Background: an optimization exercise with open tools, aiming at small area and a short achievable clock period. Do not read the settings as production practice.
Only simulation tests tie the RTL to the original design; equivalence was not proved.
Not every run is shown, and edits may drop behaviour that the tests do not exercise.

**design/flow/design.v**
```verilog
`timescale 1ns / 1ps
module mips(
	input clk,                    
    input reset,                  
    input interrupt,              
    output [31:0] macroscopic_pc,  
    output [31:0] i_inst_addr,     
    input  [31:0] i_inst_rdata,    
    output [31:0] m_data_addr,     
    input  [31:0] m_data_rdata,    
    output [31:0] m_data_wdata,    
    output [3 :0] m_data_byteen,   
    output [31:0] m_int_addr,     
    output [3 :0] m_int_byteen,   
    output [31:0] m_inst_addr,     
    output w_grf_we,               
    output [4 :0] w_grf_addr,      
    output [31:0] w_grf_wdata,     
    output [31:0] w_inst_addr      
    );
wire IRQ0, IRQ1, DM_Wr, Timer0_Wr, Timer1_Wr;
wire [5:0] HWInt = {{3{1'b0}},interrupt,IRQ1,IRQ0};
wire [31:0] DIV_RD,DIV_WD, timer1_RD, timer0_RD, CPU_WD;
wire [3:0] DIV_Byteen, CPU_Byteen;
assign m_data_wdata = CPU_WD;
assign m_int_addr = m_data_addr;
assign m_int_byteen = CPU_Byteen;
CPU cpu(
	.clk (clk),
	.reset (reset),
    .i_inst_rdata (i_inst_rdata),
    .m_data_rdata (m_data_rdata),
	.HWInt (HWInt),
    .i_inst_addr (i_inst_addr),
    .m_data_addr (m_data_addr),
    .m_data_wdata (CPU_WD),
    .m_data_byteen (CPU_Byteen),
    .m_inst_addr (m_inst_addr),
    .w_grf_we (w_grf_we),
    .w_grf_addr (w_grf_addr),
    .w_grf_wdata (w_grf_wdata),
    .w_inst_addr (w_inst_addr),
	.macroscopic_pc (macroscopic_pc)
	);
wire DIV_Wr = |CPU_Byteen;
BRIDGE bridge(
	.DM_RD (m_data_rdata),
	.timer0_RD (timer0_RD),
	.timer1_RD (timer1_RD),
	.CPU_WD (CPU_WD),
	.DIV_Wr (DIV_Wr),
	.addr (m_data_addr),
	.CPU_Byteen (CPU_Byteen),
	.DM_Wr (DM_Wr),
	.DM_Byteen (m_data_byteen),
	.Timer0_Wr (Timer0_Wr),
	.Timer1_Wr (Timer1_Wr),
	.DIV_RD (DIV_RD),
	.DIV_WD (DIV_WD)
	);
TC timer0(
	.clk(clk), 
    .reset(reset), 
    .Addr(m_data_addr[31:2]), 
    .WE(Timer0_Wr), 
    .Din(DIV_WD), 
    .Dout(timer0_RD), 
    .IRQ(IRQ0)
	);
TC timer1(
	.clk(clk), 
    .reset(reset), 
    .Addr(m_data_addr[31:2]), 
    .WE(Timer1_Wr), 
    .Din(DIV_WD), 
    .Dout(timer1_RD), 
    .IRQ(IRQ1)
	);
endmodule
`timescale 1ns / 1ps
 `timescale 1ns / 1ps
module CPU(
    input clk,
    input reset,
	input [5:0] HWInt,
    input [31:0] i_inst_rdata,
    input [31:0] m_data_rdata,
    output [31:0] i_inst_addr,
    output [31:0] m_data_addr,
    output [31:0] m_data_wdata,
    output [3 :0] m_data_byteen,
    output [31:0] m_inst_addr,
    output w_grf_we,
    output [4:0] w_grf_addr,
    output [31:0] w_grf_wdata,
    output [31:0] w_inst_addr,
	output [31:0] macroscopic_pc  
    );
assign i_inst_addr = PC ; 
assign m_data_addr = AO_M;
assign m_data_wdata = DM_WD;
assign m_inst_addr = PC_M;
assign w_grf_we = RF_Wr;
assign w_grf_addr = A3_W;
assign w_inst_addr = PC_W;
assign macroscopic_pc = PC_M;
wire EXT_Sel,DM_Wr,RF_Wr,Stall;
wire alu_ovf;
wire [31:0] Instr,PC,RD1,RD2,EXT_Ext,Dout,instr_D;
wire [31:0] PC_D,
			V1_E, V2_E, EXT_E, PC_E,
			V2_M, AO_M, PC_M, DM_WD,
			AO_W, PC_W,
			CP0_M, CP0_W, epc, HI, LO, ALU_C;
wire [4:0] A3_E,A3_M,A3_W,RD_E,RD_M;
wire [4:0] excCode_D,excCode_toD,excCode_E,excCode_toE,excCode_M,excCode_toM,excCode_toCP0;
wire [1:0] RF_A3_Sel,storeType,loadType,bType,detectType;
wire [2:0] RF_WD_Sel,ALU_Op,NPC_Op;
wire [3:0] MD_Op,CPU_Byteen;
wire AO_M_For_ALU_A,AO_M_For_ALU_B,DR_W_For_ALU_A,DR_W_For_ALU_B,AO_M_For_V2_M,
	 AO_M_For_rs,AO_M_For_rt,DR_W_For_rs,DR_W_For_rt,AO_W_For_rs,AO_W_For_rt;
wire ALU_B_Sel, CP0_W_For_ALU_A, CP0_W_For_ALU_B, CP0_W_For_DM_WD, CP0_W_For_V2_M, CP0_W_For_rs, CP0_W_For_rt, CP0_Wr, DR_W_For_DM_WD, DR_W_For_V2_M, DStall, DisExc, EisExc, MD_M_For_ALU_A, MD_M_For_ALU_B, MD_M_For_V2_M, MD_M_For_rs, MD_M_For_rt, MD_W_For_rs, MD_W_For_rt, MisExc, RA_E_For_rs, RA_E_For_rt, RA_M_For_rs, RA_M_For_rt, RA_W_For_rs, RA_W_For_rt, busy, isBD, isERET, isExc_toCP0, isExc_toD, isExc_toE, isExc_toM, isJump, req, isJ_E, isLW_M;
assign Instr = i_inst_rdata;
wire [4:0] RS_D = instr_D[25:21];
wire [4:0] RT_D = instr_D[20:16];
wire [4:0] RD_D = instr_D[15:11];
wire [25:0] IMM_D = instr_D[25:0];
wire [5:0] opCode_D = instr_D[31:26];
reg [31:0] RA_E;
reg rc;
integer ri;
always @(*) begin
	rc = 1'b1;
	RA_E[2:0] = PC_E[2:0];
	for (ri = 3; ri < 32; ri = ri + 1) begin
		RA_E[ri] = PC_E[ri] ^ rc;
		rc = PC_E[ri] & rc;
	end
end
wire M_rs = AO_M_For_rs | MD_M_For_rs | RA_M_For_rs;
wire M_rt = AO_M_For_rt | MD_M_For_rt | RA_M_For_rt;
wire W_rs = AO_W_For_rs | MD_W_For_rs | RA_W_For_rs;
wire W_rt = AO_W_For_rt | MD_W_For_rt | RA_W_For_rt;
wire [31:0] fwdE_rs = RA_E_For_rs ? RA_E :
					  M_rs ? AO_M :
					  (DR_W_For_rs | W_rs) ? AO_W : RD1;
wire [31:0] fwdE_rt = RA_E_For_rt ? RA_E :
					  M_rt ? AO_M :
					  (DR_W_For_rt | W_rt) ? AO_W : RD2;
wire cp0_rs = !RA_E_For_rs && !M_rs && !DR_W_For_rs && CP0_W_For_rs;
wire cp0_rt = !RA_E_For_rt && !M_rt && !DR_W_For_rt && CP0_W_For_rt;
wire [31:0] fwdD_rs = cp0_rs ? CP0_W : fwdE_rs;
wire [31:0] fwdD_rt = cp0_rt ? CP0_W : fwdE_rt;
NPC npc(
	.clk (clk),  
	.reset (reset),
	.En (!DStall),
	.req (req),
	.PC (PC),
	.RF_RD1 (fwdD_rs),
	.EPC (epc),
	.isJump (isJump),
	.Imm (IMM_D),
	.NPC_Op (NPC_Op),
	.NPC (PC)
	);
IF_ExcDetect IF_Exc(
	.PC (PC),
	.isExc (isExc_toD),
	.excCode (excCode_toD)
	);
CONTROLLER controller(
	.clk (clk),
	.reset (reset),
	.instr (instr_D),
	.flush (req),
	.busy (busy),
	.AO_M_For_ALU_A (AO_M_For_ALU_A),
	.AO_M_For_ALU_B (AO_M_For_ALU_B),
	.AO_M_For_V2_M (AO_M_For_V2_M),
	.AO_M_For_rs (AO_M_For_rs),
	.AO_M_For_rt (AO_M_For_rt),
	.MD_M_For_ALU_A (MD_M_For_ALU_A),
	.MD_M_For_ALU_B (MD_M_For_ALU_B),
	.MD_M_For_V2_M (MD_M_For_V2_M),
	.MD_M_For_rs (MD_M_For_rs),
	.MD_M_For_rt (MD_M_For_rt),
	.DR_W_For_rs (DR_W_For_rs),
	.DR_W_For_rt (DR_W_For_rt),
	.CP0_W_For_rs (CP0_W_For_rs),
	.CP0_W_For_rt (CP0_W_For_rt),
	.AO_W_For_rs (AO_W_For_rs), 
	.AO_W_For_rt (AO_W_For_rt),
	.MD_W_For_rs (MD_W_For_rs), 
	.MD_W_For_rt (MD_W_For_rt),
	.DR_W_For_ALU_A (DR_W_For_ALU_A),
	.DR_W_For_ALU_B (DR_W_For_ALU_B),
	.DR_W_For_DM_WD (DR_W_For_DM_WD),
	.DR_W_For_V2_M  (DR_W_For_V2_M),
	.CP0_W_For_ALU_A (CP0_W_For_ALU_A),
	.CP0_W_For_ALU_B (CP0_W_For_ALU_B),
	.CP0_W_For_DM_WD (CP0_W_For_DM_WD),
	.CP0_W_For_V2_M  (CP0_W_For_V2_M),
	.RA_E_For_rs (RA_E_For_rs),
	.RA_E_For_rt (RA_E_For_rt),
	.RA_M_For_rs (RA_M_For_rs),
	.RA_M_For_rt (RA_M_For_rt),
	.RA_W_For_rs (RA_W_For_rs),
	.RA_W_For_rt (RA_W_For_rt),
	.Dstop (DStall),
	.RF_A3_Sel (RF_A3_Sel),
	.RF_WD_Sel (RF_WD_Sel),
	.ALU_B_Sel (ALU_B_Sel),
	.EXT_Sel (EXT_Sel),
	.DM_Wr (DM_Wr),
	.CP0_Wr (CP0_Wr),
	.NPC_Op (NPC_Op),
	.RF_Wr (RF_Wr),
	.ALU_Op (ALU_Op),
	.MD_Op (MD_Op),
	.loadType (loadType),
	.storeType (storeType),
	.bType (bType),
	.detectType (detectType),
	.isBD (isBD),
	.isERET (isERET),
	.isJ_E (isJ_E),
	.isLW_M (isLW_M)
	);
regD D(
	.clk (clk),
	.reset (reset || req),
	.En (!DStall),
	.PC_Start (PC),
	.Instr (Instr),
	.IFisExc (isExc_toD),
	.isExc (DisExc),
	.instr (instr_D),
	.PC (PC_D),
	.excCode (excCode_D)
	);
D_ExcDetect D_Exc(
	.isD_Exc (DisExc),
	.D_ExcCode (excCode_D),
	.opCode (opCode_D),
	.isExc (isExc_toE),
	.excCode (excCode_toE)
	);
CMP cmp(
	.A (fwdD_rs),
	.B (fwdD_rt),
	.bType (bType),
	.isJump (isJump)
	);
wire [31:0] WD_W = (A3_W == 0) ? 32'd0 :
				   (RF_WD_Sel == 4) ? CP0_W : AO_W;
assign w_grf_wdata = WD_W;
GRF grf(
	.clk (clk),
	.reset (reset),
	.WE (RF_Wr),
	.WD (WD_W),
	.A1 (RS_D),
	.A2 (RT_D),
	.A3 (A3_W),
	.WPC (PC_W),
	.RD1 (RD1),
	.RD2 (RD2)	
	);
EXT ext(
	.IM_D (IMM_D[15:0]),
	.EXT_Sel (EXT_Sel),
	.EXT_Ext (EXT_Ext)
	);
regE E(
	.clk (clk),
	.En (!DStall),
	.reset (reset),
	.clear (DStall || req),
	.RD1 (fwdE_rs),
	.RD2 (fwdE_rt),
	.A3_D ((RF_A3_Sel == 0) ? RT_D:
		   (RF_A3_Sel == 1) ? RD_D:
		   (RF_A3_Sel == 2   ) ? 5'b11111 : RD_D),
	.RD_D (RD_D),
	.EXT (EXT_Ext),
	.PC_D (PC_D), 
	.DisExc (isExc_toE),
	.DExcCode (excCode_toE),
	.V1 (V1_E),
	.V2 (V2_E),
	.A3 (A3_E),
	.RD (RD_E),
	.ext (EXT_E),
	.PC (PC_E),
	.EisExc (EisExc),
	.EExcCode (excCode_E)
	);	
wire [31:0] opA = (AO_M_For_ALU_A | MD_M_For_ALU_A) ? AO_M :
				  DR_W_For_ALU_A ? AO_W :
				  CP0_W_For_ALU_A ? CP0_W : V1_E;
wire [31:0] opB = (ALU_B_Sel == 0) ? EXT_E :
				  (AO_M_For_ALU_B | MD_M_For_ALU_B) ? AO_M :
				  DR_W_For_ALU_B ? AO_W :
				  CP0_W_For_ALU_B ? CP0_W : V2_E;
ALU alu(
	.ALU_A (opA),
	.ALU_B (opB),
	.ALUOp (ALU_Op),
	.ALU_C (ALU_C),
	.ovf (alu_ovf)
	);
MULTDIV md(
	.clk (clk),
	.reset (reset),
	.A (opA),
	.B (opB),
	.MD_Op (MD_Op),
	.busy (busy),
	.HI (HI),
	.LO (LO)
	);
E_ExcDetect E_Exc(
	.isE_Exc (EisExc),
	.E_ExcCode (excCode_E),
	.ovf (alu_ovf),
	.detectType (detectType),
	.isOverflow (),
	.isExc (isExc_toM),
	.excCode (excCode_toM)
);	
wire [31:0] AO_E = isJ_E ? RA_E :
				   (MD_Op == 6) ? HI :
				   (MD_Op == 7) ? LO : ALU_C;
regM M(
	.clk (clk),
	.reset (reset || req),
	.V2_E ((AO_M_For_V2_M | MD_M_For_V2_M) ? AO_M :
		   DR_W_For_V2_M ? AO_W :
		   CP0_W_For_V2_M ? CP0_W : V2_E),
	.AO_E (AO_E),
	.A3_E (A3_E),
	.RD_E (RD_E),
	.PC_E (PC_E),
	.EisExc (isExc_toM),
	.excCode_E (excCode_toM),
	.V2 (V2_M),
	.AO (AO_M),
	.A3 (A3_M),
	.RD (RD_M),
	.PC (PC_M), 
	.isExc (MisExc),
	.excCode (excCode_M)
	);
M_ExcDetect M_Exc(
	.isE_Exc (MisExc),
	.E_ExcCode (excCode_M),
	.isExc (isExc_toCP0),
	.excCode (excCode_toCP0)
	);
CP0 cp0(
	.clk (clk),
	.reset (reset),
	.CP0_Wr (CP0_Wr),
	.readReg (RD_M),  
	.writeReg (RD_M),  
	.V2_M (V2_M),  
	.PC (PC_M),  
	.isBD (isBD), 
	.isExc (isExc_toCP0),
	.excCode (excCode_toCP0),
	.HWInt (HWInt),  
	.EXLclear (isERET),
	.epc (epc),
	.req (req), 
	.CP0out (CP0_M)  
	);
assign m_data_byteen = (req) ? 0 : CPU_Byteen;	
DATA_BYTE data_byte(
	.sType (storeType),
	.tempWD ((DR_W_For_DM_WD) ? AO_W : V2_M),
	.lowAddr (AO_M[1:0]),
    .m_data_byteen (CPU_Byteen),
	.DM_WD (DM_WD)
	);
DATA_EXTEND data_extend(
	.A (AO_M[1:0]),
	.Din (m_data_rdata),
	.loadType (loadType),
	.Dout (Dout)
	);
regW W(
	.clk (clk),
	.reset (reset || req),
	.AO_M (isLW_M ? Dout : AO_M),
	.A3_M (A3_M),
	.PC_M (PC_M),
	.CP0_M (CP0_M),
	.AO (AO_W),
	.A3 (A3_W),
	.PC (PC_W),
	.CP0 (CP0_W)
	);
endmodule
`timescale 1ns / 1ps
module BRIDGE(
	input [31:0] DM_RD,
	input [31:0] timer0_RD,
	input [31:0] timer1_RD,
	input [31:0] CPU_WD,
	input DIV_Wr,
	input [31:0] addr,
	input [3:0] CPU_Byteen,
	output DM_Wr,
	output [3:0] DM_Byteen,
	output Timer0_Wr,
	output Timer1_Wr,
	output [31:0] DIV_RD,
	output [31:0] DIV_WD
    );
wire hitDM = (32'h0 <= addr && addr <= 32'h0000_2fff) ? 1 : 0;
wire hitTimer0 = (32'h0000_7f00 <= addr && addr <= 32'h0000_7f0b) ? 1 : 0;
wire hitTimer1 = (32'h0000_7f01 <= addr && addr <= 32'h0000_7f1b) ? 1 : 0;
assign DM_Wr = DIV_Wr && hitDM;
assign Timer0_Wr = DIV_Wr && hitTimer0;
assign Timer1_Wr = DIV_Wr && hitTimer1;
assign DM_Byteen = (DM_Wr) ? CPU_Byteen : 4'b0;
assign DIV_RD = (hitDM) ? DM_RD :
				(hitTimer0) ? timer0_RD :
				(hitTimer1) ? timer1_RD : 0 ;
assign DIV_WD = CPU_WD;
endmodule
`timescale 1ns / 1ps
module TC(
    input clk,
    input reset,
    input [31:2] Addr,
    input WE,
    input [31:0] Din,
    output [31:0] Dout,
    output IRQ
    );
	reg [1:0] state;
	reg [3:0] ctrl;
	reg [31:0] preset, count;
	reg _IRQ;
	assign IRQ = ctrl[3] & _IRQ;
	assign Dout = 32'd0;
	reg [31:0] dec;
	reg bw;
	integer j;
	always @(*) begin
		bw = 1'b1;
		for (j = 0; j < 32; j = j + 1) begin
			dec[j] = count[j] ^ bw;
			bw = bw & ~count[j];
		end
	end
	wire gt1 = |count[31:1];
	always @(posedge clk) begin
		if(reset) begin
			state <= 0;
			ctrl <= 0;
			preset <= 0;
			count <= 0;
			_IRQ <= 0;
		end
		else if(WE) begin
			case (Addr[3:2])
				2'd0: ctrl <= Din[3:0];
				2'd1: preset <= Din;
				2'd2: count <= Din;
				default: ;
			endcase
		end
		else begin
			case(state)
				2'b00 : if(ctrl[0]) begin
					state <= 2'b01;
					_IRQ <= 1'b0;
				end
				2'b01 : begin
					count <= preset;
					state <= 2'b10;
				end
				2'b10  :
					if(ctrl[0]) begin
						if(gt1) count <= dec;
						else begin
							count <= 0;
							state <= 2'b11;
							_IRQ <= 1'b1;
						end
					end
					else state <= 2'b00;
				default : begin
					if(ctrl[2:1] == 2'b00) ctrl[0] <= 1'b0;
					else _IRQ <= 1'b0;
					state <= 2'b00;
				end
			endcase
		end
	end
endmodule
`timescale 1ns / 1ps
 `timescale 1ns / 1ps
module CONTROLLER(
	input clk,
	input reset,
	input flush,
    input [31:0] instr,       
	input busy,
	output AO_M_For_ALU_A,
	output AO_M_For_ALU_B,
	output AO_M_For_V2_M,
	output MD_M_For_ALU_A,
	output MD_M_For_ALU_B,
	output MD_M_For_V2_M,
	output reg AO_M_For_rs,
	output reg AO_M_For_rt,
	output reg MD_M_For_rs,
	output reg MD_M_For_rt, 
	output reg DR_W_For_rs, 
	output reg DR_W_For_rt,
	output reg CP0_W_For_rs,
	output reg CP0_W_For_rt,
	output reg AO_W_For_rs, 
	output reg AO_W_For_rt,
	output reg MD_W_For_rs,
	output reg MD_W_For_rt,
	output reg DR_W_For_ALU_A, 
	output reg DR_W_For_ALU_B,
	output reg DR_W_For_DM_WD,
	output reg DR_W_For_V2_M,
	output reg CP0_W_For_ALU_A, 
	output reg CP0_W_For_ALU_B,
	output reg CP0_W_For_DM_WD,
	output reg CP0_W_For_V2_M,
	output reg RA_E_For_rs,
	output reg RA_E_For_rt,
	output reg RA_M_For_rs,
	output reg RA_M_For_rt,
	output reg RA_W_For_rs,
	output reg RA_W_For_rt,
	output reg Dstop,
	output [1:0] RF_A3_Sel,  
    output [2:0] RF_WD_Sel,  
    output ALU_B_Sel,  
    output EXT_Sel,  
    output DM_Wr,
	output CP0_Wr,
    output [2:0] NPC_Op,  
	output [1:0] bType,
    output RF_Wr,
	output [2:0] ALU_Op,
	output [3:0] MD_Op,
	output [1:0] loadType,
	output [1:0] storeType,
	output [1:0] detectType,
	output isBD,
	output isERET,
	output isJ_E,
	output isLW_M
    );
reg [31:0] Einstr, Minstr, Winstr;
reg Dkill;
wire [31:0] Dinstr = Dkill ? 32'd0 : instr;
reg [2:0] Dread,Dwrite,Eread,Ewrite,Mread,Mwrite,Wread,Wwrite;
reg [4:0] Drs, Drt, Drd, Ers, Ert, Erd, Mrs, Mrt, Mrd, Wrs, Wrt, Wrd;
reg DisLW,EisLW,MisLW,WisLW,DisJ,EisJ,MisJ,WisJ,
	DisCP0,EisCP0,MisCP0,WisCP0,DisMTC0,WisMTC0,DisERET,EisERET,MisERET,WisERET,
	DisPreBD,DisBD,EisBD,MisBD;
reg [1:0] DrsUse,DrtUse,Dnew,Enew,Mnew;
wire EisMTC0 = 1'b0;
wire MisMTC0 = 1'b0;
reg rsStopByE,rtStopByE,rsStopByM,rtStopByM,eretStopByMTC0;
reg [1:0] DRF_A3_Sel,
		  DdetectType,EdetectType,
		  DloadType,EloadType,MloadType,
		  DstoreType,EstoreType,MstoreType;
reg [2:0] DNPC_Op,
		  DRF_WD_Sel,ERF_WD_Sel,MRF_WD_Sel,WRF_WD_Sel,
		  DALU_Op,EALU_Op;
reg [3:0]		  DMD_Op,EMD_Op,MMD_Op,WMD_Op;
reg DRF_Wr,ERF_Wr,MRF_Wr,WRF_Wr,
	DALU_B_Sel,EALU_B_Sel,
	DEXT_Sel,
	DbType,
	DDM_Wr,EDM_Wr,MDM_Wr,WDM_Wr,
	DCP0_Wr,ECP0_Wr,MCP0_Wr,WCP0_Wr,
	DAO_M_For_ALU_A,DAO_M_For_ALU_B,EAO_M_For_ALU_A,EAO_M_For_ALU_B,
	DMD_M_For_ALU_A,DMD_M_For_ALU_B,EMD_M_For_ALU_A,EMD_M_For_ALU_B,
	DAO_M_For_V2_M,EAO_M_For_V2_M,
	DMD_M_For_V2_M,EMD_M_For_V2_M;
assign RF_A3_Sel = DRF_A3_Sel;
assign RF_WD_Sel = WRF_WD_Sel;
assign ALU_B_Sel = EALU_B_Sel;
assign EXT_Sel = DEXT_Sel;
assign DM_Wr = MDM_Wr;
assign CP0_Wr = MCP0_Wr;
assign NPC_Op = DNPC_Op;
assign bType = DbType;
assign RF_Wr = WRF_Wr;
assign ALU_Op = EALU_Op;
assign MD_Op = EMD_Op;
assign loadType = MloadType;
assign storeType = MstoreType;
assign detectType = EdetectType;
assign isBD = MisBD;
assign isERET = MisERET;
assign isJ_E = EisJ;
assign isLW_M = MisLW;
assign AO_M_For_ALU_A = EAO_M_For_ALU_A;
assign AO_M_For_ALU_B = EAO_M_For_ALU_B;
assign AO_M_For_V2_M = EAO_M_For_V2_M;
assign MD_M_For_ALU_A = EMD_M_For_ALU_A;
assign MD_M_For_ALU_B = EMD_M_For_ALU_B;
assign MD_M_For_V2_M = EMD_M_For_V2_M;
always @(posedge clk) begin
	if (reset) begin
		Dkill <= 0;
		Einstr <= 0;
		Minstr <= 0;
		Winstr <= 0;
		Ewrite <= 5;
		Mwrite <= 5;
		Wwrite <= 5;
		Eread <= 5;
		Mread <= 5;
		Wread <= 5;
		DisBD <= 0; EisBD <= 0; MisBD <= 0;
		Ers <= 0; Ert <= 0; Erd <= 0;
		Mrs <= 0; Mrt <= 0; Mrd <= 0;
		Wrs <= 0; Wrt <= 0; Wrd <= 0;
		EisLW <= 0; MisLW <= 0; WisLW <= 0;
		EisCP0 <= 0; MisCP0 <= 0; WisCP0 <= 0;
		EisERET <= 0; MisERET <= 0; WisERET <= 0;
		EisJ <= 0; MisJ <= 0; WisJ <= 0;
		Enew <= 0; Mnew <= 0;
		ERF_WD_Sel <= 0; MRF_WD_Sel <= 0; WRF_WD_Sel <= 0;
		EALU_B_Sel <= 0;
		EDM_Wr <= 0; MDM_Wr <= 0;
		ECP0_Wr <= 0; MCP0_Wr <= 0;
		ERF_Wr <= 0; MRF_Wr <= 0; WRF_Wr <= 0;
		EMD_Op <= 8; MMD_Op <= 8; WMD_Op <= 8;
		EALU_Op <= 0;
		EloadType <= 3; MloadType <= 3;
		EstoreType <= 3; MstoreType <= 3;
		EdetectType <= 2;
		EAO_M_For_ALU_A <= 0;
		EAO_M_For_ALU_B <= 0;
		EAO_M_For_V2_M <= 0;
		EMD_M_For_ALU_A <= 0;
		EMD_M_For_ALU_B <= 0;
		EMD_M_For_V2_M <= 0;
		end
	else if (flush) begin
		Dkill <= 0;
		Einstr <= 0;
		Minstr <= 0;
		Winstr <= 0;
		Ewrite <= 5;
		Mwrite <= 5;
		Wwrite <= 5;
		Eread <= 5;
		Mread <= 5;
		Wread <= 5;
		EDM_Wr <= 0;
		MDM_Wr <= 0;
		ECP0_Wr <= 0;
		MCP0_Wr <= 0;
		ERF_Wr <= 0;
		MRF_Wr <= 0;
		WRF_Wr <= 0;
		EloadType <= 3;
		EstoreType <= 3;
		MloadType <= 3;
		MstoreType <= 3;
	end
	else begin 
		if (Dstop == 0) begin
			Dkill <= (DNPC_Op == 5);
			DisBD <= (DisPreBD) ? 1 : 0;
			Einstr <= Dinstr;
			Ers <= Drs;
			Ert <= Drt;
			Erd <= Drd;
			Eread <= Dread;
			Ewrite <= Dwrite;
			EisLW <= DisLW;
			EisCP0 <= DisCP0;
			EisBD <= DisBD;
			EisERET <= DisERET;
			EisJ <= DisJ;
			Enew <= (Dnew == 0) ? 0 : Dnew - 1;
			ERF_WD_Sel <= DRF_WD_Sel;
			EALU_B_Sel <= DALU_B_Sel;
			EDM_Wr <= DDM_Wr;
			ECP0_Wr <= DCP0_Wr;
			ERF_Wr <= DRF_Wr;
			EMD_Op <= DMD_Op;
			EALU_Op <= DALU_Op;
			EstoreType <= DstoreType;
			EloadType <= DloadType;
			EdetectType <= DdetectType;
			EAO_M_For_ALU_A <= DAO_M_For_ALU_A;
			EAO_M_For_ALU_B <= DAO_M_For_ALU_B;
			EAO_M_For_V2_M  <= DAO_M_For_V2_M;
			EMD_M_For_ALU_A <= DMD_M_For_ALU_A;
			EMD_M_For_ALU_B <= DMD_M_For_ALU_B;
			EMD_M_For_V2_M  <= DMD_M_For_V2_M;
			end
		else if (Dstop == 1) begin
			Einstr <= 0;
			Ers <= 0;
			Ert <= 0;
			Eread <= 5;
			Ewrite <= 5;
			EisLW <= 0;
			EisJ <= 0;
			EisCP0 <= 0;
			EisBD <= 0;
			EisERET <= 0;
			Enew <= 0;
			EALU_B_Sel <= 0;
			EDM_Wr <= 0;
			ECP0_Wr <= 0;
			ERF_Wr <= 0;
			EMD_Op <= 8;
			EALU_Op <= 0;
			EloadType <= 3;
			EstoreType <= 3;
			EdetectType <= 2;
			EAO_M_For_ALU_A <= 0;
			EAO_M_For_ALU_B <= 0;
			EAO_M_For_V2_M <= 0;
			EMD_M_For_ALU_A <= 0;
			EMD_M_For_ALU_B <= 0;
			EMD_M_For_V2_M <= 0;
			end
		Mread <= Eread;
		Minstr <= Einstr;
		Mrs <= Ers;
		Mrt <= Ert;	
		Mrd <= Erd;						
		Mwrite <= Ewrite;		
		MisLW <= EisLW;		
		MisJ <= EisJ;
		MisBD <= EisBD;
		MisERET <= EisERET;
		MisCP0 <= EisCP0;
		MMD_Op <= EMD_Op;			
		Mnew <= (Enew == 0) ? 0 : Enew - 1;
		MRF_WD_Sel <= ERF_WD_Sel;							
		MDM_Wr <= EDM_Wr;	
		MCP0_Wr <= ECP0_Wr;
		MRF_Wr <= ERF_Wr;					
		MloadType <= EloadType;
		MstoreType <= EstoreType;
		Wread <= Mread;
		Winstr <= Minstr;
		Wrs <= Mrs;
		Wrt <= Mrt;
		Wrd <= Mrd;
		Wwrite <= Mwrite;
		WisLW <= MisLW;
		WisJ <= MisJ;
		WisCP0 <= MisCP0;
		WisERET <= MisERET;
		WMD_Op <= MMD_Op;
		WRF_WD_Sel <= MRF_WD_Sel;
		WRF_Wr <= MRF_Wr;
end
end
always @(*) begin
	decode(Dinstr, Drs, Drt, Drd, Dread, Dwrite, DisLW, DisJ, DisCP0, DisMTC0, DisERET, DrsUse, DrtUse, Dnew,
		   DRF_A3_Sel, DRF_WD_Sel, DALU_B_Sel, DEXT_Sel, DDM_Wr,DCP0_Wr, DNPC_Op, DRF_Wr, 
		   DALU_Op, DMD_Op, DloadType, DstoreType, DbType, DdetectType, DisPreBD);
	DAO_M_For_ALU_A = (!EisJ) && (EMD_Op == 8) && ((DrsUse == Enew) && (Enew == 1))
				  && (Dread == 2 || Dread == 0)
				  && ((Ewrite == 3 && Erd == Drs && Erd != 0) || (Ewrite == 1 && Ert == Drs && Ert!= 0));
	DAO_M_For_ALU_B = (!EisJ) && (EMD_Op == 8) && ((DrtUse == Enew) && (Enew == 1))
				  && ((Dread == 2) || (Dread == 1))
				  && ((Ewrite == 3 && Erd == Drt && Erd != 0) || (Ewrite == 1 && Ert == Drt && Ert != 0));
	DMD_M_For_ALU_A = (EMD_Op == 6 || EMD_Op == 7)
				  && (Dread == 2 || Dread == 0)
				  && (Ewrite == 3 && Erd == Drs && Erd != 0);
	DMD_M_For_ALU_B = (EMD_Op == 6 || EMD_Op == 7)
				  && ((Dread == 2) || (Dread == 1))
				  && (Ewrite == 3 && Erd == Drt && Erd != 0);
	RA_E_For_rs = (EisJ)
				  && (Dread == 2 || Dread == 0)
				  && (Ewrite == 1 && Ert == Drs);
	RA_E_For_rt = (EisJ)
				  && ((Dread == 2) || (Dread == 1))
				  && (Ewrite == 1 && Ert == Drt);
	RA_M_For_rs = (MisJ)
				  && (Dread == 2 || Dread == 0)
				  && (Mwrite == 1 && Mrt == Drs)
				  && ((Ewrite == 3 && Erd != Drs) || (Ewrite == 1 && Ert != Drs) || (Ewrite == 5) || (Ewrite == 4) ||(Ewrite == 6) || (Mwrite == 7));
	RA_M_For_rt = (MisJ)
				  && ((Dread == 2) || (Dread == 1))
				  && (Mwrite == 1 && Mrt == Drt)
				  && ((Ewrite == 3 && Erd != Drt) || (Ewrite == 1 && Ert != Drt) || (Ewrite == 5) ||(Ewrite == 4)||(Ewrite == 6)  || (Mwrite == 7));
	RA_W_For_rs = (WisJ)
				  && (Dread == 2 || Dread == 0)
				  && (Wwrite == 1 && Wrt == Drs);
	RA_W_For_rt = (WisJ)
				  && ((Dread == 2) || (Dread == 1))
				  && (Wwrite == 1 && Wrt == Drt);
	DR_W_For_ALU_A = (WisLW)
				  && (Eread == 2 || Eread == 0)
				  && (Wrt == Ers && Wrt != 0)
				  && (((Mwrite == 3) && (Mrd != Ers)) || ((Mwrite == 1) && (Mrt != Ers)) || Mwrite == 5 || Mwrite == 4 || Mwrite == 6 || Mwrite == 7);
	DR_W_For_ALU_B = (WisLW)
				  && ((Eread == 2) || (Eread == 1)) 
				  && (Wrt == Ert && Wrt != 0)
				  && (((Mwrite == 3) && (Mrd != Ert)) || ((Mwrite == 1) && (Mrt != Ert)) || Mwrite == 5 || Mwrite == 4 || Mwrite == 6 || Mwrite == 7);
	DR_W_For_V2_M = (WisLW)
				  && ((Eread == 2) || (Eread == 1))
				  && (Wrt == Ert && Wrt != 0)
				  && (((Mwrite == 3) && (Mrd != Ert)) || ((Mwrite == 1) && (Mrt != Ert)) || Mwrite == 5 || Mwrite == 4 || Mwrite == 6 || Mwrite == 7);
	DR_W_For_DM_WD = (WisLW)
				  && ((Mread ==2) || (Mread == 1))
				  && (Wrt == Mrt  && Wrt != 0);
	CP0_W_For_ALU_A = (WisCP0)
				  && (Eread == 2 || Eread == 0)
				  && (Wrt == Ers && Wrt != 0)
				  && (((Mwrite == 3) && (Mrd != Ers)) || ((Mwrite == 1) && (Mrt != Ers)) || Mwrite == 5 || Mwrite == 4 || Mwrite == 6 || Mwrite == 7);
	CP0_W_For_ALU_B = (WisCP0)
				  && ((Eread == 2) || (Eread == 1))
				  && (Wrt == Ert && Wrt != 0)
				  && (((Mwrite == 3) && (Mrd != Ert)) || ((Mwrite == 1) && (Mrt != Ert)) || Mwrite == 5 || Mwrite == 4 || Mwrite == 6 || Mwrite == 7);
	CP0_W_For_V2_M = (WisCP0)
				  && ((Eread == 2) || (Eread == 1))
				  && (Wrt == Ert && Wrt != 0)
				  && (((Mwrite == 3) && (Mrd != Ert)) || ((Mwrite == 1) && (Mrt != Ert)) || Mwrite == 5 || Mwrite == 4 || Mwrite == 6 || Mwrite == 7);
	CP0_W_For_DM_WD = (WisCP0)
				  && ((Mread ==2) || (Mread == 1))
				  && (Wrt == Mrt  && Wrt != 0);
	DAO_M_For_V2_M =  (!EisJ) && (!EisLW) && (EMD_Op == 8)
				  && (DrtUse >= Enew)
				  && ((Dread == 2) || (Dread == 1))
				  && ((Ewrite == 3 && Erd == Drt && Erd != 0) || (Ewrite == 1 && Ert == Drt && Ert != 0));
	DMD_M_For_V2_M = (EMD_Op == 6 || EMD_Op == 7)
				  && (DrtUse >= Enew)
				  && (Dread == 2 || Dread == 1)
				  && (Ewrite == 3 && Erd == Drt && Erd != 0);
	AO_M_For_rs = (!MisJ) && (Mnew == 0) && (MMD_Op == 8)
	           && (Dread == 2 || Dread == 0)
			   && ((Mwrite == 3 && Mrd == Drs && Mrd != 0) || (Mwrite == 1 && Mrt == Drs && Mrt != 0))			
			   && ((Ewrite == 3 && Erd != Drs) || (Ewrite == 1 && Ert != Drs) || Ewrite == 5 || Ewrite == 4 || Ewrite == 6);
	MD_M_For_rs = (MMD_Op == 6 || MMD_Op == 7)
			   && (Dread == 2 || Dread == 0)
			   && (Mwrite == 3 && Mrd == Drs && Mrd != 0)			
			   && ((Ewrite == 3 && Erd != Drs) || (Ewrite == 1 && Ert != Drs) || Ewrite == 5 || Ewrite == 4 || Ewrite == 6);
	AO_M_For_rt = (!MisJ) && (Mnew == 0) && (MMD_Op == 8) && (!MisLW)
			   && ((Dread == 2) || (Dread == 1))
			   && ((Mwrite == 3 && Mrd == Drt && Mrd != 0) || (Mwrite == 1 && Mrt == Drt && Mrt != 0))
			   && ((Ewrite == 3 && Erd != Drt) || (Ewrite == 1 && Ert != Drt) || Ewrite == 5 || Ewrite == 4 || Ewrite == 6);
	MD_M_For_rt = (MMD_Op == 6 || MMD_Op == 7)
			   && ((Dread == 2) || (Dread == 1))
			   && (Mwrite == 3 && Mrd == Drt && Mrd != 0)		
			   && ((Ewrite == 3 && Erd != Drt) || (Ewrite == 1 && Ert != Drt) || Ewrite == 5 || Ewrite == 4 || Ewrite == 6);
	DR_W_For_rs = (WisLW)
			   && (Dread == 2 || Dread == 0)
			   && (Wrt == Drs && Wrt != 0);
	DR_W_For_rt = (WisLW)
			   && ((Dread == 2) || (Dread == 1))
			   && (Wrt == Drt && Wrt != 0);
	CP0_W_For_rs = (WisCP0)
			   && (Dread == 2 || Dread == 0)
			   && (Wrt == Drs && Wrt != 0);
	CP0_W_For_rt = (WisCP0)
			   && ((Dread == 2) || (Dread == 1))
			   && (Wrt == Drt && Wrt != 0);
	AO_W_For_rs = (!WisLW && !WisJ && WMD_Op == 8)
			   && (Dread == 2 || Dread == 0)
			   && ((Wwrite == 3 && Wrd == Drs && Wrd !=0 ) || (Wwrite == 1 && Wrt == Drs && Wrt != 0));
	MD_W_For_rs = (WMD_Op == 6 || WMD_Op == 7)
			   && (Dread == 2 || Dread == 0)
			   && (Wwrite == 3 && Wrd == Drs && Wrd !=0 );
	AO_W_For_rt = (!WisLW && !WisJ && WMD_Op == 8)
			   && ((Dread == 2) || (Dread == 1))
			   && ((Wwrite == 3 && Wrd == Drt && Wrd != 0) || (Wwrite == 1 && Wrt == Drt && Wrt != 0));
	MD_W_For_rt = (WMD_Op == 6 || WMD_Op == 7)
			   && ((Dread == 2) || (Dread == 1))
			   && (Wwrite == 3 && Wrd == Drt && Wrd !=0 );
	rsStopByE = (Dread == 2 || Dread == 0) 
			 && (Enew > DrsUse) 
			 && ((Ewrite == 3 && Erd == Drs && Erd != 0 ) || (Ewrite == 1 && Ert == Drs && Ert != 0));
	rsStopByM = (Dread == 2 || Dread == 0) 
			 && (Mnew > DrsUse)
			 && ((Mwrite == 3 && Mrd == Drs && Mrd != 0 ) || (Mwrite == 1 && Mrt == Drs && Mrt != 0));
	rtStopByE = (Dread == 2)
			 && (Enew > DrtUse)
			 && ((Ewrite == 3 && Erd == Drt && Erd != 0) || (Ewrite == 1 && Ert == Drt && Ert != 0));
	rtStopByM = (Dread == 2)
			 && (Mnew > DrtUse)
			 && ((Mwrite == 3 && Mrd == Drt && Mrd != 0) || (Mwrite == 1 && Mrt == Drt & Mrt != 0));
	eretStopByMTC0 = (DisERET) 
			 && ((EisMTC0 && Erd == 14) || (MisMTC0 && Mrd == 14));
	Dstop = (rsStopByE || rsStopByM || rtStopByE || rtStopByM)
		  ||(busy && (DMD_Op == 6 || DMD_Op == 7 || DMD_Op == 4 || DMD_Op == 5))
		  ||((EMD_Op == 0 || EMD_Op == 2 || EMD_Op == 1 || EMD_Op == 3) && (DMD_Op == 6 || DMD_Op == 7 || DMD_Op == 4 || DMD_Op == 5))
		  || eretStopByMTC0;
end
task decode;
	input [31:0] Instr;
	output [4:0] rs;
	output [4:0] rt;
	output [4:0] rd;
	output [2:0] read;
	output [2:0] write;
	output isLW;
	output isJ;
	output isCP0;
	output isMTC0;
	output isERET;
	output [1:0] rsUse;
	output [1:0] rtUse;
	output [1:0] new_c;
	output [1:0] RF_A3_Sel;  
    output [2:0] RF_WD_Sel;  
    output ALU_B_Sel;  
    output EXT_Sel;  
    output DM_Wr;
	output CP0_Wr;
    output [2:0] NPC_Op;  
    output RF_Wr;
	output [2:0] ALU_Op;
	output [3:0] MD_Op;
	output [1:0] loadType;
	output [1:0] storeType;
	output [1:0] bType;
	output [1:0] detectType;
	output isPreBD;
reg add, sub, And, Or, slt, sltu, lui, addi, andi, ori, addu, subu,
	lb, lh, lw, sb, sh, sw,
	mult, multu, div, divu, mfhi, mflo, mthi, mtlo,
	beq, bne, jal, jr,j,nop,
	mtc0, mfc0, eret, syscall;
reg [5:0] op,func;
reg [4:0] CP0;
begin
	rsUse = 0;
	rtUse = 0;
	new_c = 0;	
	op = Instr[31:26];
	func = Instr[5:0];
	CP0 = Instr[25:21];
	add = (op == 6'b000000) && (func == 6'b100000);
	addu = (op == 6'b000000) && (func == 6'b100001);
	addi = (op == 6'b001000);
	And = (op == 6'b000000) && (func == 6'b100100);
	andi = (op == 6'b001100);
	sub = (op == 6'b000000) && (func == 6'b100010);
	subu = (op == 6'b000000) && (func == 6'b100011);
	Or = (op == 6'b000000) && (func == 6'b100101);
	ori = (op == 6'b001101);
	lui = (op == 6'b001111);
	slt = (op == 6'b000000) && (func == 6'b101010);
	sltu = (op == 6'b000000) && (func == 6'b101011);
	mult = (op == 6'b000000) && (func == 6'b011000);
	multu = (op == 6'b000000) && (func == 6'b011001);
	div = (op == 6'b000000) && (func == 6'b011010);
	divu = (op == 6'b000000) && (func == 6'b011011);
	mfhi = (op == 6'b000000) && (func == 6'b010000);
	mflo = (op == 6'b000000) && (func == 6'b010010);
	mthi = (op == 6'b000000) && (func == 6'b010001);
	mtlo = (op == 6'b000000) && (func == 6'b010011);
	beq = (op == 6'b 000100);
	bne = (op == 6'b 000101);
	lb = (op == 6'b100000);
	lh = (op == 6'b100001);
	lw = (op == 6'b100011);
	sb = (op == 6'b101000);
	sh = (op == 6'b101001);
	sw = (op == 6'b101011);
	jal = (op == 6'b000011);
	jr = (op == 6'b000000) && (func == 6'b001000);
	j = (op == 6'b000010);
	nop = (Instr == 0);
	mtc0 = (op == 6'b010000) && (CP0 == 5'b00100);
	mfc0 = (op == 6'b010000) && (CP0 == 5'b00000);
	eret = (op == 6'b010000) && (func == 6'b011000);
	syscall = (op == 6'b000000) && (func == 6'b001100);
	rs = Instr[25:21];
	rt = (jal) ? 31 : Instr[20:16];
	rd = Instr[15:11];
	isLW = lw || lh || lb;
	isJ = jal || j;
	isPreBD = beq || bne ;
	RF_A3_Sel =    					  (ori || lui || lw || addi || andi || mfc0) ? 0 :
				(add || addu || sub || subu	|| And || Or || slt || sltu || mfhi || mflo) ? 1 :
																		(jal) ? 2 : 0;
	RF_WD_Sel = (add || addu || sub || subu || ori || lui || addi || And || andi || Or || slt || sltu) ? 0 :
																					  (lw || lh || lb) ? 1 :
																								 (jal) ? 2 : 
																						(mfhi || mflo) ? 3 : 
																								(mfc0) ? 4 : 0;
	ALU_B_Sel = (add || sub || addu || subu || beq || Or || And || slt || sltu || mult || multu || div || divu) ? 1 : 0;
	EXT_Sel = (lw || lh || lb || sw || sh || sb || addi) ? 1 : 0;
	DM_Wr = sw || sh || sb; 
	NPC_Op = (beq || bne) ? 1 :
			 (jal) ? 2 :
			 (jr)  ? 3  :
			 (j)   ? 4 : 
			 (eret)? 5 : 0;
	bType = (beq) ? 0 : 
			(bne) ? 1 : 2;
	RF_Wr = add ||addi || And || andi || slt || sltu || sub || addu|| subu || Or || ori 
			|| lw || lb || lh || lui || jal || addi || mfhi || mflo || mfc0;
	MD_Op = (mult ) ? 0 :
			(div )  ? 1  : 
			(multu) ? 2 :
			(divu) 	? 3 :
			(mthi)	? 4		:
			(mtlo)	? 5		: 
			(mfhi)	? 6		:
			(mflo)	? 7		: 8;
	isCP0 = mfc0;
	isMTC0 = mtc0;
	isERET = eret;
	CP0_Wr = mtc0;
	ALU_Op = (add || addu || lw ||lh || lb || sw || sh || sb || addi) ? 0 :
						  (sub || subu || beq) ? 1 :
								   (ori || Or) ? 2 : 
										 (lui) ? 3 : 
								 (And || andi) ? 4:
										  (slt)? 5: 
										 (sltu)? 6 :0;
	storeType = (sw) ? 0:
				(sh) ? 1:
				(sb) ? 2: 3;
	loadType = (lw) ? 0:
			   (lh) ? 1:
			   (lb) ? 2 : 3;
	detectType = (add || addi) ? 0 :
				 (sub)		   ? 1 : 2;
	if (add || sub || addu || subu || Or || And || slt || sltu) begin
		read = 2;
		write = 3;
		rsUse = 1;
		rtUse = 1;
		new_c = 2;
		end
	else if (ori || addi || andi) begin
		read = 0;
		write = 1;
		rsUse = 1;
		new_c = 2;
		end
	else if (lw || lh || lb) begin
		read = 0;
		write = 1;
		rsUse = 1;
		new_c = 3;
		end
	else if (sw || sh || sb) begin
		read = 2;
		write = 4;
		rsUse = 1;
		rtUse = 2;
		end
	else if (beq || bne) begin
		read = 2;
		write = 5;
		rsUse = 0;
		rtUse = 0;
		end
	else if (lui) begin
		read = 5;
		write = 1;
		rsUse = 1;
		new_c = 2;
		end
	else if (jal) begin
		read = 5;
		write = 1;
		new_c = 0;
		end
	else if (jr) begin
		read = 0;
		write = 5;
		rsUse = 0;
		end
	else if (mthi || mtlo) begin
		read = 0;
		write = 6;
		rsUse = 1;
		end
	else if (mult || multu || div || divu) begin
		read = 2;
		write = 6;
		rsUse = 1;
		rtUse = 1;
		end
	else if (mfhi || mflo) begin
		read = 6;
		write = 3;
		new_c = 2;
		end
	else if (mtc0) begin
		read = 1;
		write = 7;
		rtUse = 3;
		new_c = 3;
	end
	else if (mfc0) begin
		read = 7;
		write = 1;
		new_c = 3;
	end 
	else if (eret) begin
		read = 7;
		write = 5;
	end
	else begin
		read = 5;
		write = 5;
	end	
	end
endtask
endmodule 
`timescale 1ns / 1ps
 `timescale 1ns / 1ps
module NPC(
	input clk,
	input reset,
	input req,
	input En,
    input [31:0] PC,
	input [31:0] RF_RD1,
	input [31:0] EPC,
    input isJump,
	input [25:0] Imm,  
    input [2:0] NPC_Op,
    output reg [31:0] NPC
    );
wire [31:0] branch = {{14{Imm[15]}} , {Imm[15:0] , {2{1'b0}}}};  
wire [31:0] jal = {PC[31:28] , Imm , {2{1'b0}}};  
wire take = (NPC_Op == 1) && isJump;
wire [31:0] addend = take ? branch : 32'd4;
reg [31:0] sum;
reg c;
integer i;
always @(*) begin
	c = 1'b0;
	for (i = 0; i < 32; i = i + 1) begin
		sum[i] = PC[i] ^ addend[i] ^ c;
		c = (PC[i] & addend[i]) | (PC[i] & c) | (addend[i] & c);
	end
end
always @(posedge clk) begin 
	if (reset) begin
		NPC <= 32'h00003000;
	end
	else begin
		if (req) begin
			NPC <= 32'h0000_4180;
		end
	else if (En) begin
			case (NPC_Op)
				2, 4 : NPC <= jal;
				3 : NPC <= RF_RD1;
				5: NPC <= EPC;
				default : NPC <= sum;
				endcase
				end
	end
end	
endmodule
`timescale 1ns / 1ps
module GRF(
	input clk,
	input reset,
	input WE,
	input [31:0] WD,
	input [4:0] A1,
	input [4:0] A2,
	input [4:0] A3,
	input [31:0] WPC,
	output reg [31:0] RD1,
	output reg [31:0] RD2
    );
reg [31:0] r [31:1];
wire [31:0] wd = WD & {32{~reset}};
genvar g;
generate for (g = 1; g < 32; g = g + 1) begin: gr
	wire en = reset | (WE && A3 == g);
	always @(posedge clk) if (en) r[g] <= wd;
end endgenerate
wire [31:0] s1 = 32'd1 << A1;
wire [31:0] s2 = 32'd1 << A2;
integer i;
always @(*) begin
	RD1 = 32'd0;
	RD2 = 32'd0;
	for (i = 1; i < 32; i = i + 1) begin
		RD1 = RD1 | (r[i] & {32{s1[i]}});
		RD2 = RD2 | (r[i] & {32{s2[i]}});
	end
end
endmodule
`timescale 1ns / 1ps
 `timescale 1ns / 1ps
module CMP(
    input [31:0] A,
    input [31:0] B,
	input [1:0] bType,
	output reg isJump
    );
always @(*) begin
	case (bType)
		0 : isJump = (A == B) ? 1 : 0;
		1 : isJump = (A != B) ? 1 : 0;
		default : isJump = 0;
		endcase
end
endmodule
`timescale 1ns / 1ps
 `timescale 1ns / 1ps
module EXT(
    input [15:0] IM_D,
    input EXT_Sel,
    output [31:0] EXT_Ext
    );
assign EXT_Ext = (EXT_Sel == 0) ? {{16{2'b0}},IM_D} : {{16{IM_D[15]}},IM_D};
endmodule
`timescale 1ns / 1ps
 `timescale 1ns / 1ps
module ALU(
	input [31:0] ALU_A,
	input [31:0] ALU_B,
	input [2:0] ALUOp,
	output reg [31:0] ALU_C,
	output ovf
    );
wire sub = (ALUOp == 1) || (ALUOp == 5) || (ALUOp == 6);
wire [31:0] y = sub ? ~ALU_B : ALU_B;
reg [31:0] s;
reg c;
integer j;
always @(*) begin
	c = sub;
	for (j = 0; j < 32; j = j + 1) begin
		s[j] = ALU_A[j] ^ y[j] ^ c;
		c = (ALU_A[j] & y[j]) | (ALU_A[j] & c) | (y[j] & c);
	end
end
assign ovf = (ALU_A[31] == y[31]) && (s[31] != ALU_A[31]);
wire lt = (ALU_A[31] != ALU_B[31]) ? ALU_A[31] : s[31];
wire ltu = ~c;
always @(*) begin
	case (ALUOp)
		2:
			ALU_C = ALU_A | ALU_B;
		3:
			ALU_C = ALU_B << 16;
		4:
			ALU_C = ALU_A & ALU_B;
		5:
			ALU_C = {31'd0, lt};
		6:
			ALU_C = {31'd0, ltu};
		default:
			ALU_C = s;
	endcase
end
endmodule
`timescale 1ns / 1ps
 `timescale 1ns / 1ps
module CP0(
	input clk,
	input reset,
	input CP0_Wr,
	input [4:0] readReg,  
	input [4:0] writeReg,  
	input [31:0] V2_M,  
	input [31:0] PC,  
	input isBD, 
	input isExc,
	input [4:0] excCode,
	input [5:0] HWInt,  
	input EXLclear,
	output [31:0] epc,
	output req, 
	output [31:0] CP0out  
    );
reg [31:0]SR, Cause, EPC, Prid;
reg[5:0] IM,IP;
reg [4:0] Cau_excCode;
reg IE, EXL;
wire CPU_Exc;
wire Int_Req;
wire [31:0] returnPC = (isBD) ? PC - 4 : PC;
assign Int_Req = |(HWInt[5:0] & IM[5:0]) & IE & !EXL ;
assign CPU_Exc = (isExc) && (excCode != 0) && (!EXL);
assign req = Int_Req || CPU_Exc;	
assign epc = EPC;
assign CP0out = (readReg == 12) ? SR :
				(readReg == 13) ? Cause :
				(readReg == 14) ? EPC :
				(readReg == 15) ? Prid : 0;
always @(*) begin
	IM = SR[15:10];
	EXL = SR[1];
	IE = SR[0];
	IP = Cause[15:10];
	Cau_excCode = Cause[6:2];
end
always @(posedge clk) begin
	if (reset) begin
		SR <= 0;
		Cause <= 0;
		EPC <= 0;
		Prid <= 0;
	end
	else begin
		Cause[15:10] <= HWInt;
		if (EXLclear) begin
			SR[1] <= 0;
		end
		else begin
			if (req) begin
				Cause[6:2] <= (Int_Req) ? 0 : excCode;
				SR[1] <= 1;
				EPC <= PC;
				Cause[31] <= isBD;
			end
			else if (CP0_Wr) begin
				if (writeReg == 12) SR <= V2_M;
				else if (writeReg == 14) EPC <= V2_M;
			end
		end
	end
end	
endmodule
`timescale 1ns / 1ps
 `timescale 1ns / 1ps
module MULTDIV(
    input clk,
    input reset,
	input [3:0] MD_Op,
    input [31:0] A,
    input [31:0] B,
	output reg busy,
    output reg [31:0] HI,
    output reg [31:0] LO
    );
reg [3:0] cnt;
wire isMult = (MD_Op == 0) || (MD_Op == 2);
wire isDiv = (MD_Op == 1) || (MD_Op == 3);
wire isSigned = (MD_Op == 0) || (MD_Op == 1);
wire issue = isMult || isDiv;
reg mode_div;           
reg neg_q, neg_r, dz;   
reg [2:0] phx;
reg [7:0] plx;
wire [34:0] ph = {phx, HI};  
wire [39:0] pl = {plx, LO};  
reg pv;                 
reg [32:0] md;          
wire aNeg = isSigned & A[31];
wire bNeg = isSigned & B[31];
wire negA = isDiv ? aNeg : bNeg;
wire [32:0] A33 = {aNeg, A};
wire [32:0] nA;
wire [31:0] absB;
cneg #(33) negA_u (.x(A33), .n(negA), .y(nA));
cneg #(32) negB_u (.x(B), .n(bNeg), .y(absB));
reg [32:0] h, t, y;
reg [34:0] l, hm, ym, M1, M2;
reg [39:0] lm;
reg [33:0] s;
reg [35:0] sm;
reg pvm, bneg, bone, btwo;
reg [32:0] s0, s1;
reg c, c0, c1, cm;
integer k, j, b;
always @(*) begin
	h = ph[32:0];
	l = pl[34:0];
	s = 0; s0 = 0; s1 = 0; t = 0; y = 0; c = 0; c0 = 0; c1 = 0;
	for (k = 0; k < 7; k = k + 1) begin
		t = {h[31:0], l[34]};
		y = ~md;
		c = 1'b1;
		for (b = 0; b < 3; b = b + 1) begin
			c0 = 1'b0;
			c1 = 1'b1;
			for (j = 11 * b; j < 11 * b + 11; j = j + 1) begin
				s0[j] = t[j] ^ y[j] ^ c0;
				c0 = (t[j] & y[j]) | (t[j] & c0) | (y[j] & c0);
				s1[j] = t[j] ^ y[j] ^ c1;
				c1 = (t[j] & y[j]) | (t[j] & c1) | (y[j] & c1);
				s[j] = c ? s1[j] : s0[j];
			end
			c = c ? c1 : c0;
		end
		l = {l[33:0], c};
		h = c ? s[32:0] : t;
	end
end
always @(*) begin
	hm = ph;
	lm = pl;
	pvm = pv;
	M1 = {{2{md[32]}}, md};
	M2 = {md[32], md, 1'b0};
	sm = 0; ym = 0; cm = 0; bneg = 0; bone = 0; btwo = 0;
	for (k = 0; k < 4; k = k + 1) begin
		bneg = lm[1] & ~(lm[0] & pvm);
		bone = lm[0] ^ pvm;
		btwo = (lm[1] & ~lm[0] & ~pvm) | (~lm[1] & lm[0] & pvm);
		ym = ((M1 & {35{bone}}) | (M2 & {35{btwo}})) ^ {35{bneg}};
		cm = bneg;
		for (j = 0; j < 35; j = j + 1) begin
			sm[j] = hm[j] ^ ym[j] ^ cm;
			cm = (hm[j] & ym[j]) | (hm[j] & cm) | (ym[j] & cm);
		end
		sm[35] = hm[34] ^ ym[34] ^ cm;
		pvm = lm[1];
		hm = {sm[35], sm[35:2]};
		lm = {sm[1:0], lm[39:2]};
	end
end
wire [31:0] q = l[31:0];
wire [31:0] r = h[31:0];
wire [31:0] resLo = mode_div ? (dz ? 32'd0 : q) : lm[31:0];
wire [31:0] resHi = mode_div ? (dz ? 32'd0 : r) : {hm[23:0], lm[39:32]};
reg fix_q, fix_r;
wire [31:0] fixLo, fixHi;
cneg #(32) negQ_u (.x(LO), .n(fix_q), .y(fixLo));
cneg #(32) negR_u (.x(HI), .n(fix_r), .y(fixHi));
wire iterate = (cnt != 0) && (cnt <= 5);
wire [34:0] nh = mode_div ? {2'b00, h} : hm;
wire [39:0] nl = mode_div ? {5'd0, l} : lm;
wire [31:0] initL = isDiv ? nA[31:0] : absB;
always @(posedge clk) begin
	if (issue) begin
		mode_div <= isDiv;
		neg_q <= aNeg ^ bNeg;
		neg_r <= aNeg;
		dz <= (B == 0);
		pv <= 1'b0;
		md <= isDiv ? {1'b0, absB} : nA;
		phx <= 3'd0;
		plx <= 8'd0;
	end
	else if (iterate) begin
		pv <= pvm;
		phx <= nh[34:32];
		plx <= nl[39:32];
	end
end
always @(posedge clk) begin
	if (reset) begin
		fix_q <= 0;
		fix_r <= 0;
	end
	else begin
		fix_q <= (cnt == 1) && !issue && mode_div && !dz && neg_q;
		fix_r <= (cnt == 1) && !issue && mode_div && !dz && neg_r;
	end
end
always @(posedge clk) begin
	if (reset) begin
		busy <= 0;
		cnt <= 0;
		HI <= 0;
		LO <= 0;
	end
	else if (issue) begin
		busy <= 1;
		cnt <= (cnt == 0 && isDiv) ? 4'd10 : 4'd5;
		HI <= 32'd0;
		LO <= initL;
	end
	else if (cnt == 0) begin
		if (fix_q) LO <= fixLo;
		if (fix_r) HI <= fixHi;
		case (MD_Op) 
			4: HI <= A;
			5: LO <= A;
			default: begin
				busy <= 0;
				cnt <= 0;
			end
		endcase
	end
	else if (cnt == 1) begin
		busy <= 0;
		cnt <= 0;
		HI <= resHi;
		LO <= resLo;
	end
	else begin
		cnt <= cnt - 1;
		if (iterate) begin
			HI <= nh[31:0];
			LO <= nl[31:0];
		end
	end
end
endmodule
module cneg #(parameter W = 32) (
	input [W-1:0] x,
	input n,
	output reg [W-1:0] y
	);
reg c;
reg [W-1:0] v;
integer i;
always @(*) begin
	v = x ^ {W{n}};
	c = n;
	for (i = 0; i < W; i = i + 1) begin
		y[i] = v[i] ^ c;
		c = v[i] & c;
	end
end
endmodule
`timescale 1ns / 1ps
 `timescale 1ns / 1ps
module regD(
	input clk,
	input reset,
	input En,
	input [31:0] PC_Start,
	input [31:0] Instr,
	input IFisExc,
	output reg isExc,
	output reg [31:0] instr,
	output reg [31:0] PC,
	output reg [4:0] excCode
    );
always @(posedge clk) begin
	if (reset) begin
		instr <= 0;
		PC <= 0;
		isExc <= 0;
		excCode <= 0;
	end
	else if (En) begin
		instr <= Instr;
		PC <= PC_Start;
		isExc <= IFisExc;
		excCode <= 10;
	end
end
endmodule
`timescale 1ns / 1ps
module regE(
	input clk,
	input reset,
	input clear,
	input En,
	input [31:0] PC_D,
	input [31:0] RD1,
	input [31:0] RD2,
	input [4:0] A3_D,
	input [31:0] EXT,
	input [4:0] RD_D,
	input DisExc,
	input [4:0] DExcCode,
	output reg [31:0] V1,
	output reg [31:0] V2,
	output reg [4:0] A3,
	output reg [4:0] RD,
	output [31:0] ext,
	output reg [31:0] PC,
	output reg EisExc,
	output reg [4:0] EExcCode
    );
reg [16:0] ext17;
assign ext = {{15{ext17[16]}}, ext17};
always @(posedge clk) begin
	if (reset) begin
		V1 <= 0;
		V2 <= 0;
		A3 <= 0;
		ext17 <= 0;
		PC <= 32'h00003000;
		EisExc <= 0;
		RD <= 0;
		EExcCode <= 0;
		end
	else begin
		if(clear) begin
			V1 <= 0;
			V2 <= 0;
			A3 <= 0;
			ext17 <= 0;
			PC <= 32'h00003000;
			EisExc <= 0;
			RD <= 0;
		end
		else begin
			V1 <= RD1;
			V2 <= RD2;
			A3 <= A3_D;
			RD <= RD_D;
			ext17 <= EXT[16:0];
			PC <= PC_D;
			EisExc <= DisExc;
			EExcCode <= DExcCode;
		end
	end
end
endmodule
`timescale 1ns / 1ps
 `timescale 1ns / 1ps
module regM(
	input clk,
	input reset,
	input [31:0] PC_E,
    input [31:0] V2_E,
    input [31:0] AO_E,
    input [4:0] A3_E,
	input [4:0] RD_E,
	input EisExc,
	input [4:0] excCode_E,
    output reg [31:0] V2,
    output reg [31:0] AO,
    output reg [4:0] A3,
	output reg [4:0] RD,
	output reg [31:0] PC,
	output reg isExc,
	output reg [4:0] excCode
    );
always @(posedge clk) begin
	if (reset) begin
		V2 <= 0;
		AO <= 0;
		A3 <= 0;
		PC <= 32'h00003000;
		RD <= 0;
		isExc <= 0;
		excCode <= 0;
	end
	else begin
			V2 <= V2_E;
			AO <= AO_E;
			A3 <= A3_E;
			PC <= PC_E;
			RD <= RD_E;
			isExc <= EisExc;
			excCode <= excCode_E;
	end
end
endmodule
`timescale 1ns / 1ps
module regW(
	input clk,
	input reset,
	input [31:0] PC_M,
    input [31:0] AO_M,
    input [4:0] A3_M,
	input [31:0] CP0_M,
    output reg [31:0] AO,
    output reg [4:0] A3,
	output reg [31:0] PC,
	output reg [31:0] CP0
    );
always @(posedge clk) begin
	if (reset) begin
		AO <= 0;
		A3 <= 0;
		PC <= 32'h3000;
		CP0 <= 0;
	end
	else begin
		AO <= AO_M;
		A3 <= A3_M;
		PC <= PC_M;
		CP0 <= CP0_M;
	end
end
endmodule
`timescale 1ns / 1ps
module IF_ExcDetect(
	input [31:0] PC,
	output reg isExc,
	output reg [4:0] excCode
    );
always @(*) begin
	excCode = 4;
	if ((32'h00003000 > PC || PC > 32'h00006ffc) || (PC[1:0] != 0)) begin
		isExc = 1;
		excCode = 4;
	end
	else begin
		isExc = 0;
	end
end
endmodule
`timescale 1ns / 1ps
 `timescale 1ns / 1ps
module D_ExcDetect(
	input isD_Exc,
	input [4:0] D_ExcCode,
	input [5:0] opCode,
	output reg isExc,
	output reg [4:0] excCode
    );
wire legal = (opCode == 6'b000000 
		   || opCode == 6'b001000 
		   || opCode == 6'b001100
		   || opCode == 6'b 000100
		   || opCode == 6'b 000101
		   || opCode == 6'b000010
		   || opCode == 6'b000011
		   || opCode == 6'b100000
		   || opCode == 6'b100001
		   || opCode == 6'b100011
		   || opCode == 6'b001111
		   || opCode == 6'b001101
		   || opCode == 6'b010000
		   || opCode == 6'b010010
		   || opCode == 6'b010001
		   || opCode == 6'b010011
		   || opCode == 6'b101000
		   || opCode == 6'b101001
		   || opCode == 6'b101011);
always @(*) begin
	excCode = D_ExcCode;
	if (isD_Exc) begin
		isExc = 1;
		excCode = D_ExcCode;
	end
	else begin
		if (!legal) begin
			isExc = 1;
			excCode = 10;
		end	
		else begin
			isExc = 0;
		end
	end
end
endmodule
`timescale 1ns / 1ps
 `timescale 1ns / 1ps
module E_ExcDetect(
	input isE_Exc,
	input [4:0] E_ExcCode,
	input ovf,
    input [1:0] detectType,
	output reg isOverflow,
	output reg isExc,
	output reg [4:0] excCode
    );
always @(*) begin
	isOverflow = 0;
	isExc = 0;
	excCode = E_ExcCode;
	if (isE_Exc) begin
		isExc = 1;
		excCode = E_ExcCode;
	end
	else begin
		case (detectType)
			0: begin
				if (ovf) begin
					isOverflow = 1;
					isExc = 1;
					excCode = 12;
					end
				end
			1: begin
				if (ovf) begin
					isOverflow = 0;
					isExc = 1;
					excCode = 12;
					end
				end
			default : ;
		endcase
	end
end
endmodule
`timescale 1ns / 1ps
 `timescale 1ns / 1ps
module M_ExcDetect(
	input isE_Exc,
	input [4:0] E_ExcCode,
	output isExc,
	output [4:0] excCode
    );
assign isExc = isE_Exc;
assign excCode = E_ExcCode;
endmodule
`timescale 1ns / 1ps
 `timescale 1ns / 1ps
module DATA_BYTE(
	input [1:0] sType,
	input [31:0] tempWD, 
	input [1:0] lowAddr,
    output reg [3:0] m_data_byteen,
	output reg [31:0] DM_WD
    );
always @(*) begin
	DM_WD = tempWD;
	case (sType)
		0 : begin
				m_data_byteen = 4'b1111;
				DM_WD = tempWD;
				end
		1 : begin
			   if (lowAddr[1] == 0) begin
				m_data_byteen = 4'b0011;
				DM_WD = {2{tempWD[15:0]}};
				end
			   else begin
				m_data_byteen = 4'b1100;
				DM_WD = {2{tempWD[15:0]}};
				end
			    end
		2 : begin
			case(lowAddr)
				0 : begin
					m_data_byteen = 4'b0001;
					DM_WD = {4{tempWD[7:0]}};
					end
				1 : begin
					m_data_byteen = 4'b0010;
					DM_WD = {4{tempWD[7:0]}};
					end
				2 : begin
					m_data_byteen = 4'b0100;
					DM_WD = {4{tempWD[7:0]}};
					end
				3 : begin
					m_data_byteen = 4'b1000;
					DM_WD = {4{tempWD[7:0]}};
					end
			endcase
			end
		default : m_data_byteen = 0;
	endcase
end
endmodule
`timescale 1ns / 1ps
 `timescale 1ns / 1ps
module DATA_EXTEND(
    input [1:0] A,
    input [31:0] Din, 
    input [1:0] loadType,
    output reg [31:0] Dout
    );
wire byteLh = A[1];
wire [1:0] byteLb = A;
always @(*) begin
	case (loadType)
		0 : Dout = Din;
		1 : if (byteLh == 1) Dout = {{16{Din[31]}},Din[31:16]};
			  else Dout = {{16{Din[15]}}, Din[15:0]};
		2 : begin
			case(byteLb)
				0: Dout = {{24{Din[7]}},Din[7:0]};
				1: Dout = {{24{Din[15]}},Din[15:8]};
				2: Dout = {{24{Din[23]}},Din[23:16]};
				3: Dout = {{24{Din[31]}},Din[31:24]};
				endcase
			end
		default: Dout = Din;
		endcase
end
endmodule
`timescale 1ns / 1ps
```
**design/flow/run.sh**
```bash
#!/bin/bash
# synth_recipe.tcl (not shown) runs the flow's synth.tcl, then flattens the netlist and writes it again
# the make line also repeats each setting of config.mk as NAME=value (left out here)
make -C /OpenROAD-flow-scripts/flow DESIGN_CONFIG=/design/flow/config.mk WORK_HOME=/design/flow/orfs CLKGATE_MAP_FILE= SYNTH_SCRIPT=/design/flow/synth_recipe.tcl finish
```
**design/flow/config.mk**
```make
export PLATFORM = sky130hd
export DESIGN_NAME = mips
export DESIGN_NICKNAME = mips
export VERILOG_FILES = /design/flow/design.v
export SDC_FILE = /design/flow/constraint.sdc
export NUM_CORES = 4
export LEC_CHECK = 0
export ABC_AREA = 1
export ABC_CLOCK_PERIOD_IN_PS = 50000
export CAP_MARGIN = 15
export CELL_PAD_IN_SITES_DETAIL_PLACEMENT = 0
export CELL_PAD_IN_SITES_GLOBAL_PLACEMENT = 1
export CORE_MARGIN = 2
export CORE_UTILIZATION = 58
export CTS_CLUSTER_DIAMETER = 60
export CTS_CLUSTER_SIZE = 30
export PLACE_DENSITY = 0.72
export SLEW_MARGIN = 15
```
**design/flow/constraint.sdc**
```tcl
create_clock -name core_clock -period 125.0 [get_ports {clk}]
set_input_delay 25.0000 -clock core_clock [delete_from_list [all_inputs] [get_ports {clk}]]
set_output_delay 25.0000 -clock core_clock [all_outputs]
set_load 0.01 [all_outputs]
```
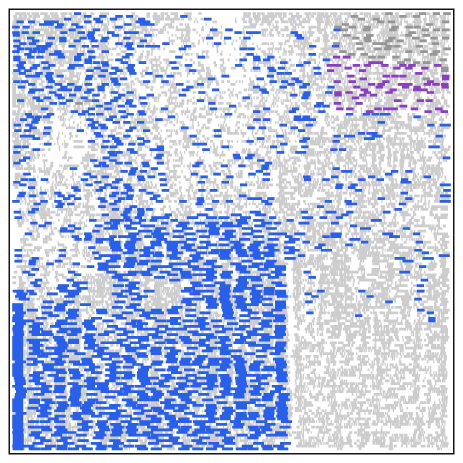
(run_1/hierarchy.png)
Drawn at 1 px/micron.
color	scope	flops
blue	cpu	1723
purple	timer1	71

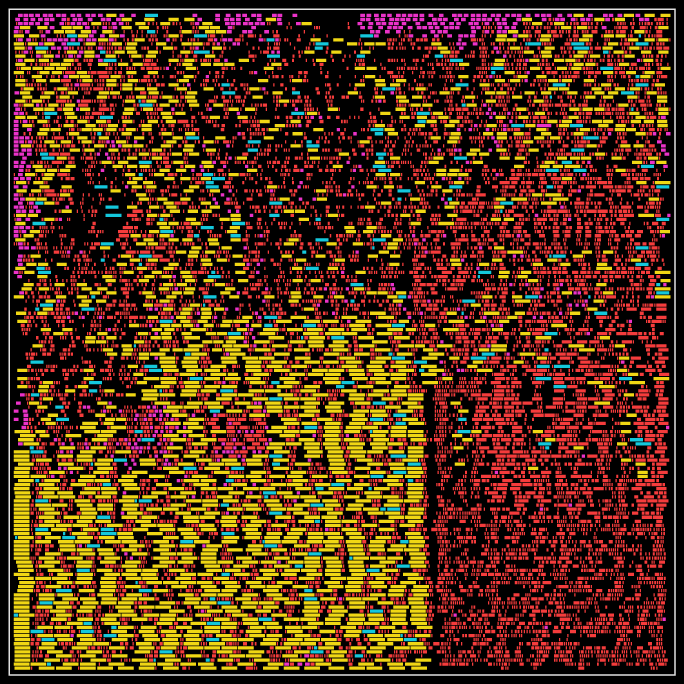
(run_1/cell_classes.png)
Drawn at 1.5 px/micron.
color	class	cells
magenta	other buffers and delay cells	675
red	all other logic	10737
yellow	flip-flops	1867
cyan	clock drivers and dummy loads	267

==> flow_summary.ini, run 1 <==
[outcome]
outcome = finished clean

[placed_design]
place_congestion = 1.08
place_hpwl_microns = 343000
preCtsSetupSlack_ns = 72.16
dp_cells = 15800

[route]
dr_wl_met2_microns = 198000
antenna_left = 0

[worst_setup_path]
worstPathRequired_ns = 100.00
reg2reg_to = cpu.md.HI[19]$_SDFFE_PP0P_
ff2ff_setup_slack_ns = 76.89
max_stage_delay_ns = 0.58
crit_chain = clkdlybuf4s50_1 -> inv_1 -> o211ai_1 -> nand3_1 -> nand2_2 -> nor2_1 -> inv_1 -> nor2_1 -> nor4_1 -> inv_1 -> nand4_1 -> nor3_1 -> clkdlybuf4s50_1
crit_fanout = 4
start_kind = input pin
crit_path_end = m_data_byteen[1]
crit_start = interrupt

[synth]
yosysTopAreaCell = edfxtp_1
synthSimpleGateAreaFrac_pct = 17.7
ys_warn_count = 21
synth_top_area_share_pct = 27.7
syn_area_sq_mm = 0.112
ys_types = 70
synthFlopType = edfxtp_1
async_reset_ff_share_pct = 0
synth-edff-count = 1029

[grt]
grt_max_degree = 88
grt_antenna_before_repair = 30
met1_usage_pct = 60.6

[sta]
rsz0062_at_grt = no
drv_slew = 0
fmax_ghz = 0.0189

[floorplan]
rows = 161
die_w_microns = 443

[clock_network]
clock_sinks = 1867
clock_latency_ns = 0.87

[job]
drv_cap = 0

[final_layout]
largest_register_ffs = 992
finalCoreUtilization_pct = 64.3
drive_above_1_share_pct = 6.51
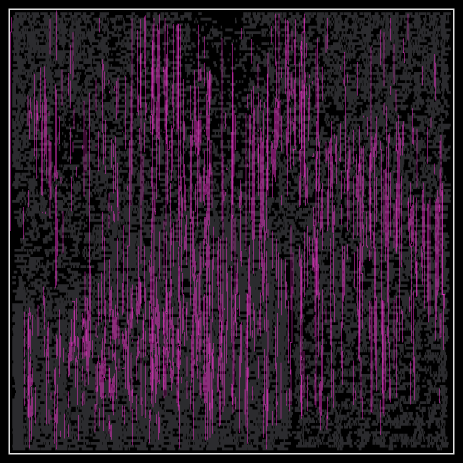
(run_1/met4.png)
Drawn at 1 px/micron.
wire length on this layer	39.1 mm
share of all routed wire	8.1%
main direction	vertical
nets with wire on the layer	616
longest straight run	228 microns
routed vias: 108000
total wire length: 480000 microns

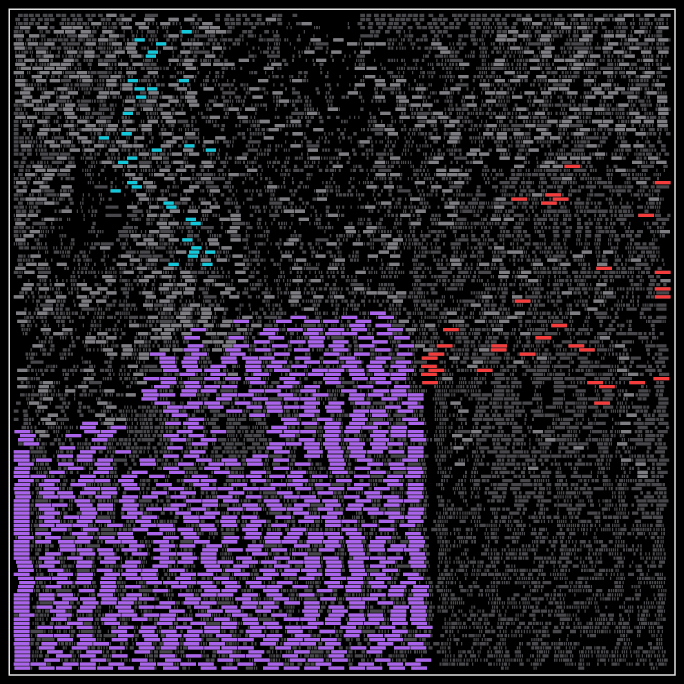
(run_1/registers.png)
Drawn at 1.5 px/micron.
color	netlist name	flops
cyan	cpu.cp0.EPC	32
purple	cpu.grf.r	992
red	cpu.md.md	33
not colored	810

## run 1: cell type report
| cell class | count | area [sq um] | area share (%) |
|---|---|---|---|
| Antenna cell | 22 | 55.1 | 0.0446 |
| Clock buffer | 156 | 3720 | 3.01 |
| Clock inverter | 111 | 1490 | 1.21 |
| Inverter | 1437 | 5420 | 4.39 |
| Multi-Input combinational cell | 9300 | 56000 | 45.4 |
| Sequential cell | 1867 | 47700 | 38.6 |
| Tap cell | 2526 | 3160 | 2.56 |
| Timing Repair Buffer | 675 | 5930 | 4.80 |
## run 1: cell usage in the layout (no fill, tap or decap), drive strengths merged, types with 27 or more instances in the layout
cell type	Yosys	layout
nand3	467	467
xnor2	78	78
o21ai	1135	1135
nand4	164	164
inv	1381	1439
nand2	3085	3085
xor2	400	400
buf	179	338
clkbuf	640	158
ha	393	393
nor2	823	823
o221ai	43	43
nor4	85	85
a31oi	204	204
a41oi	28	28
clkdlybuf4s50	0	335
o22ai	348	348
fa	268	268
or2	45	45
nor3	124	124
a211oi	31	31
clkinv	56	99
a21oi	695	695
a221oi	371	371
a22oi	55	55
o211ai	247	247
dfxtp	838	838
a2111oi	27	27
edfxtp	1029	1029
o2111ai	84	84
## run 1: how the worst min path moves through the flow
stage	end	slack, ns	start
2_1_floorplan	cpu.controller.MloadType[0]$_SDFF_PP1_	0.39	cpu.controller.EloadType[0]$_SDFF_PP1_
3_3_place_gp	cpu.controller.WRF_Wr$_SDFF_PP0_	0.40	cpu.controller.MRF_Wr$_SDFF_PP0_
3_5_place_dp	cpu.controller.MRF_Wr$_SDFF_PP0_	0.40	cpu.controller.ERF_Wr$_SDFF_PP0_
4_1_cts	cpu.controller.MRF_Wr$_SDFF_PP0_	0.41	cpu.controller.ERF_Wr$_SDFF_PP0_
5_1_grt	cpu.controller.WRF_Wr$_SDFF_PP0_	0.43	cpu.controller.MRF_Wr$_SDFF_PP0_
6_report	cpu.controller.MRF_Wr$_SDFF_PP0_	0.41	cpu.controller.ERF_Wr$_SDFF_PP0_
==> run_1/final_routing.png <==
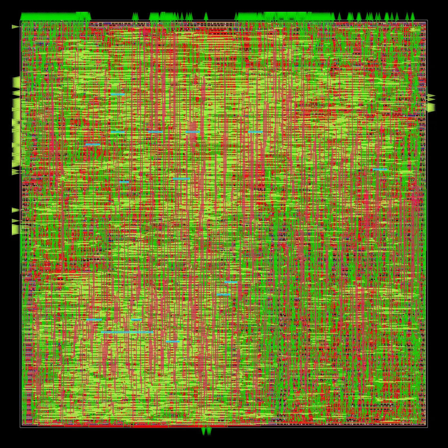

==> inputs of run 2 (changes only) <==
==> design/flow/flow/run.sh (new file) <==
#!/bin/bash
# Layout flow: the standard flow (standard.sh) with two changes after synthesis:
#  - the ports are buffered with sky130_fd_sc_hd__buf_1 (buffer_ports -buffer_cell)
#    instead of the delay buffer buffer_ports picks by default;
#  - the setup repair margin of ORFS's repair_timing is raised, so that the resizer
#    also works on the paths from the interrupt input to the byte-enable outputs
#    (their slack is about 73 ns at the 125 ns clock, so a margin above that makes
#    them repair targets).
# Synthesis is the standard one, unchanged. Each make run's full output goes to its
# own log file here.
set -euo pipefail
MARGIN=${MARGIN:-75.5}
sed "s/CLKGATE_MAP_FILE= /CLKGATE_MAP_FILE= SETUP_SLACK_MARGIN=$MARGIN 'BUFFER_PORTS_ARGS=-buffer_cell sky130_fd_sc_hd__buf_1' /" standard.sh > standard_mod.sh
bash standard.sh synth > synth.log 2>&1
bash standard_mod.sh floorplan > floorplan.log 2>&1
bash standard_mod.sh place > place.log 2>&1
bash standard_mod.sh cts > cts.log 2>&1
bash standard_mod.sh grt > grt.log 2>&1
bash standard_mod.sh finish > finish.log 2>&1
test -f out/final.def
==> design/flow/standard.sh (new file) <==
#!/bin/bash
# synth_recipe.tcl (not shown) runs the flow's synth.tcl, then flattens the netlist and writes it again
# the make line also repeats each setting of config.mk as NAME=value (left out here)
make -C /OpenROAD-flow-scripts/flow DESIGN_CONFIG=/design/flow/config.mk WORK_HOME=/design/flow/orfs CLKGATE_MAP_FILE= SYNTH_SCRIPT=/design/flow/synth_recipe.tcl "${@:-finish}"
--- a/design/flow/config.mk
+++ b/design/flow/config.mk
@@ -13,6 +13,6 @@
 export CORE_MARGIN = 2
-export CORE_UTILIZATION = 58
+export CORE_UTILIZATION = 50
 export CTS_CLUSTER_DIAMETER = 60
 export CTS_CLUSTER_SIZE = 30
-export PLACE_DENSITY = 0.72
+export PLACE_DENSITY = 0.66
 export SLEW_MARGIN = 15
removed: design/flow/run.sh
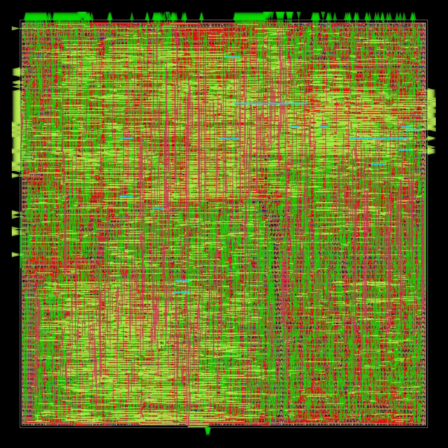
(run_2/final_routing.png)
M1 WL: 192000 microns
DR WL/cell: 30.5 microns
routed vias: 107000

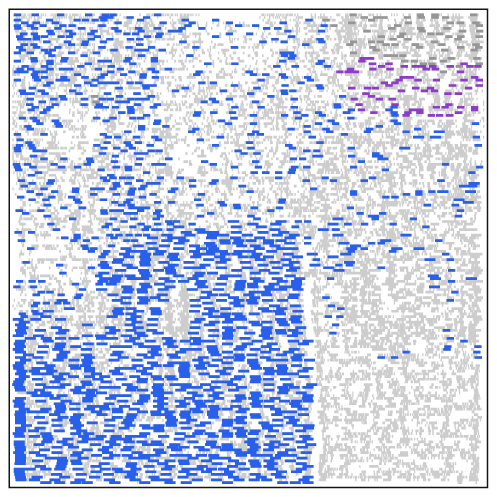
(run_2/hierarchy.png)
Drawn at 1 px/micron.
final core occ: 55.3%
non-filler cells, final: 16600
full die area: 0.227 sq mm

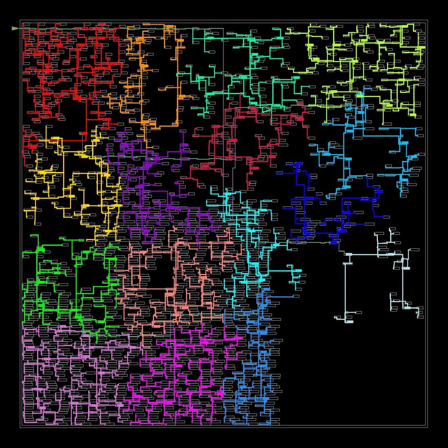
(run_2/cts_layout.png)
seq_cells: 1867
CTS buffer count: 154

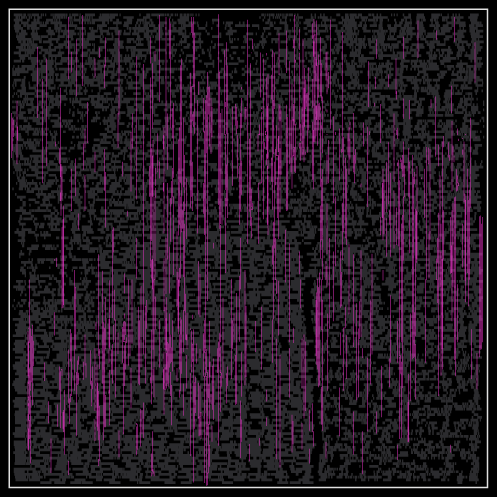
(run_2/met4.png)
Drawn at 1 px/micron.
total wire length: 506000 microns

==> run 2 against run 1 <==
Net effect: still clean; flip-flop and latch count unchanged; clock skew increased by 0.0065 ns; via count decreased by 1.1%.
==> flow_summary.ini, run 2 <==
[outcome]
outcome = finished clean

[job]
drv_cap = 0

[sta]
rsz0062_at_grt = yes
timing.setup.tns_ns = 0
maxSlewHeadroom_pct = 5.16
drv_slew = 0
period_needed_ns = 51.77
setup_viol = 0
hold_viol_final = 0
whs_ns = 0.418
fmax_ghz = 0.0193

[worst_setup_path]
crit_chain = buf_8 -> inv_8 -> o211ai_1 -> nand3_2 -> nand2_4 -> nor2_4 -> nand2_2 -> inv_2 -> nor4_2 -> inv_1 -> nand4_1 -> buf_4 -> nor2_2 -> buf_2
start_kind = input pin
max_stage_delay_ns = 0.27
worstPathRequired_ns = 100.00
crit_path_end_kind = primary output
crit_fanout = 3

[clock_network]
cts_tree = yes
path_clk_slew_ns = 0.10
clock_sinks = 1867
clock_latency_ns = 0.88

[final_layout]
layout_commonest_cell = nand2_1
largest_register_ffs = 992
finalInstanceArea_sq_mm = 0.123
mostFrequentLayoutCells = nand2_1, inv_1, o21ai_0
finalNetCount = 14200
reg_top3 = cpu.grf.r x992, cpu.md.md x33
drive_above_1_share_pct = 7.16

[synth]
synth_seq_cells = 1867
ys_types = 70
ys_warn_count = 21
syn_area_sq_mm = 0.112
async_reset_ff_share_pct = 0
yosysTopAreaCell = edfxtp_1
synth-edff-count = 1029
synth_top_area_share_pct = 27.7
synthFlopType = edfxtp_1

[min_path]
hp-class = register to register

[floorplan]
die_w_microns = 477
start_util_pct = 50.3
rows = 173

[placed_design]
dp_cells = 16300
place_hpwl_microns = 365000
place_congestion = 1.03
preCtsSetupSlack_ns = 72.94

[grt]
first_global_vias = 99200
grtUsageTotal_pct = 43.1
grt_max_degree = 142
grt_antenna_before_repair = 43

[route]
antenna_left = 0
==> run 2: worst max-delay path: cells and delay by family <==
family / cells / cell delay, ns
and+or+nand+nor: 7 / 0.96
buffers and inverters: 6 / 0.56
AOI/OAI and AO/OA: 1 / 0.25
==> run 2: layer usage <==
layer / GRT usage, % / wire length [microns]
met5: 0 / 316
met4: 22.9 / 32100
met1: 56.6 / 192000
met3: 14.5 / 70100
met2: 62.6 / 211000
==> run 2: cell type report <==
type / instances / area (sq um) / area share, %
multi-input cells: 9300 / 56100 / 45.7
flip-flops and latches: 1867 / 47700 / 38.8
inverters: 1437 / 5440 / 4.43
repair buffers: 713 / 4140 / 3.37
clock buffers: 163 / 3960 / 3.22
well taps: 2975 / 3720 / 3.03
clock inverters: 125 / 1710 / 1.39
diodes: 27 / 67.6 / 0.0550
==> run 2: timing repair <==
action / in CTS / in global routing
endpoints found under the setup margin: 8 / 42
pin swaps: 5 / 6
hold buffers: 0 / 0
setup buffers: 10 / 2
gates resized for setup: 15 / 14
==> run 2: worst paths after layout <==
check                                             from                         end  slack (ns)  cells past startpoint
worst max-delay path                         interrupt            m_data_byteen[3]       73.23                     14
worst min-delay path            cpu.M.A3[3]$_SDFF_PP0_      cpu.W.A3[3]$_SDFF_PP0_        0.42                      2
worst max register to register  cpu.md.md[1]$_DFFE_PN_  cpu.md.HI[15]$_SDFFE_PP0P_       77.85                    143
worst min register to register  cpu.M.A3[3]$_SDFF_PP0_      cpu.W.A3[3]$_SDFF_PP0_        0.42                      2
==> run 2: logic make-up (layout without fill, tap and decap cells) <==
kind of cell / after synthesis / after routing / share of synthesized area (%)
AO/OA/AOI/OAI: 3342 / 3342 / 18.4
XOR/XNOR: 478 / 478 / 3.75
adder cells (fa/ha/maj): 661 / 661 / 9.20
buffers and inverters: 2261 / 2438 / 8.08
flip-flops: 1867 / 1867 / 42.7
multiplexers: 13 / 13 / 0.116
other: 0 / 27 / 0
AND/OR/NAND/NOR: 4806 / 4806 / 17.7
==> run_2/cell_classes.png <==
Drawn at 1.5 px/micron.
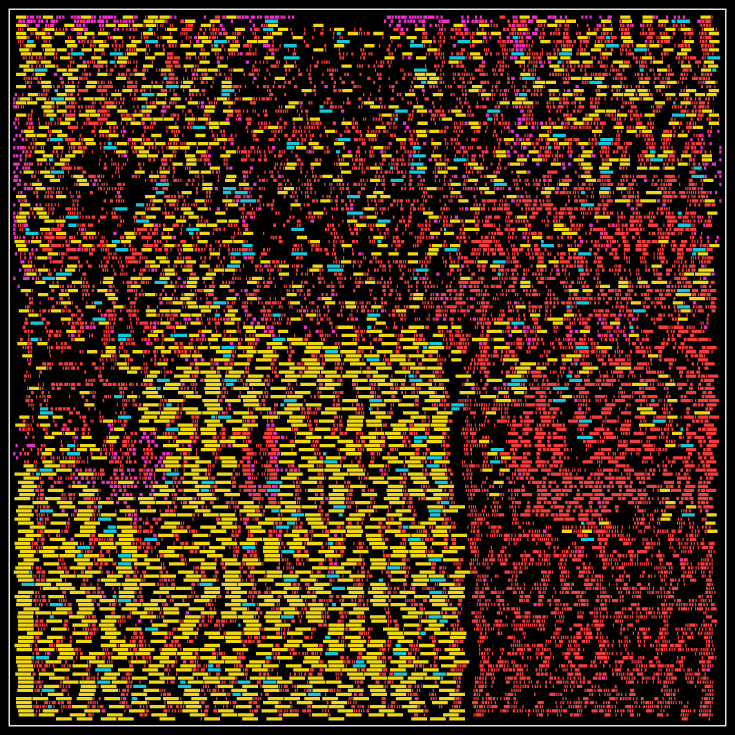

==> inputs of run 3 (changes only) <==
--- a/design/flow/flow/run.sh
+++ b/design/flow/flow/run.sh
@@ -11,3 +11,3 @@
 set -euo pipefail
-MARGIN=${MARGIN:-75.5}
+MARGIN=${MARGIN:-78}
 sed "s/CLKGATE_MAP_FILE= /CLKGATE_MAP_FILE= SETUP_SLACK_MARGIN=$MARGIN 'BUFFER_PORTS_ARGS=-buffer_cell sky130_fd_sc_hd__buf_1' /" standard.sh > standard_mod.sh
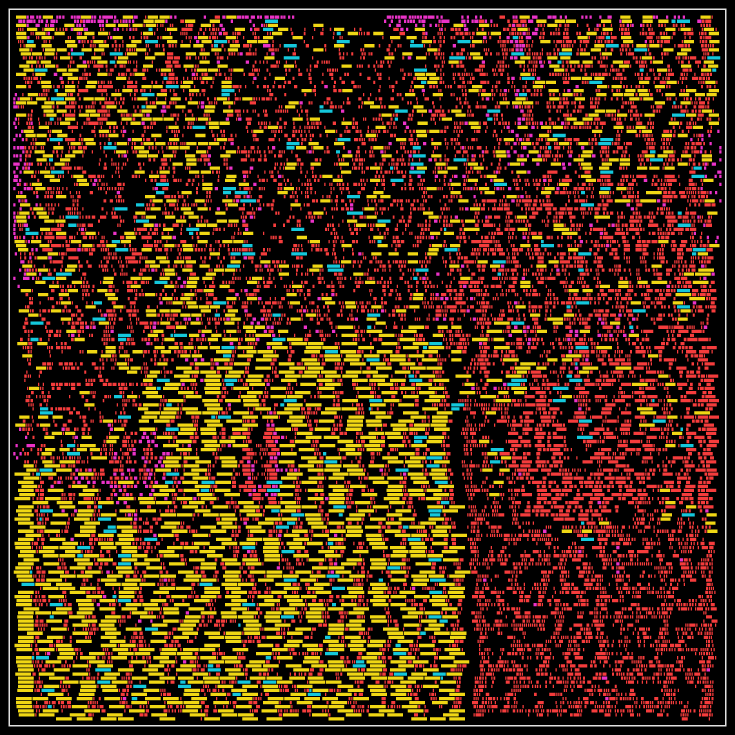
(run_3/cell_classes.png)
Drawn at 1.5 px/micron.
color	class	cells
magenta	other buffers and delay cells	721
red	all other logic	10741
cyan	clock drivers and dummy loads	288
yellow	flip-flops	1867
final core occ: 55.4%
site row count: 173

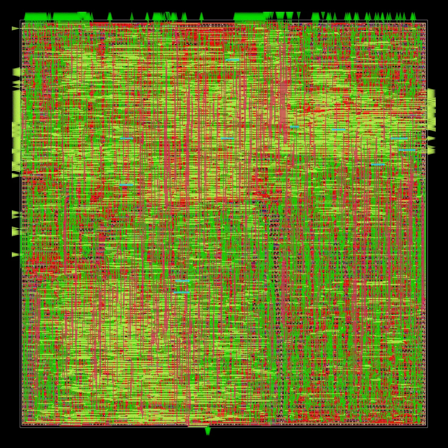
(run_3/final_routing.png)
GRT Total Usage: 43.1%
DR top layer: met5
DR WL/cell: 30.5 microns
metal2 WL: 212000 microns
total length of routed met3 wires: 69800 microns

==> run 3 against run 2 <==
Net effect: global-route usage about the same; clock skew shrank 0.0039 ns; still clean on timing, DRC and antenna; cell area increased by 0.12%; setup slack better by 0.0060 ns; flip-flop and latch count stayed put; routed wire length rose by 0.24%; critical endpoint unchanged; synthesized area unchanged; utilization grew 0.064 points; register-to-register slack gained 2.2 ns; worst hold slack gained 0.0030 ns.
==> flow_summary.ini, run 3 <==
[worst_setup_path]
worstSetupPathType = input pin to primary output
ff2ff_setup_slack_ns = 80.05
crit_path_end = m_data_byteen[3]
r2r-start = cpu.md.md[0]$_DFFE_PN_
crit_start = interrupt
worstPathRequired_ns = 100.00
start_kind = input pin
crit_fanout = 3
cp.arrival_ns = 26.76
r2r_cells = 148
crit_path_end_kind = primary output
reg2reg_to = cpu.md.HI[12]$_SDFFE_PP0P_

[grt]
overflow = 0
grt_max_degree = 142
grt_pass1_wl_microns = 716000
grt_antenna_before_repair = 43
first_global_vias = 99100

[floorplan]
start_util_pct = 50.3
core_sq_mm = 0.222
io_pins = 337
die_h_microns = 477
die_w_microns = 477
die_area_sq_mm = 0.227

[sta]
drv_slew = 0
period_needed_ns = 51.76
timing.setup.tns_ns = 0
rsz0062_at_grt = yes
skew_ns = 0.106
hold_viol_final = 0
maxSlewHeadroom_pct = 7.99
setup_viol = 0
fin_ws_ns = 73.24
fmax_ghz = 0.0193
worst_slew_pin_slew_ns = 1.37
finalCritPeriodShare_pct = 41.4

[synth]
ys_warn_count = 21
ys_seq_area_share_pct = 42.7
syn_area_sq_mm = 0.112
synth_seq_cells = 1867
synth-edff-count = 1029
synth_top_area_share_pct = 27.7
synthFlopType = edfxtp_1
synthCells = 13400
syn_avg_cell_area_sq_um = 8.32
yosysTopAreaCell = edfxtp_1
ys_types = 70
async_reset_ff_share_pct = 0
yosysMostFrequentCell = nand2_1
yosys-top-cells-count = nand2_1, inv_1, o21ai_0
synth_nets = 14200
synth_area_leaders = edfxtp_1, dfxtp_1, nand2_1, o21ai_0, fa_1

[route]
firstDrtPassIters = 7
antenna_left = 0
vias_per_cell = 6.45
drc_errors = 0
drtIter0Drc = 16100

[clock_network]
cts_hold_buf = 0
numCtsBuffers = 154
cts_tree = yes
path_clk_slew_ns = 0.10
clock_latency_ns = 0.88
clockBufferDepth = 3

[outcome]
outcome = finished clean

[min_path]
min-delay-start = cpu.controller.ERF_Wr$_SDFF_PP0_
min_path_cells = 2
hp-class = register to register
min_to = cpu.controller.MRF_Wr$_SDFF_PP0_

[final_layout]
drive_above_1_share_pct = 7.29
mostFrequentLayoutCells = nand2_1, inv_1, o21ai_0
largest_register_ffs = 992
layout_commonest_cell = nand2_1
nFillCells = 20600
final_cells = 16600
regMostFlops = cpu.grf.r
regArea_sq_mm = 0.0477
finalNetCount = 14200
synthToLayoutAreaGrowth_pct = 10.1
reg_top3 = cpu.grf.r x992, cpu.md.md x33
multi_input_area_sq_mm = 0.0562

[placed_design]
place_hpwl_microns = 365000
port_buffers = 336
dp_cells = 16300
preCtsSetupSlack_ns = 72.94
place_congestion = 1.03

[job]
drv_cap = 0

[power_and_ir_drop]
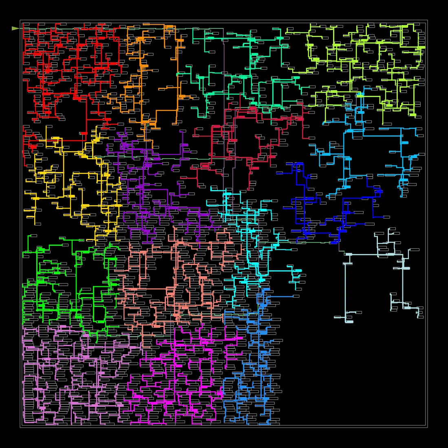
(run_3/cts_layout.png)
root buffer cell: clkbuf_16
clock sinks: 1867
H-tree levels: 4

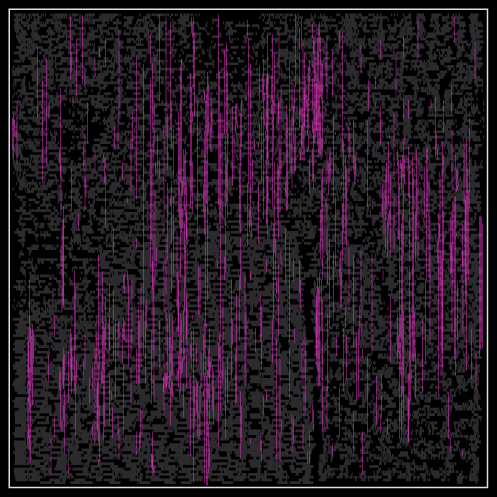
(run_3/met4.png)
Drawn at 1 px/micron.
share of all routed wire	6.5%
nets with wire on the layer	458
wire length on this layer	32.8 mm
longest straight run	290 microns
main direction	vertical
routed vias: 107000
total wire length: 507000 microns

run 3: changes by cell type in the layout (fill, tap and decap cells not counted), moves of 2 or more:
cell,delta
nand2_2,-2
nand3_2,+4
nand2_4,+2
buf_4,+7
clkinv_1,-5
inv_6,-2
diode_2,-4
clkinvlp_4,+6
run 3: kinds of logic after synthesis:
| kind of cell | count (synthesis) | synth area share, % |
|---|---|---|
| buffers and inverters | 2261 | 8.08 |
| AND/OR/NAND/NOR | 4806 | 17.7 |
| flip-flops | 1867 | 42.7 |
| AO/OA/AOI/OAI | 3342 | 18.4 |
| multiplexers | 13 | 0.116 |
| XOR/XNOR | 478 | 3.75 |
| adder cells (fa/ha/maj) | 661 | 9.20 |
run 3: layout make-up:
class | instances | share of cell area (%)
tap | 2975 | 3.03
clock inverter | 125 | 1.39
inverter | 1437 | 4.45
antenna | 23 | 0.0468
timing repair buffer | 721 | 3.42
sequential | 1867 | 38.8
clock buffer | 163 | 3.22
multi-input combinational | 9304 | 45.7
run 3: stage by stage:
stage          hold WS (ns)  area [sq um]
6_report              0.421        123000
5_1_grt               0.443        123000
4_1_cts               0.420        123000
3_5_place_dp          0.405        117000
3_3_place_gp          0.406        117000
2_1_floorplan         0.393        112000
run 3: repair_timing:
action | in CTS | in global routing
cloned | 0 | 4
resized for setup | 25 | 17
pin swaps | 5 | 7
setup buffers | 10 | 10
endpoints found under the setup margin | 42 | 42
run 3: per-layer routing:
layer | GRT usage, % | wire length (microns) | vias to the layer above
met1 | 56.6 | 193000 | 51800
met4 | 23.1 | 32800 | 22
li1 | - | - | 46600
met5 | 0 | 155 | -
met2 | 62.5 | 212000 | 7347
met3 | 14.5 | 69800 | 1379
run 3: critical path, stage by stage:
cell and delay [ns]:
buf_8 0.09, inv_8 0.02, o211ai_1 0.24, nand3_2 0.16, nand2_4 0.18, nor2_4 0.08
nand2_2 0.08, inv_2 0.05, nor4_2 0.27, inv_1 0.10, nand4_1 0.16, buf_4 0.16
nor2_2 0.03, buf_2 0.13
==> run_3/registers.png <==
Drawn at 1.5 px/micron.
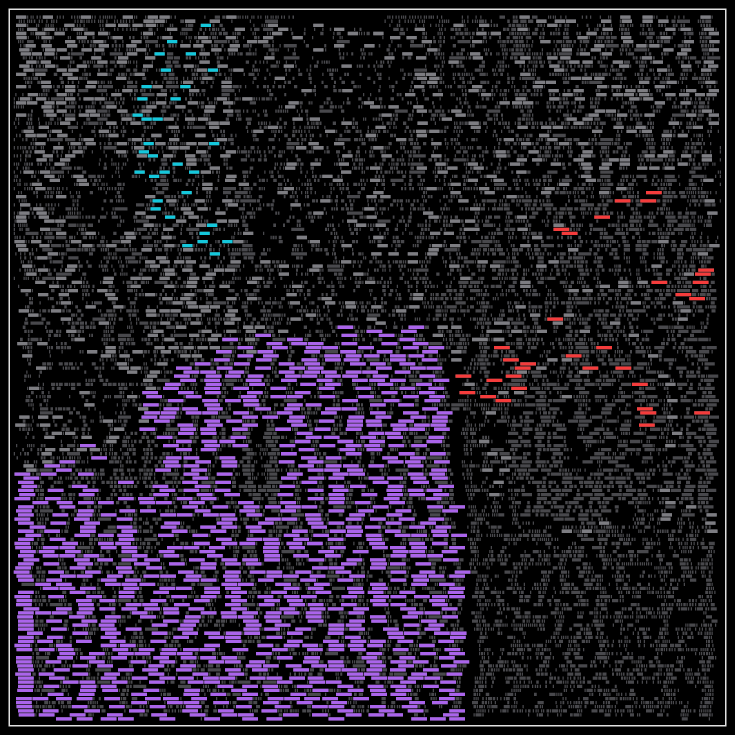

==> inputs of run 4 (changes only) <==
--- a/design/flow/flow/run.sh
+++ b/design/flow/flow/run.sh
@@ -11,3 +11,3 @@
 set -euo pipefail
-MARGIN=${MARGIN:-78}
+MARGIN=${MARGIN:-75.5}
 sed "s/CLKGATE_MAP_FILE= /CLKGATE_MAP_FILE= SETUP_SLACK_MARGIN=$MARGIN 'BUFFER_PORTS_ARGS=-buffer_cell sky130_fd_sc_hd__buf_1' /" standard.sh > standard_mod.sh
--- a/design/flow/config.mk
+++ b/design/flow/config.mk
@@ -13,6 +13,6 @@
 export CORE_MARGIN = 2
-export CORE_UTILIZATION = 50
+export CORE_UTILIZATION = 55
 export CTS_CLUSTER_DIAMETER = 60
 export CTS_CLUSTER_SIZE = 30
-export PLACE_DENSITY = 0.66
+export PLACE_DENSITY = 0.7
 export SLEW_MARGIN = 15
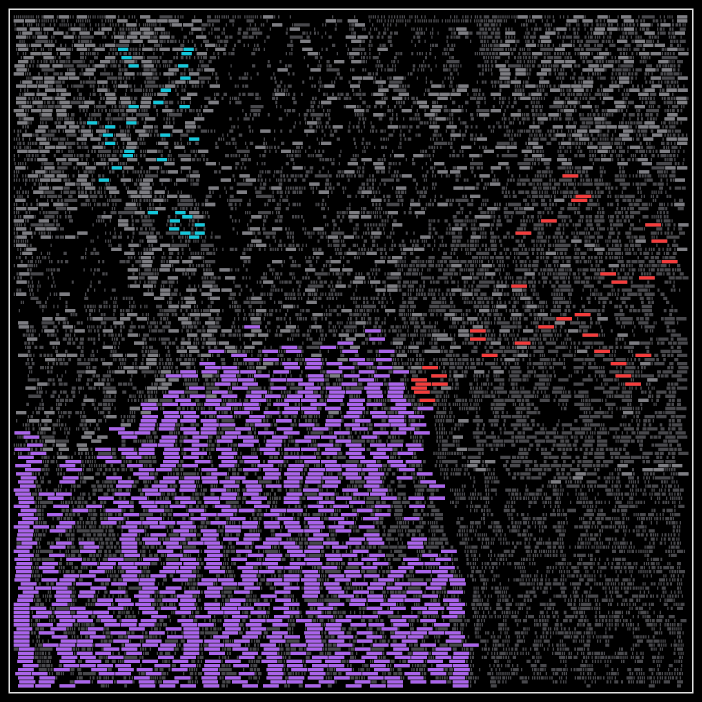
(run_4/registers.png)
Drawn at 1.5 px/micron.
color	netlist name	flops
red	cpu.md.md	33
purple	cpu.grf.r	992
cyan	cpu.cp0.EPC	32
not colored	810

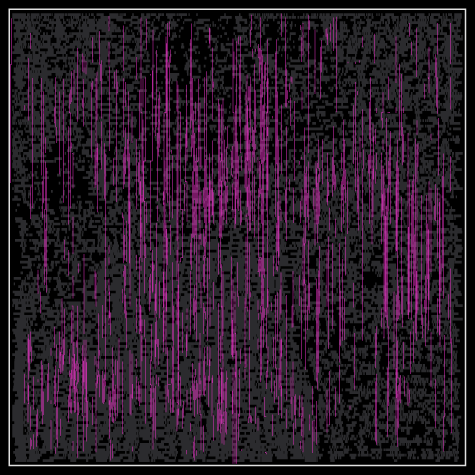
(run_4/met4.png)
Drawn at 1 px/micron.
share of all routed wire	7.4%
main direction	vertical
wire length on this layer	36.5 mm
nets with wire on the layer	547
routed vias: 108000
total wire length: 493000 microns

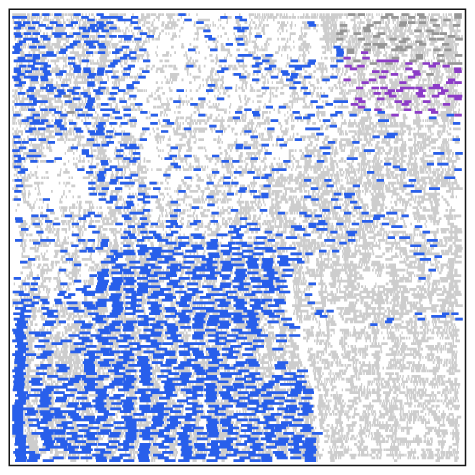
(run_4/hierarchy.png)
Drawn at 1 px/micron.
color	scope	flops
purple	timer1	71
blue	cpu	1723
not colored	73
non-filler cells, final: 16300
final core occ: 60.5%

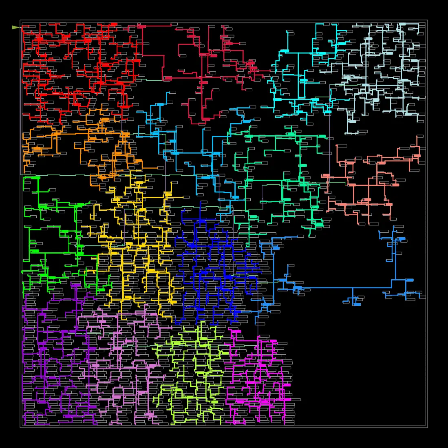
(run_4/cts_layout.png)
CTS buffer count: 150

==> run 4 against run 3 <==
Net effect: still clean; flip-flop and latch count unchanged; clock-buffer cell count up 1; global-route usage up 3.3 points; critical path depth unchanged; synthesized cell count unchanged; worst hold slack worse by 0.012 ns; cell area down 0.53%.
==> flow_summary.ini, run 4 <==
[worst_setup_path]
cp.arrival_ns = 26.71
worstPathRequired_ns = 100.00
r2r-start = cpu.md.md[1]$_DFFE_PN_
reg2reg_to = cpu.md.HI[12]$_SDFFE_PP0P_
slowest_stage = nor3_2
path_buf_inv = 6
crit_chain = buf_8 -> inv_8 -> o211ai_1 -> nand3_2 -> nand2_2 -> nor2_4 -> buf_12 -> inv_8 -> nor2_4 -> nor4_4 -> inv_1 -> nand4_1 -> nor3_2 -> buf_2
worstSetupPathType = input pin to primary output
max_stage_delay_ns = 0.27
crit_path_end_kind = primary output
r2r_cells = 141
start_kind = input pin
crit_fanout = 4
critPathTopFamily = simple AND/OR/NAND/NOR gates
ff2ff_setup_slack_ns = 77.64

[sta]
drv_slew = 0
hold_viol_final = 0
skew_ns = 0.0740
fin_ws_ns = 73.29
whs_ns = 0.410
maxSlewHeadroom_pct = 9.71
timing.setup.tns_ns = 0
period_needed_ns = 51.71
finalCritPeriodShare_pct = 41.4
rsz0062_at_grt = yes
fmax_ghz = 0.0193
worst_slew_pin_slew_ns = 1.34
setup_viol = 0

[min_path]
min-delay-start = cpu.D.PC[20]$_SDFFE_PP0N_
hp-class = register to register
min_path_cells = 2
min_to = cpu.E.PC[20]$_SDFF_PP0_

[floorplan]
die_h_microns = 455
die_area_sq_mm = 0.207
start_util_pct = 55.3
rows = 165
io_pins = 337
core_sq_mm = 0.202
die_w_microns = 455

[synth]
synth_top_area_share_pct = 27.7
synth-edff-count = 1029
yosysMostFrequentCell = nand2_1
async_reset_ff_share_pct = 0
synthFlopType = edfxtp_1
synth_nets = 14200
ys_types = 70
syn_area_sq_mm = 0.112
ys_seq_area_share_pct = 42.7
synthCells = 13400
yosys-top-cells-count = nand2_1, inv_1, o21ai_0
yosysTopAreaCell = edfxtp_1
syn_avg_cell_area_sq_um = 8.32
synth_area_leaders = edfxtp_1, dfxtp_1, nand2_1, o21ai_0, fa_1
ys_warn_count = 21

[placed_design]
place_hpwl_microns = 352000
port_buffers = 336
place_congestion = 1.08
preCtsSetupSlack_ns = 73.04

[final_layout]
regMostFlops = cpu.grf.r
finalNetCount = 14200
mostFrequentLayoutCells = nand2_1, inv_1, o21ai_0
layout_commonest_cell = nand2_1
nFillCells = 17600
reg_top3 = cpu.grf.r x992, cpu.md.md x33
largest_register_ffs = 992
synthToLayoutAreaGrowth_pct = 9.50

[grt]
first_global_vias = 101000
use_met2_pct = 67.6
met1_usage_pct = 59.9
grt_pass1_wl_microns = 699000
top_usage_layer = met2
overflow = 0
grtUsageTotal_pct = 46.3
grt_antenna_before_repair = 31
grt_max_degree = 145
grt_util_met3_pct = 15.0

[route]
routedWlPerCell_microns = 30.3
antenna_left = 0
drtIter0Drc = 17100
vias_per_cell = 6.64
firstDrtPassIters = 7

[clock_network]
path_clk_slew_ns = 0.09
htree_levels = 4
clockBufferDepth = 3
clock_latency_ns = 0.91
cts_tree = yes
cts_hold_buf = 0
cts_root_buf = clkbuf_16
clock_sinks = 1867

[job]
drv_cap = 0

[outcome]
outcome = finished clean
run 4: cell counts after synthesis:
Identical to the previous run, type by type.
run 4: area by class of cell:
| cell class | instances | area, sq um | area share (%) |
|---|---|---|---|
| Clock inverter | 116 | 1760 | 1.44 |
| Timing Repair Buffer | 695 | 4060 | 3.32 |
| Inverter | 1437 | 5450 | 4.45 |
| Multi-Input combinational cell | 9300 | 56100 | 45.9 |
| Sequential cell | 1867 | 47700 | 39.0 |
| Tap cell | 2672 | 3340 | 2.73 |
| Antenna cell | 11 | 27.5 | 0.0225 |
| Clock buffer | 164 | 3920 | 3.20 |
run 4: timing repair:
| action | in CTS | in global routing |
|---|---|---|
| gates resized for setup | 21 | 18 |
| pin swaps | 6 | 5 |
| endpoints found under the setup margin | 8 | 42 |
| buffers inserted | 10 | 5 |
run 4: through the flow:
step | cell area, sq um | util, % | std cells
detailed placement | 116000 | 57.6 | 16000
finish | 122000 | 60.5 | 16300
global placement | 116000 | 57.6 | 16000
CTS | 122000 | 60.5 | 16200
global route | 122000 | 60.5 | 16300
floorplan | 112000 | - | 13400
run 4: cell families after synthesis:
group / after synthesis / synth area share [%]
simple gates: 4806 / 17.7
compound gates: 3342 / 18.4
buf+inv: 2261 / 8.08
flops: 1867 / 42.7
fa+ha+maj: 661 / 9.20
xor+xnor: 478 / 3.75
mux: 13 / 0.116
run 4: worst max path at each step:
| stage | end | cells after the start | from |
|---|---|---|---|
| 6_report | m_data_byteen[1] | 14 | interrupt |
| 3_5_place_dp | m_data_byteen[0] | 13 | interrupt |
| 2_1_floorplan | m_data_byteen[0] | 11 | interrupt |
| 4_1_cts | m_data_byteen[1] | 14 | interrupt |
| 5_1_grt | m_data_byteen[1] | 14 | interrupt |
| 3_3_place_gp | m_data_byteen[1] | 13 | interrupt |
run 4: routing by layer:
metal / part of all wire, % / wire (microns) / vias up
met5: 0.055 / 273 / -
met4: 7.4 / 36500 / 30
met3: 15 / 71400 / 1813
met2: 42 / 206000 / 8338
met1: 36 / 178000 / 51300
li1: - / - / 46500

static timing again, ports no longer ideal:
The results above use ideal ports. As a check the final layouts listed here were re-extracted and re-timed, cells and wires unchanged. Step 1 sets driving cells, clkbuf_16 on the clock port and buf_2 on the other inputs (assumed; they add their load-dependent delay and slew). Step 2 moves the port delays by t, midway between the first and last clock arrival at a register: inputs arrive t later, outputs are due t later. That takes back most of the time a late clock gives input paths. Slacks: no drivers / after step 1 / after step 2; pairs: no drivers / after step 1.
run | shift t [ns] | setup WS [ns] | worst setup path at the end | latest minus earliest clock arrival (ns) | cell pins on the clock port's net
run 1 | 0.921 | 72.025 / 71.998 / 71.998 | input to output | 0.110 / 0.110 | 1
run 2 | 0.934 | 73.233 / 73.169 / 73.169 | input to output | 0.120 / 0.120 | 1
run 3 | 0.937 | 73.239 / 73.175 / 73.175 | input to output | 0.123 / 0.122 | 1
run 4 | 0.968 | 73.294 / 73.250 / 73.250 | input to output | 0.077 / 0.077 | 1
After both steps every run listed still meets setup and hold.
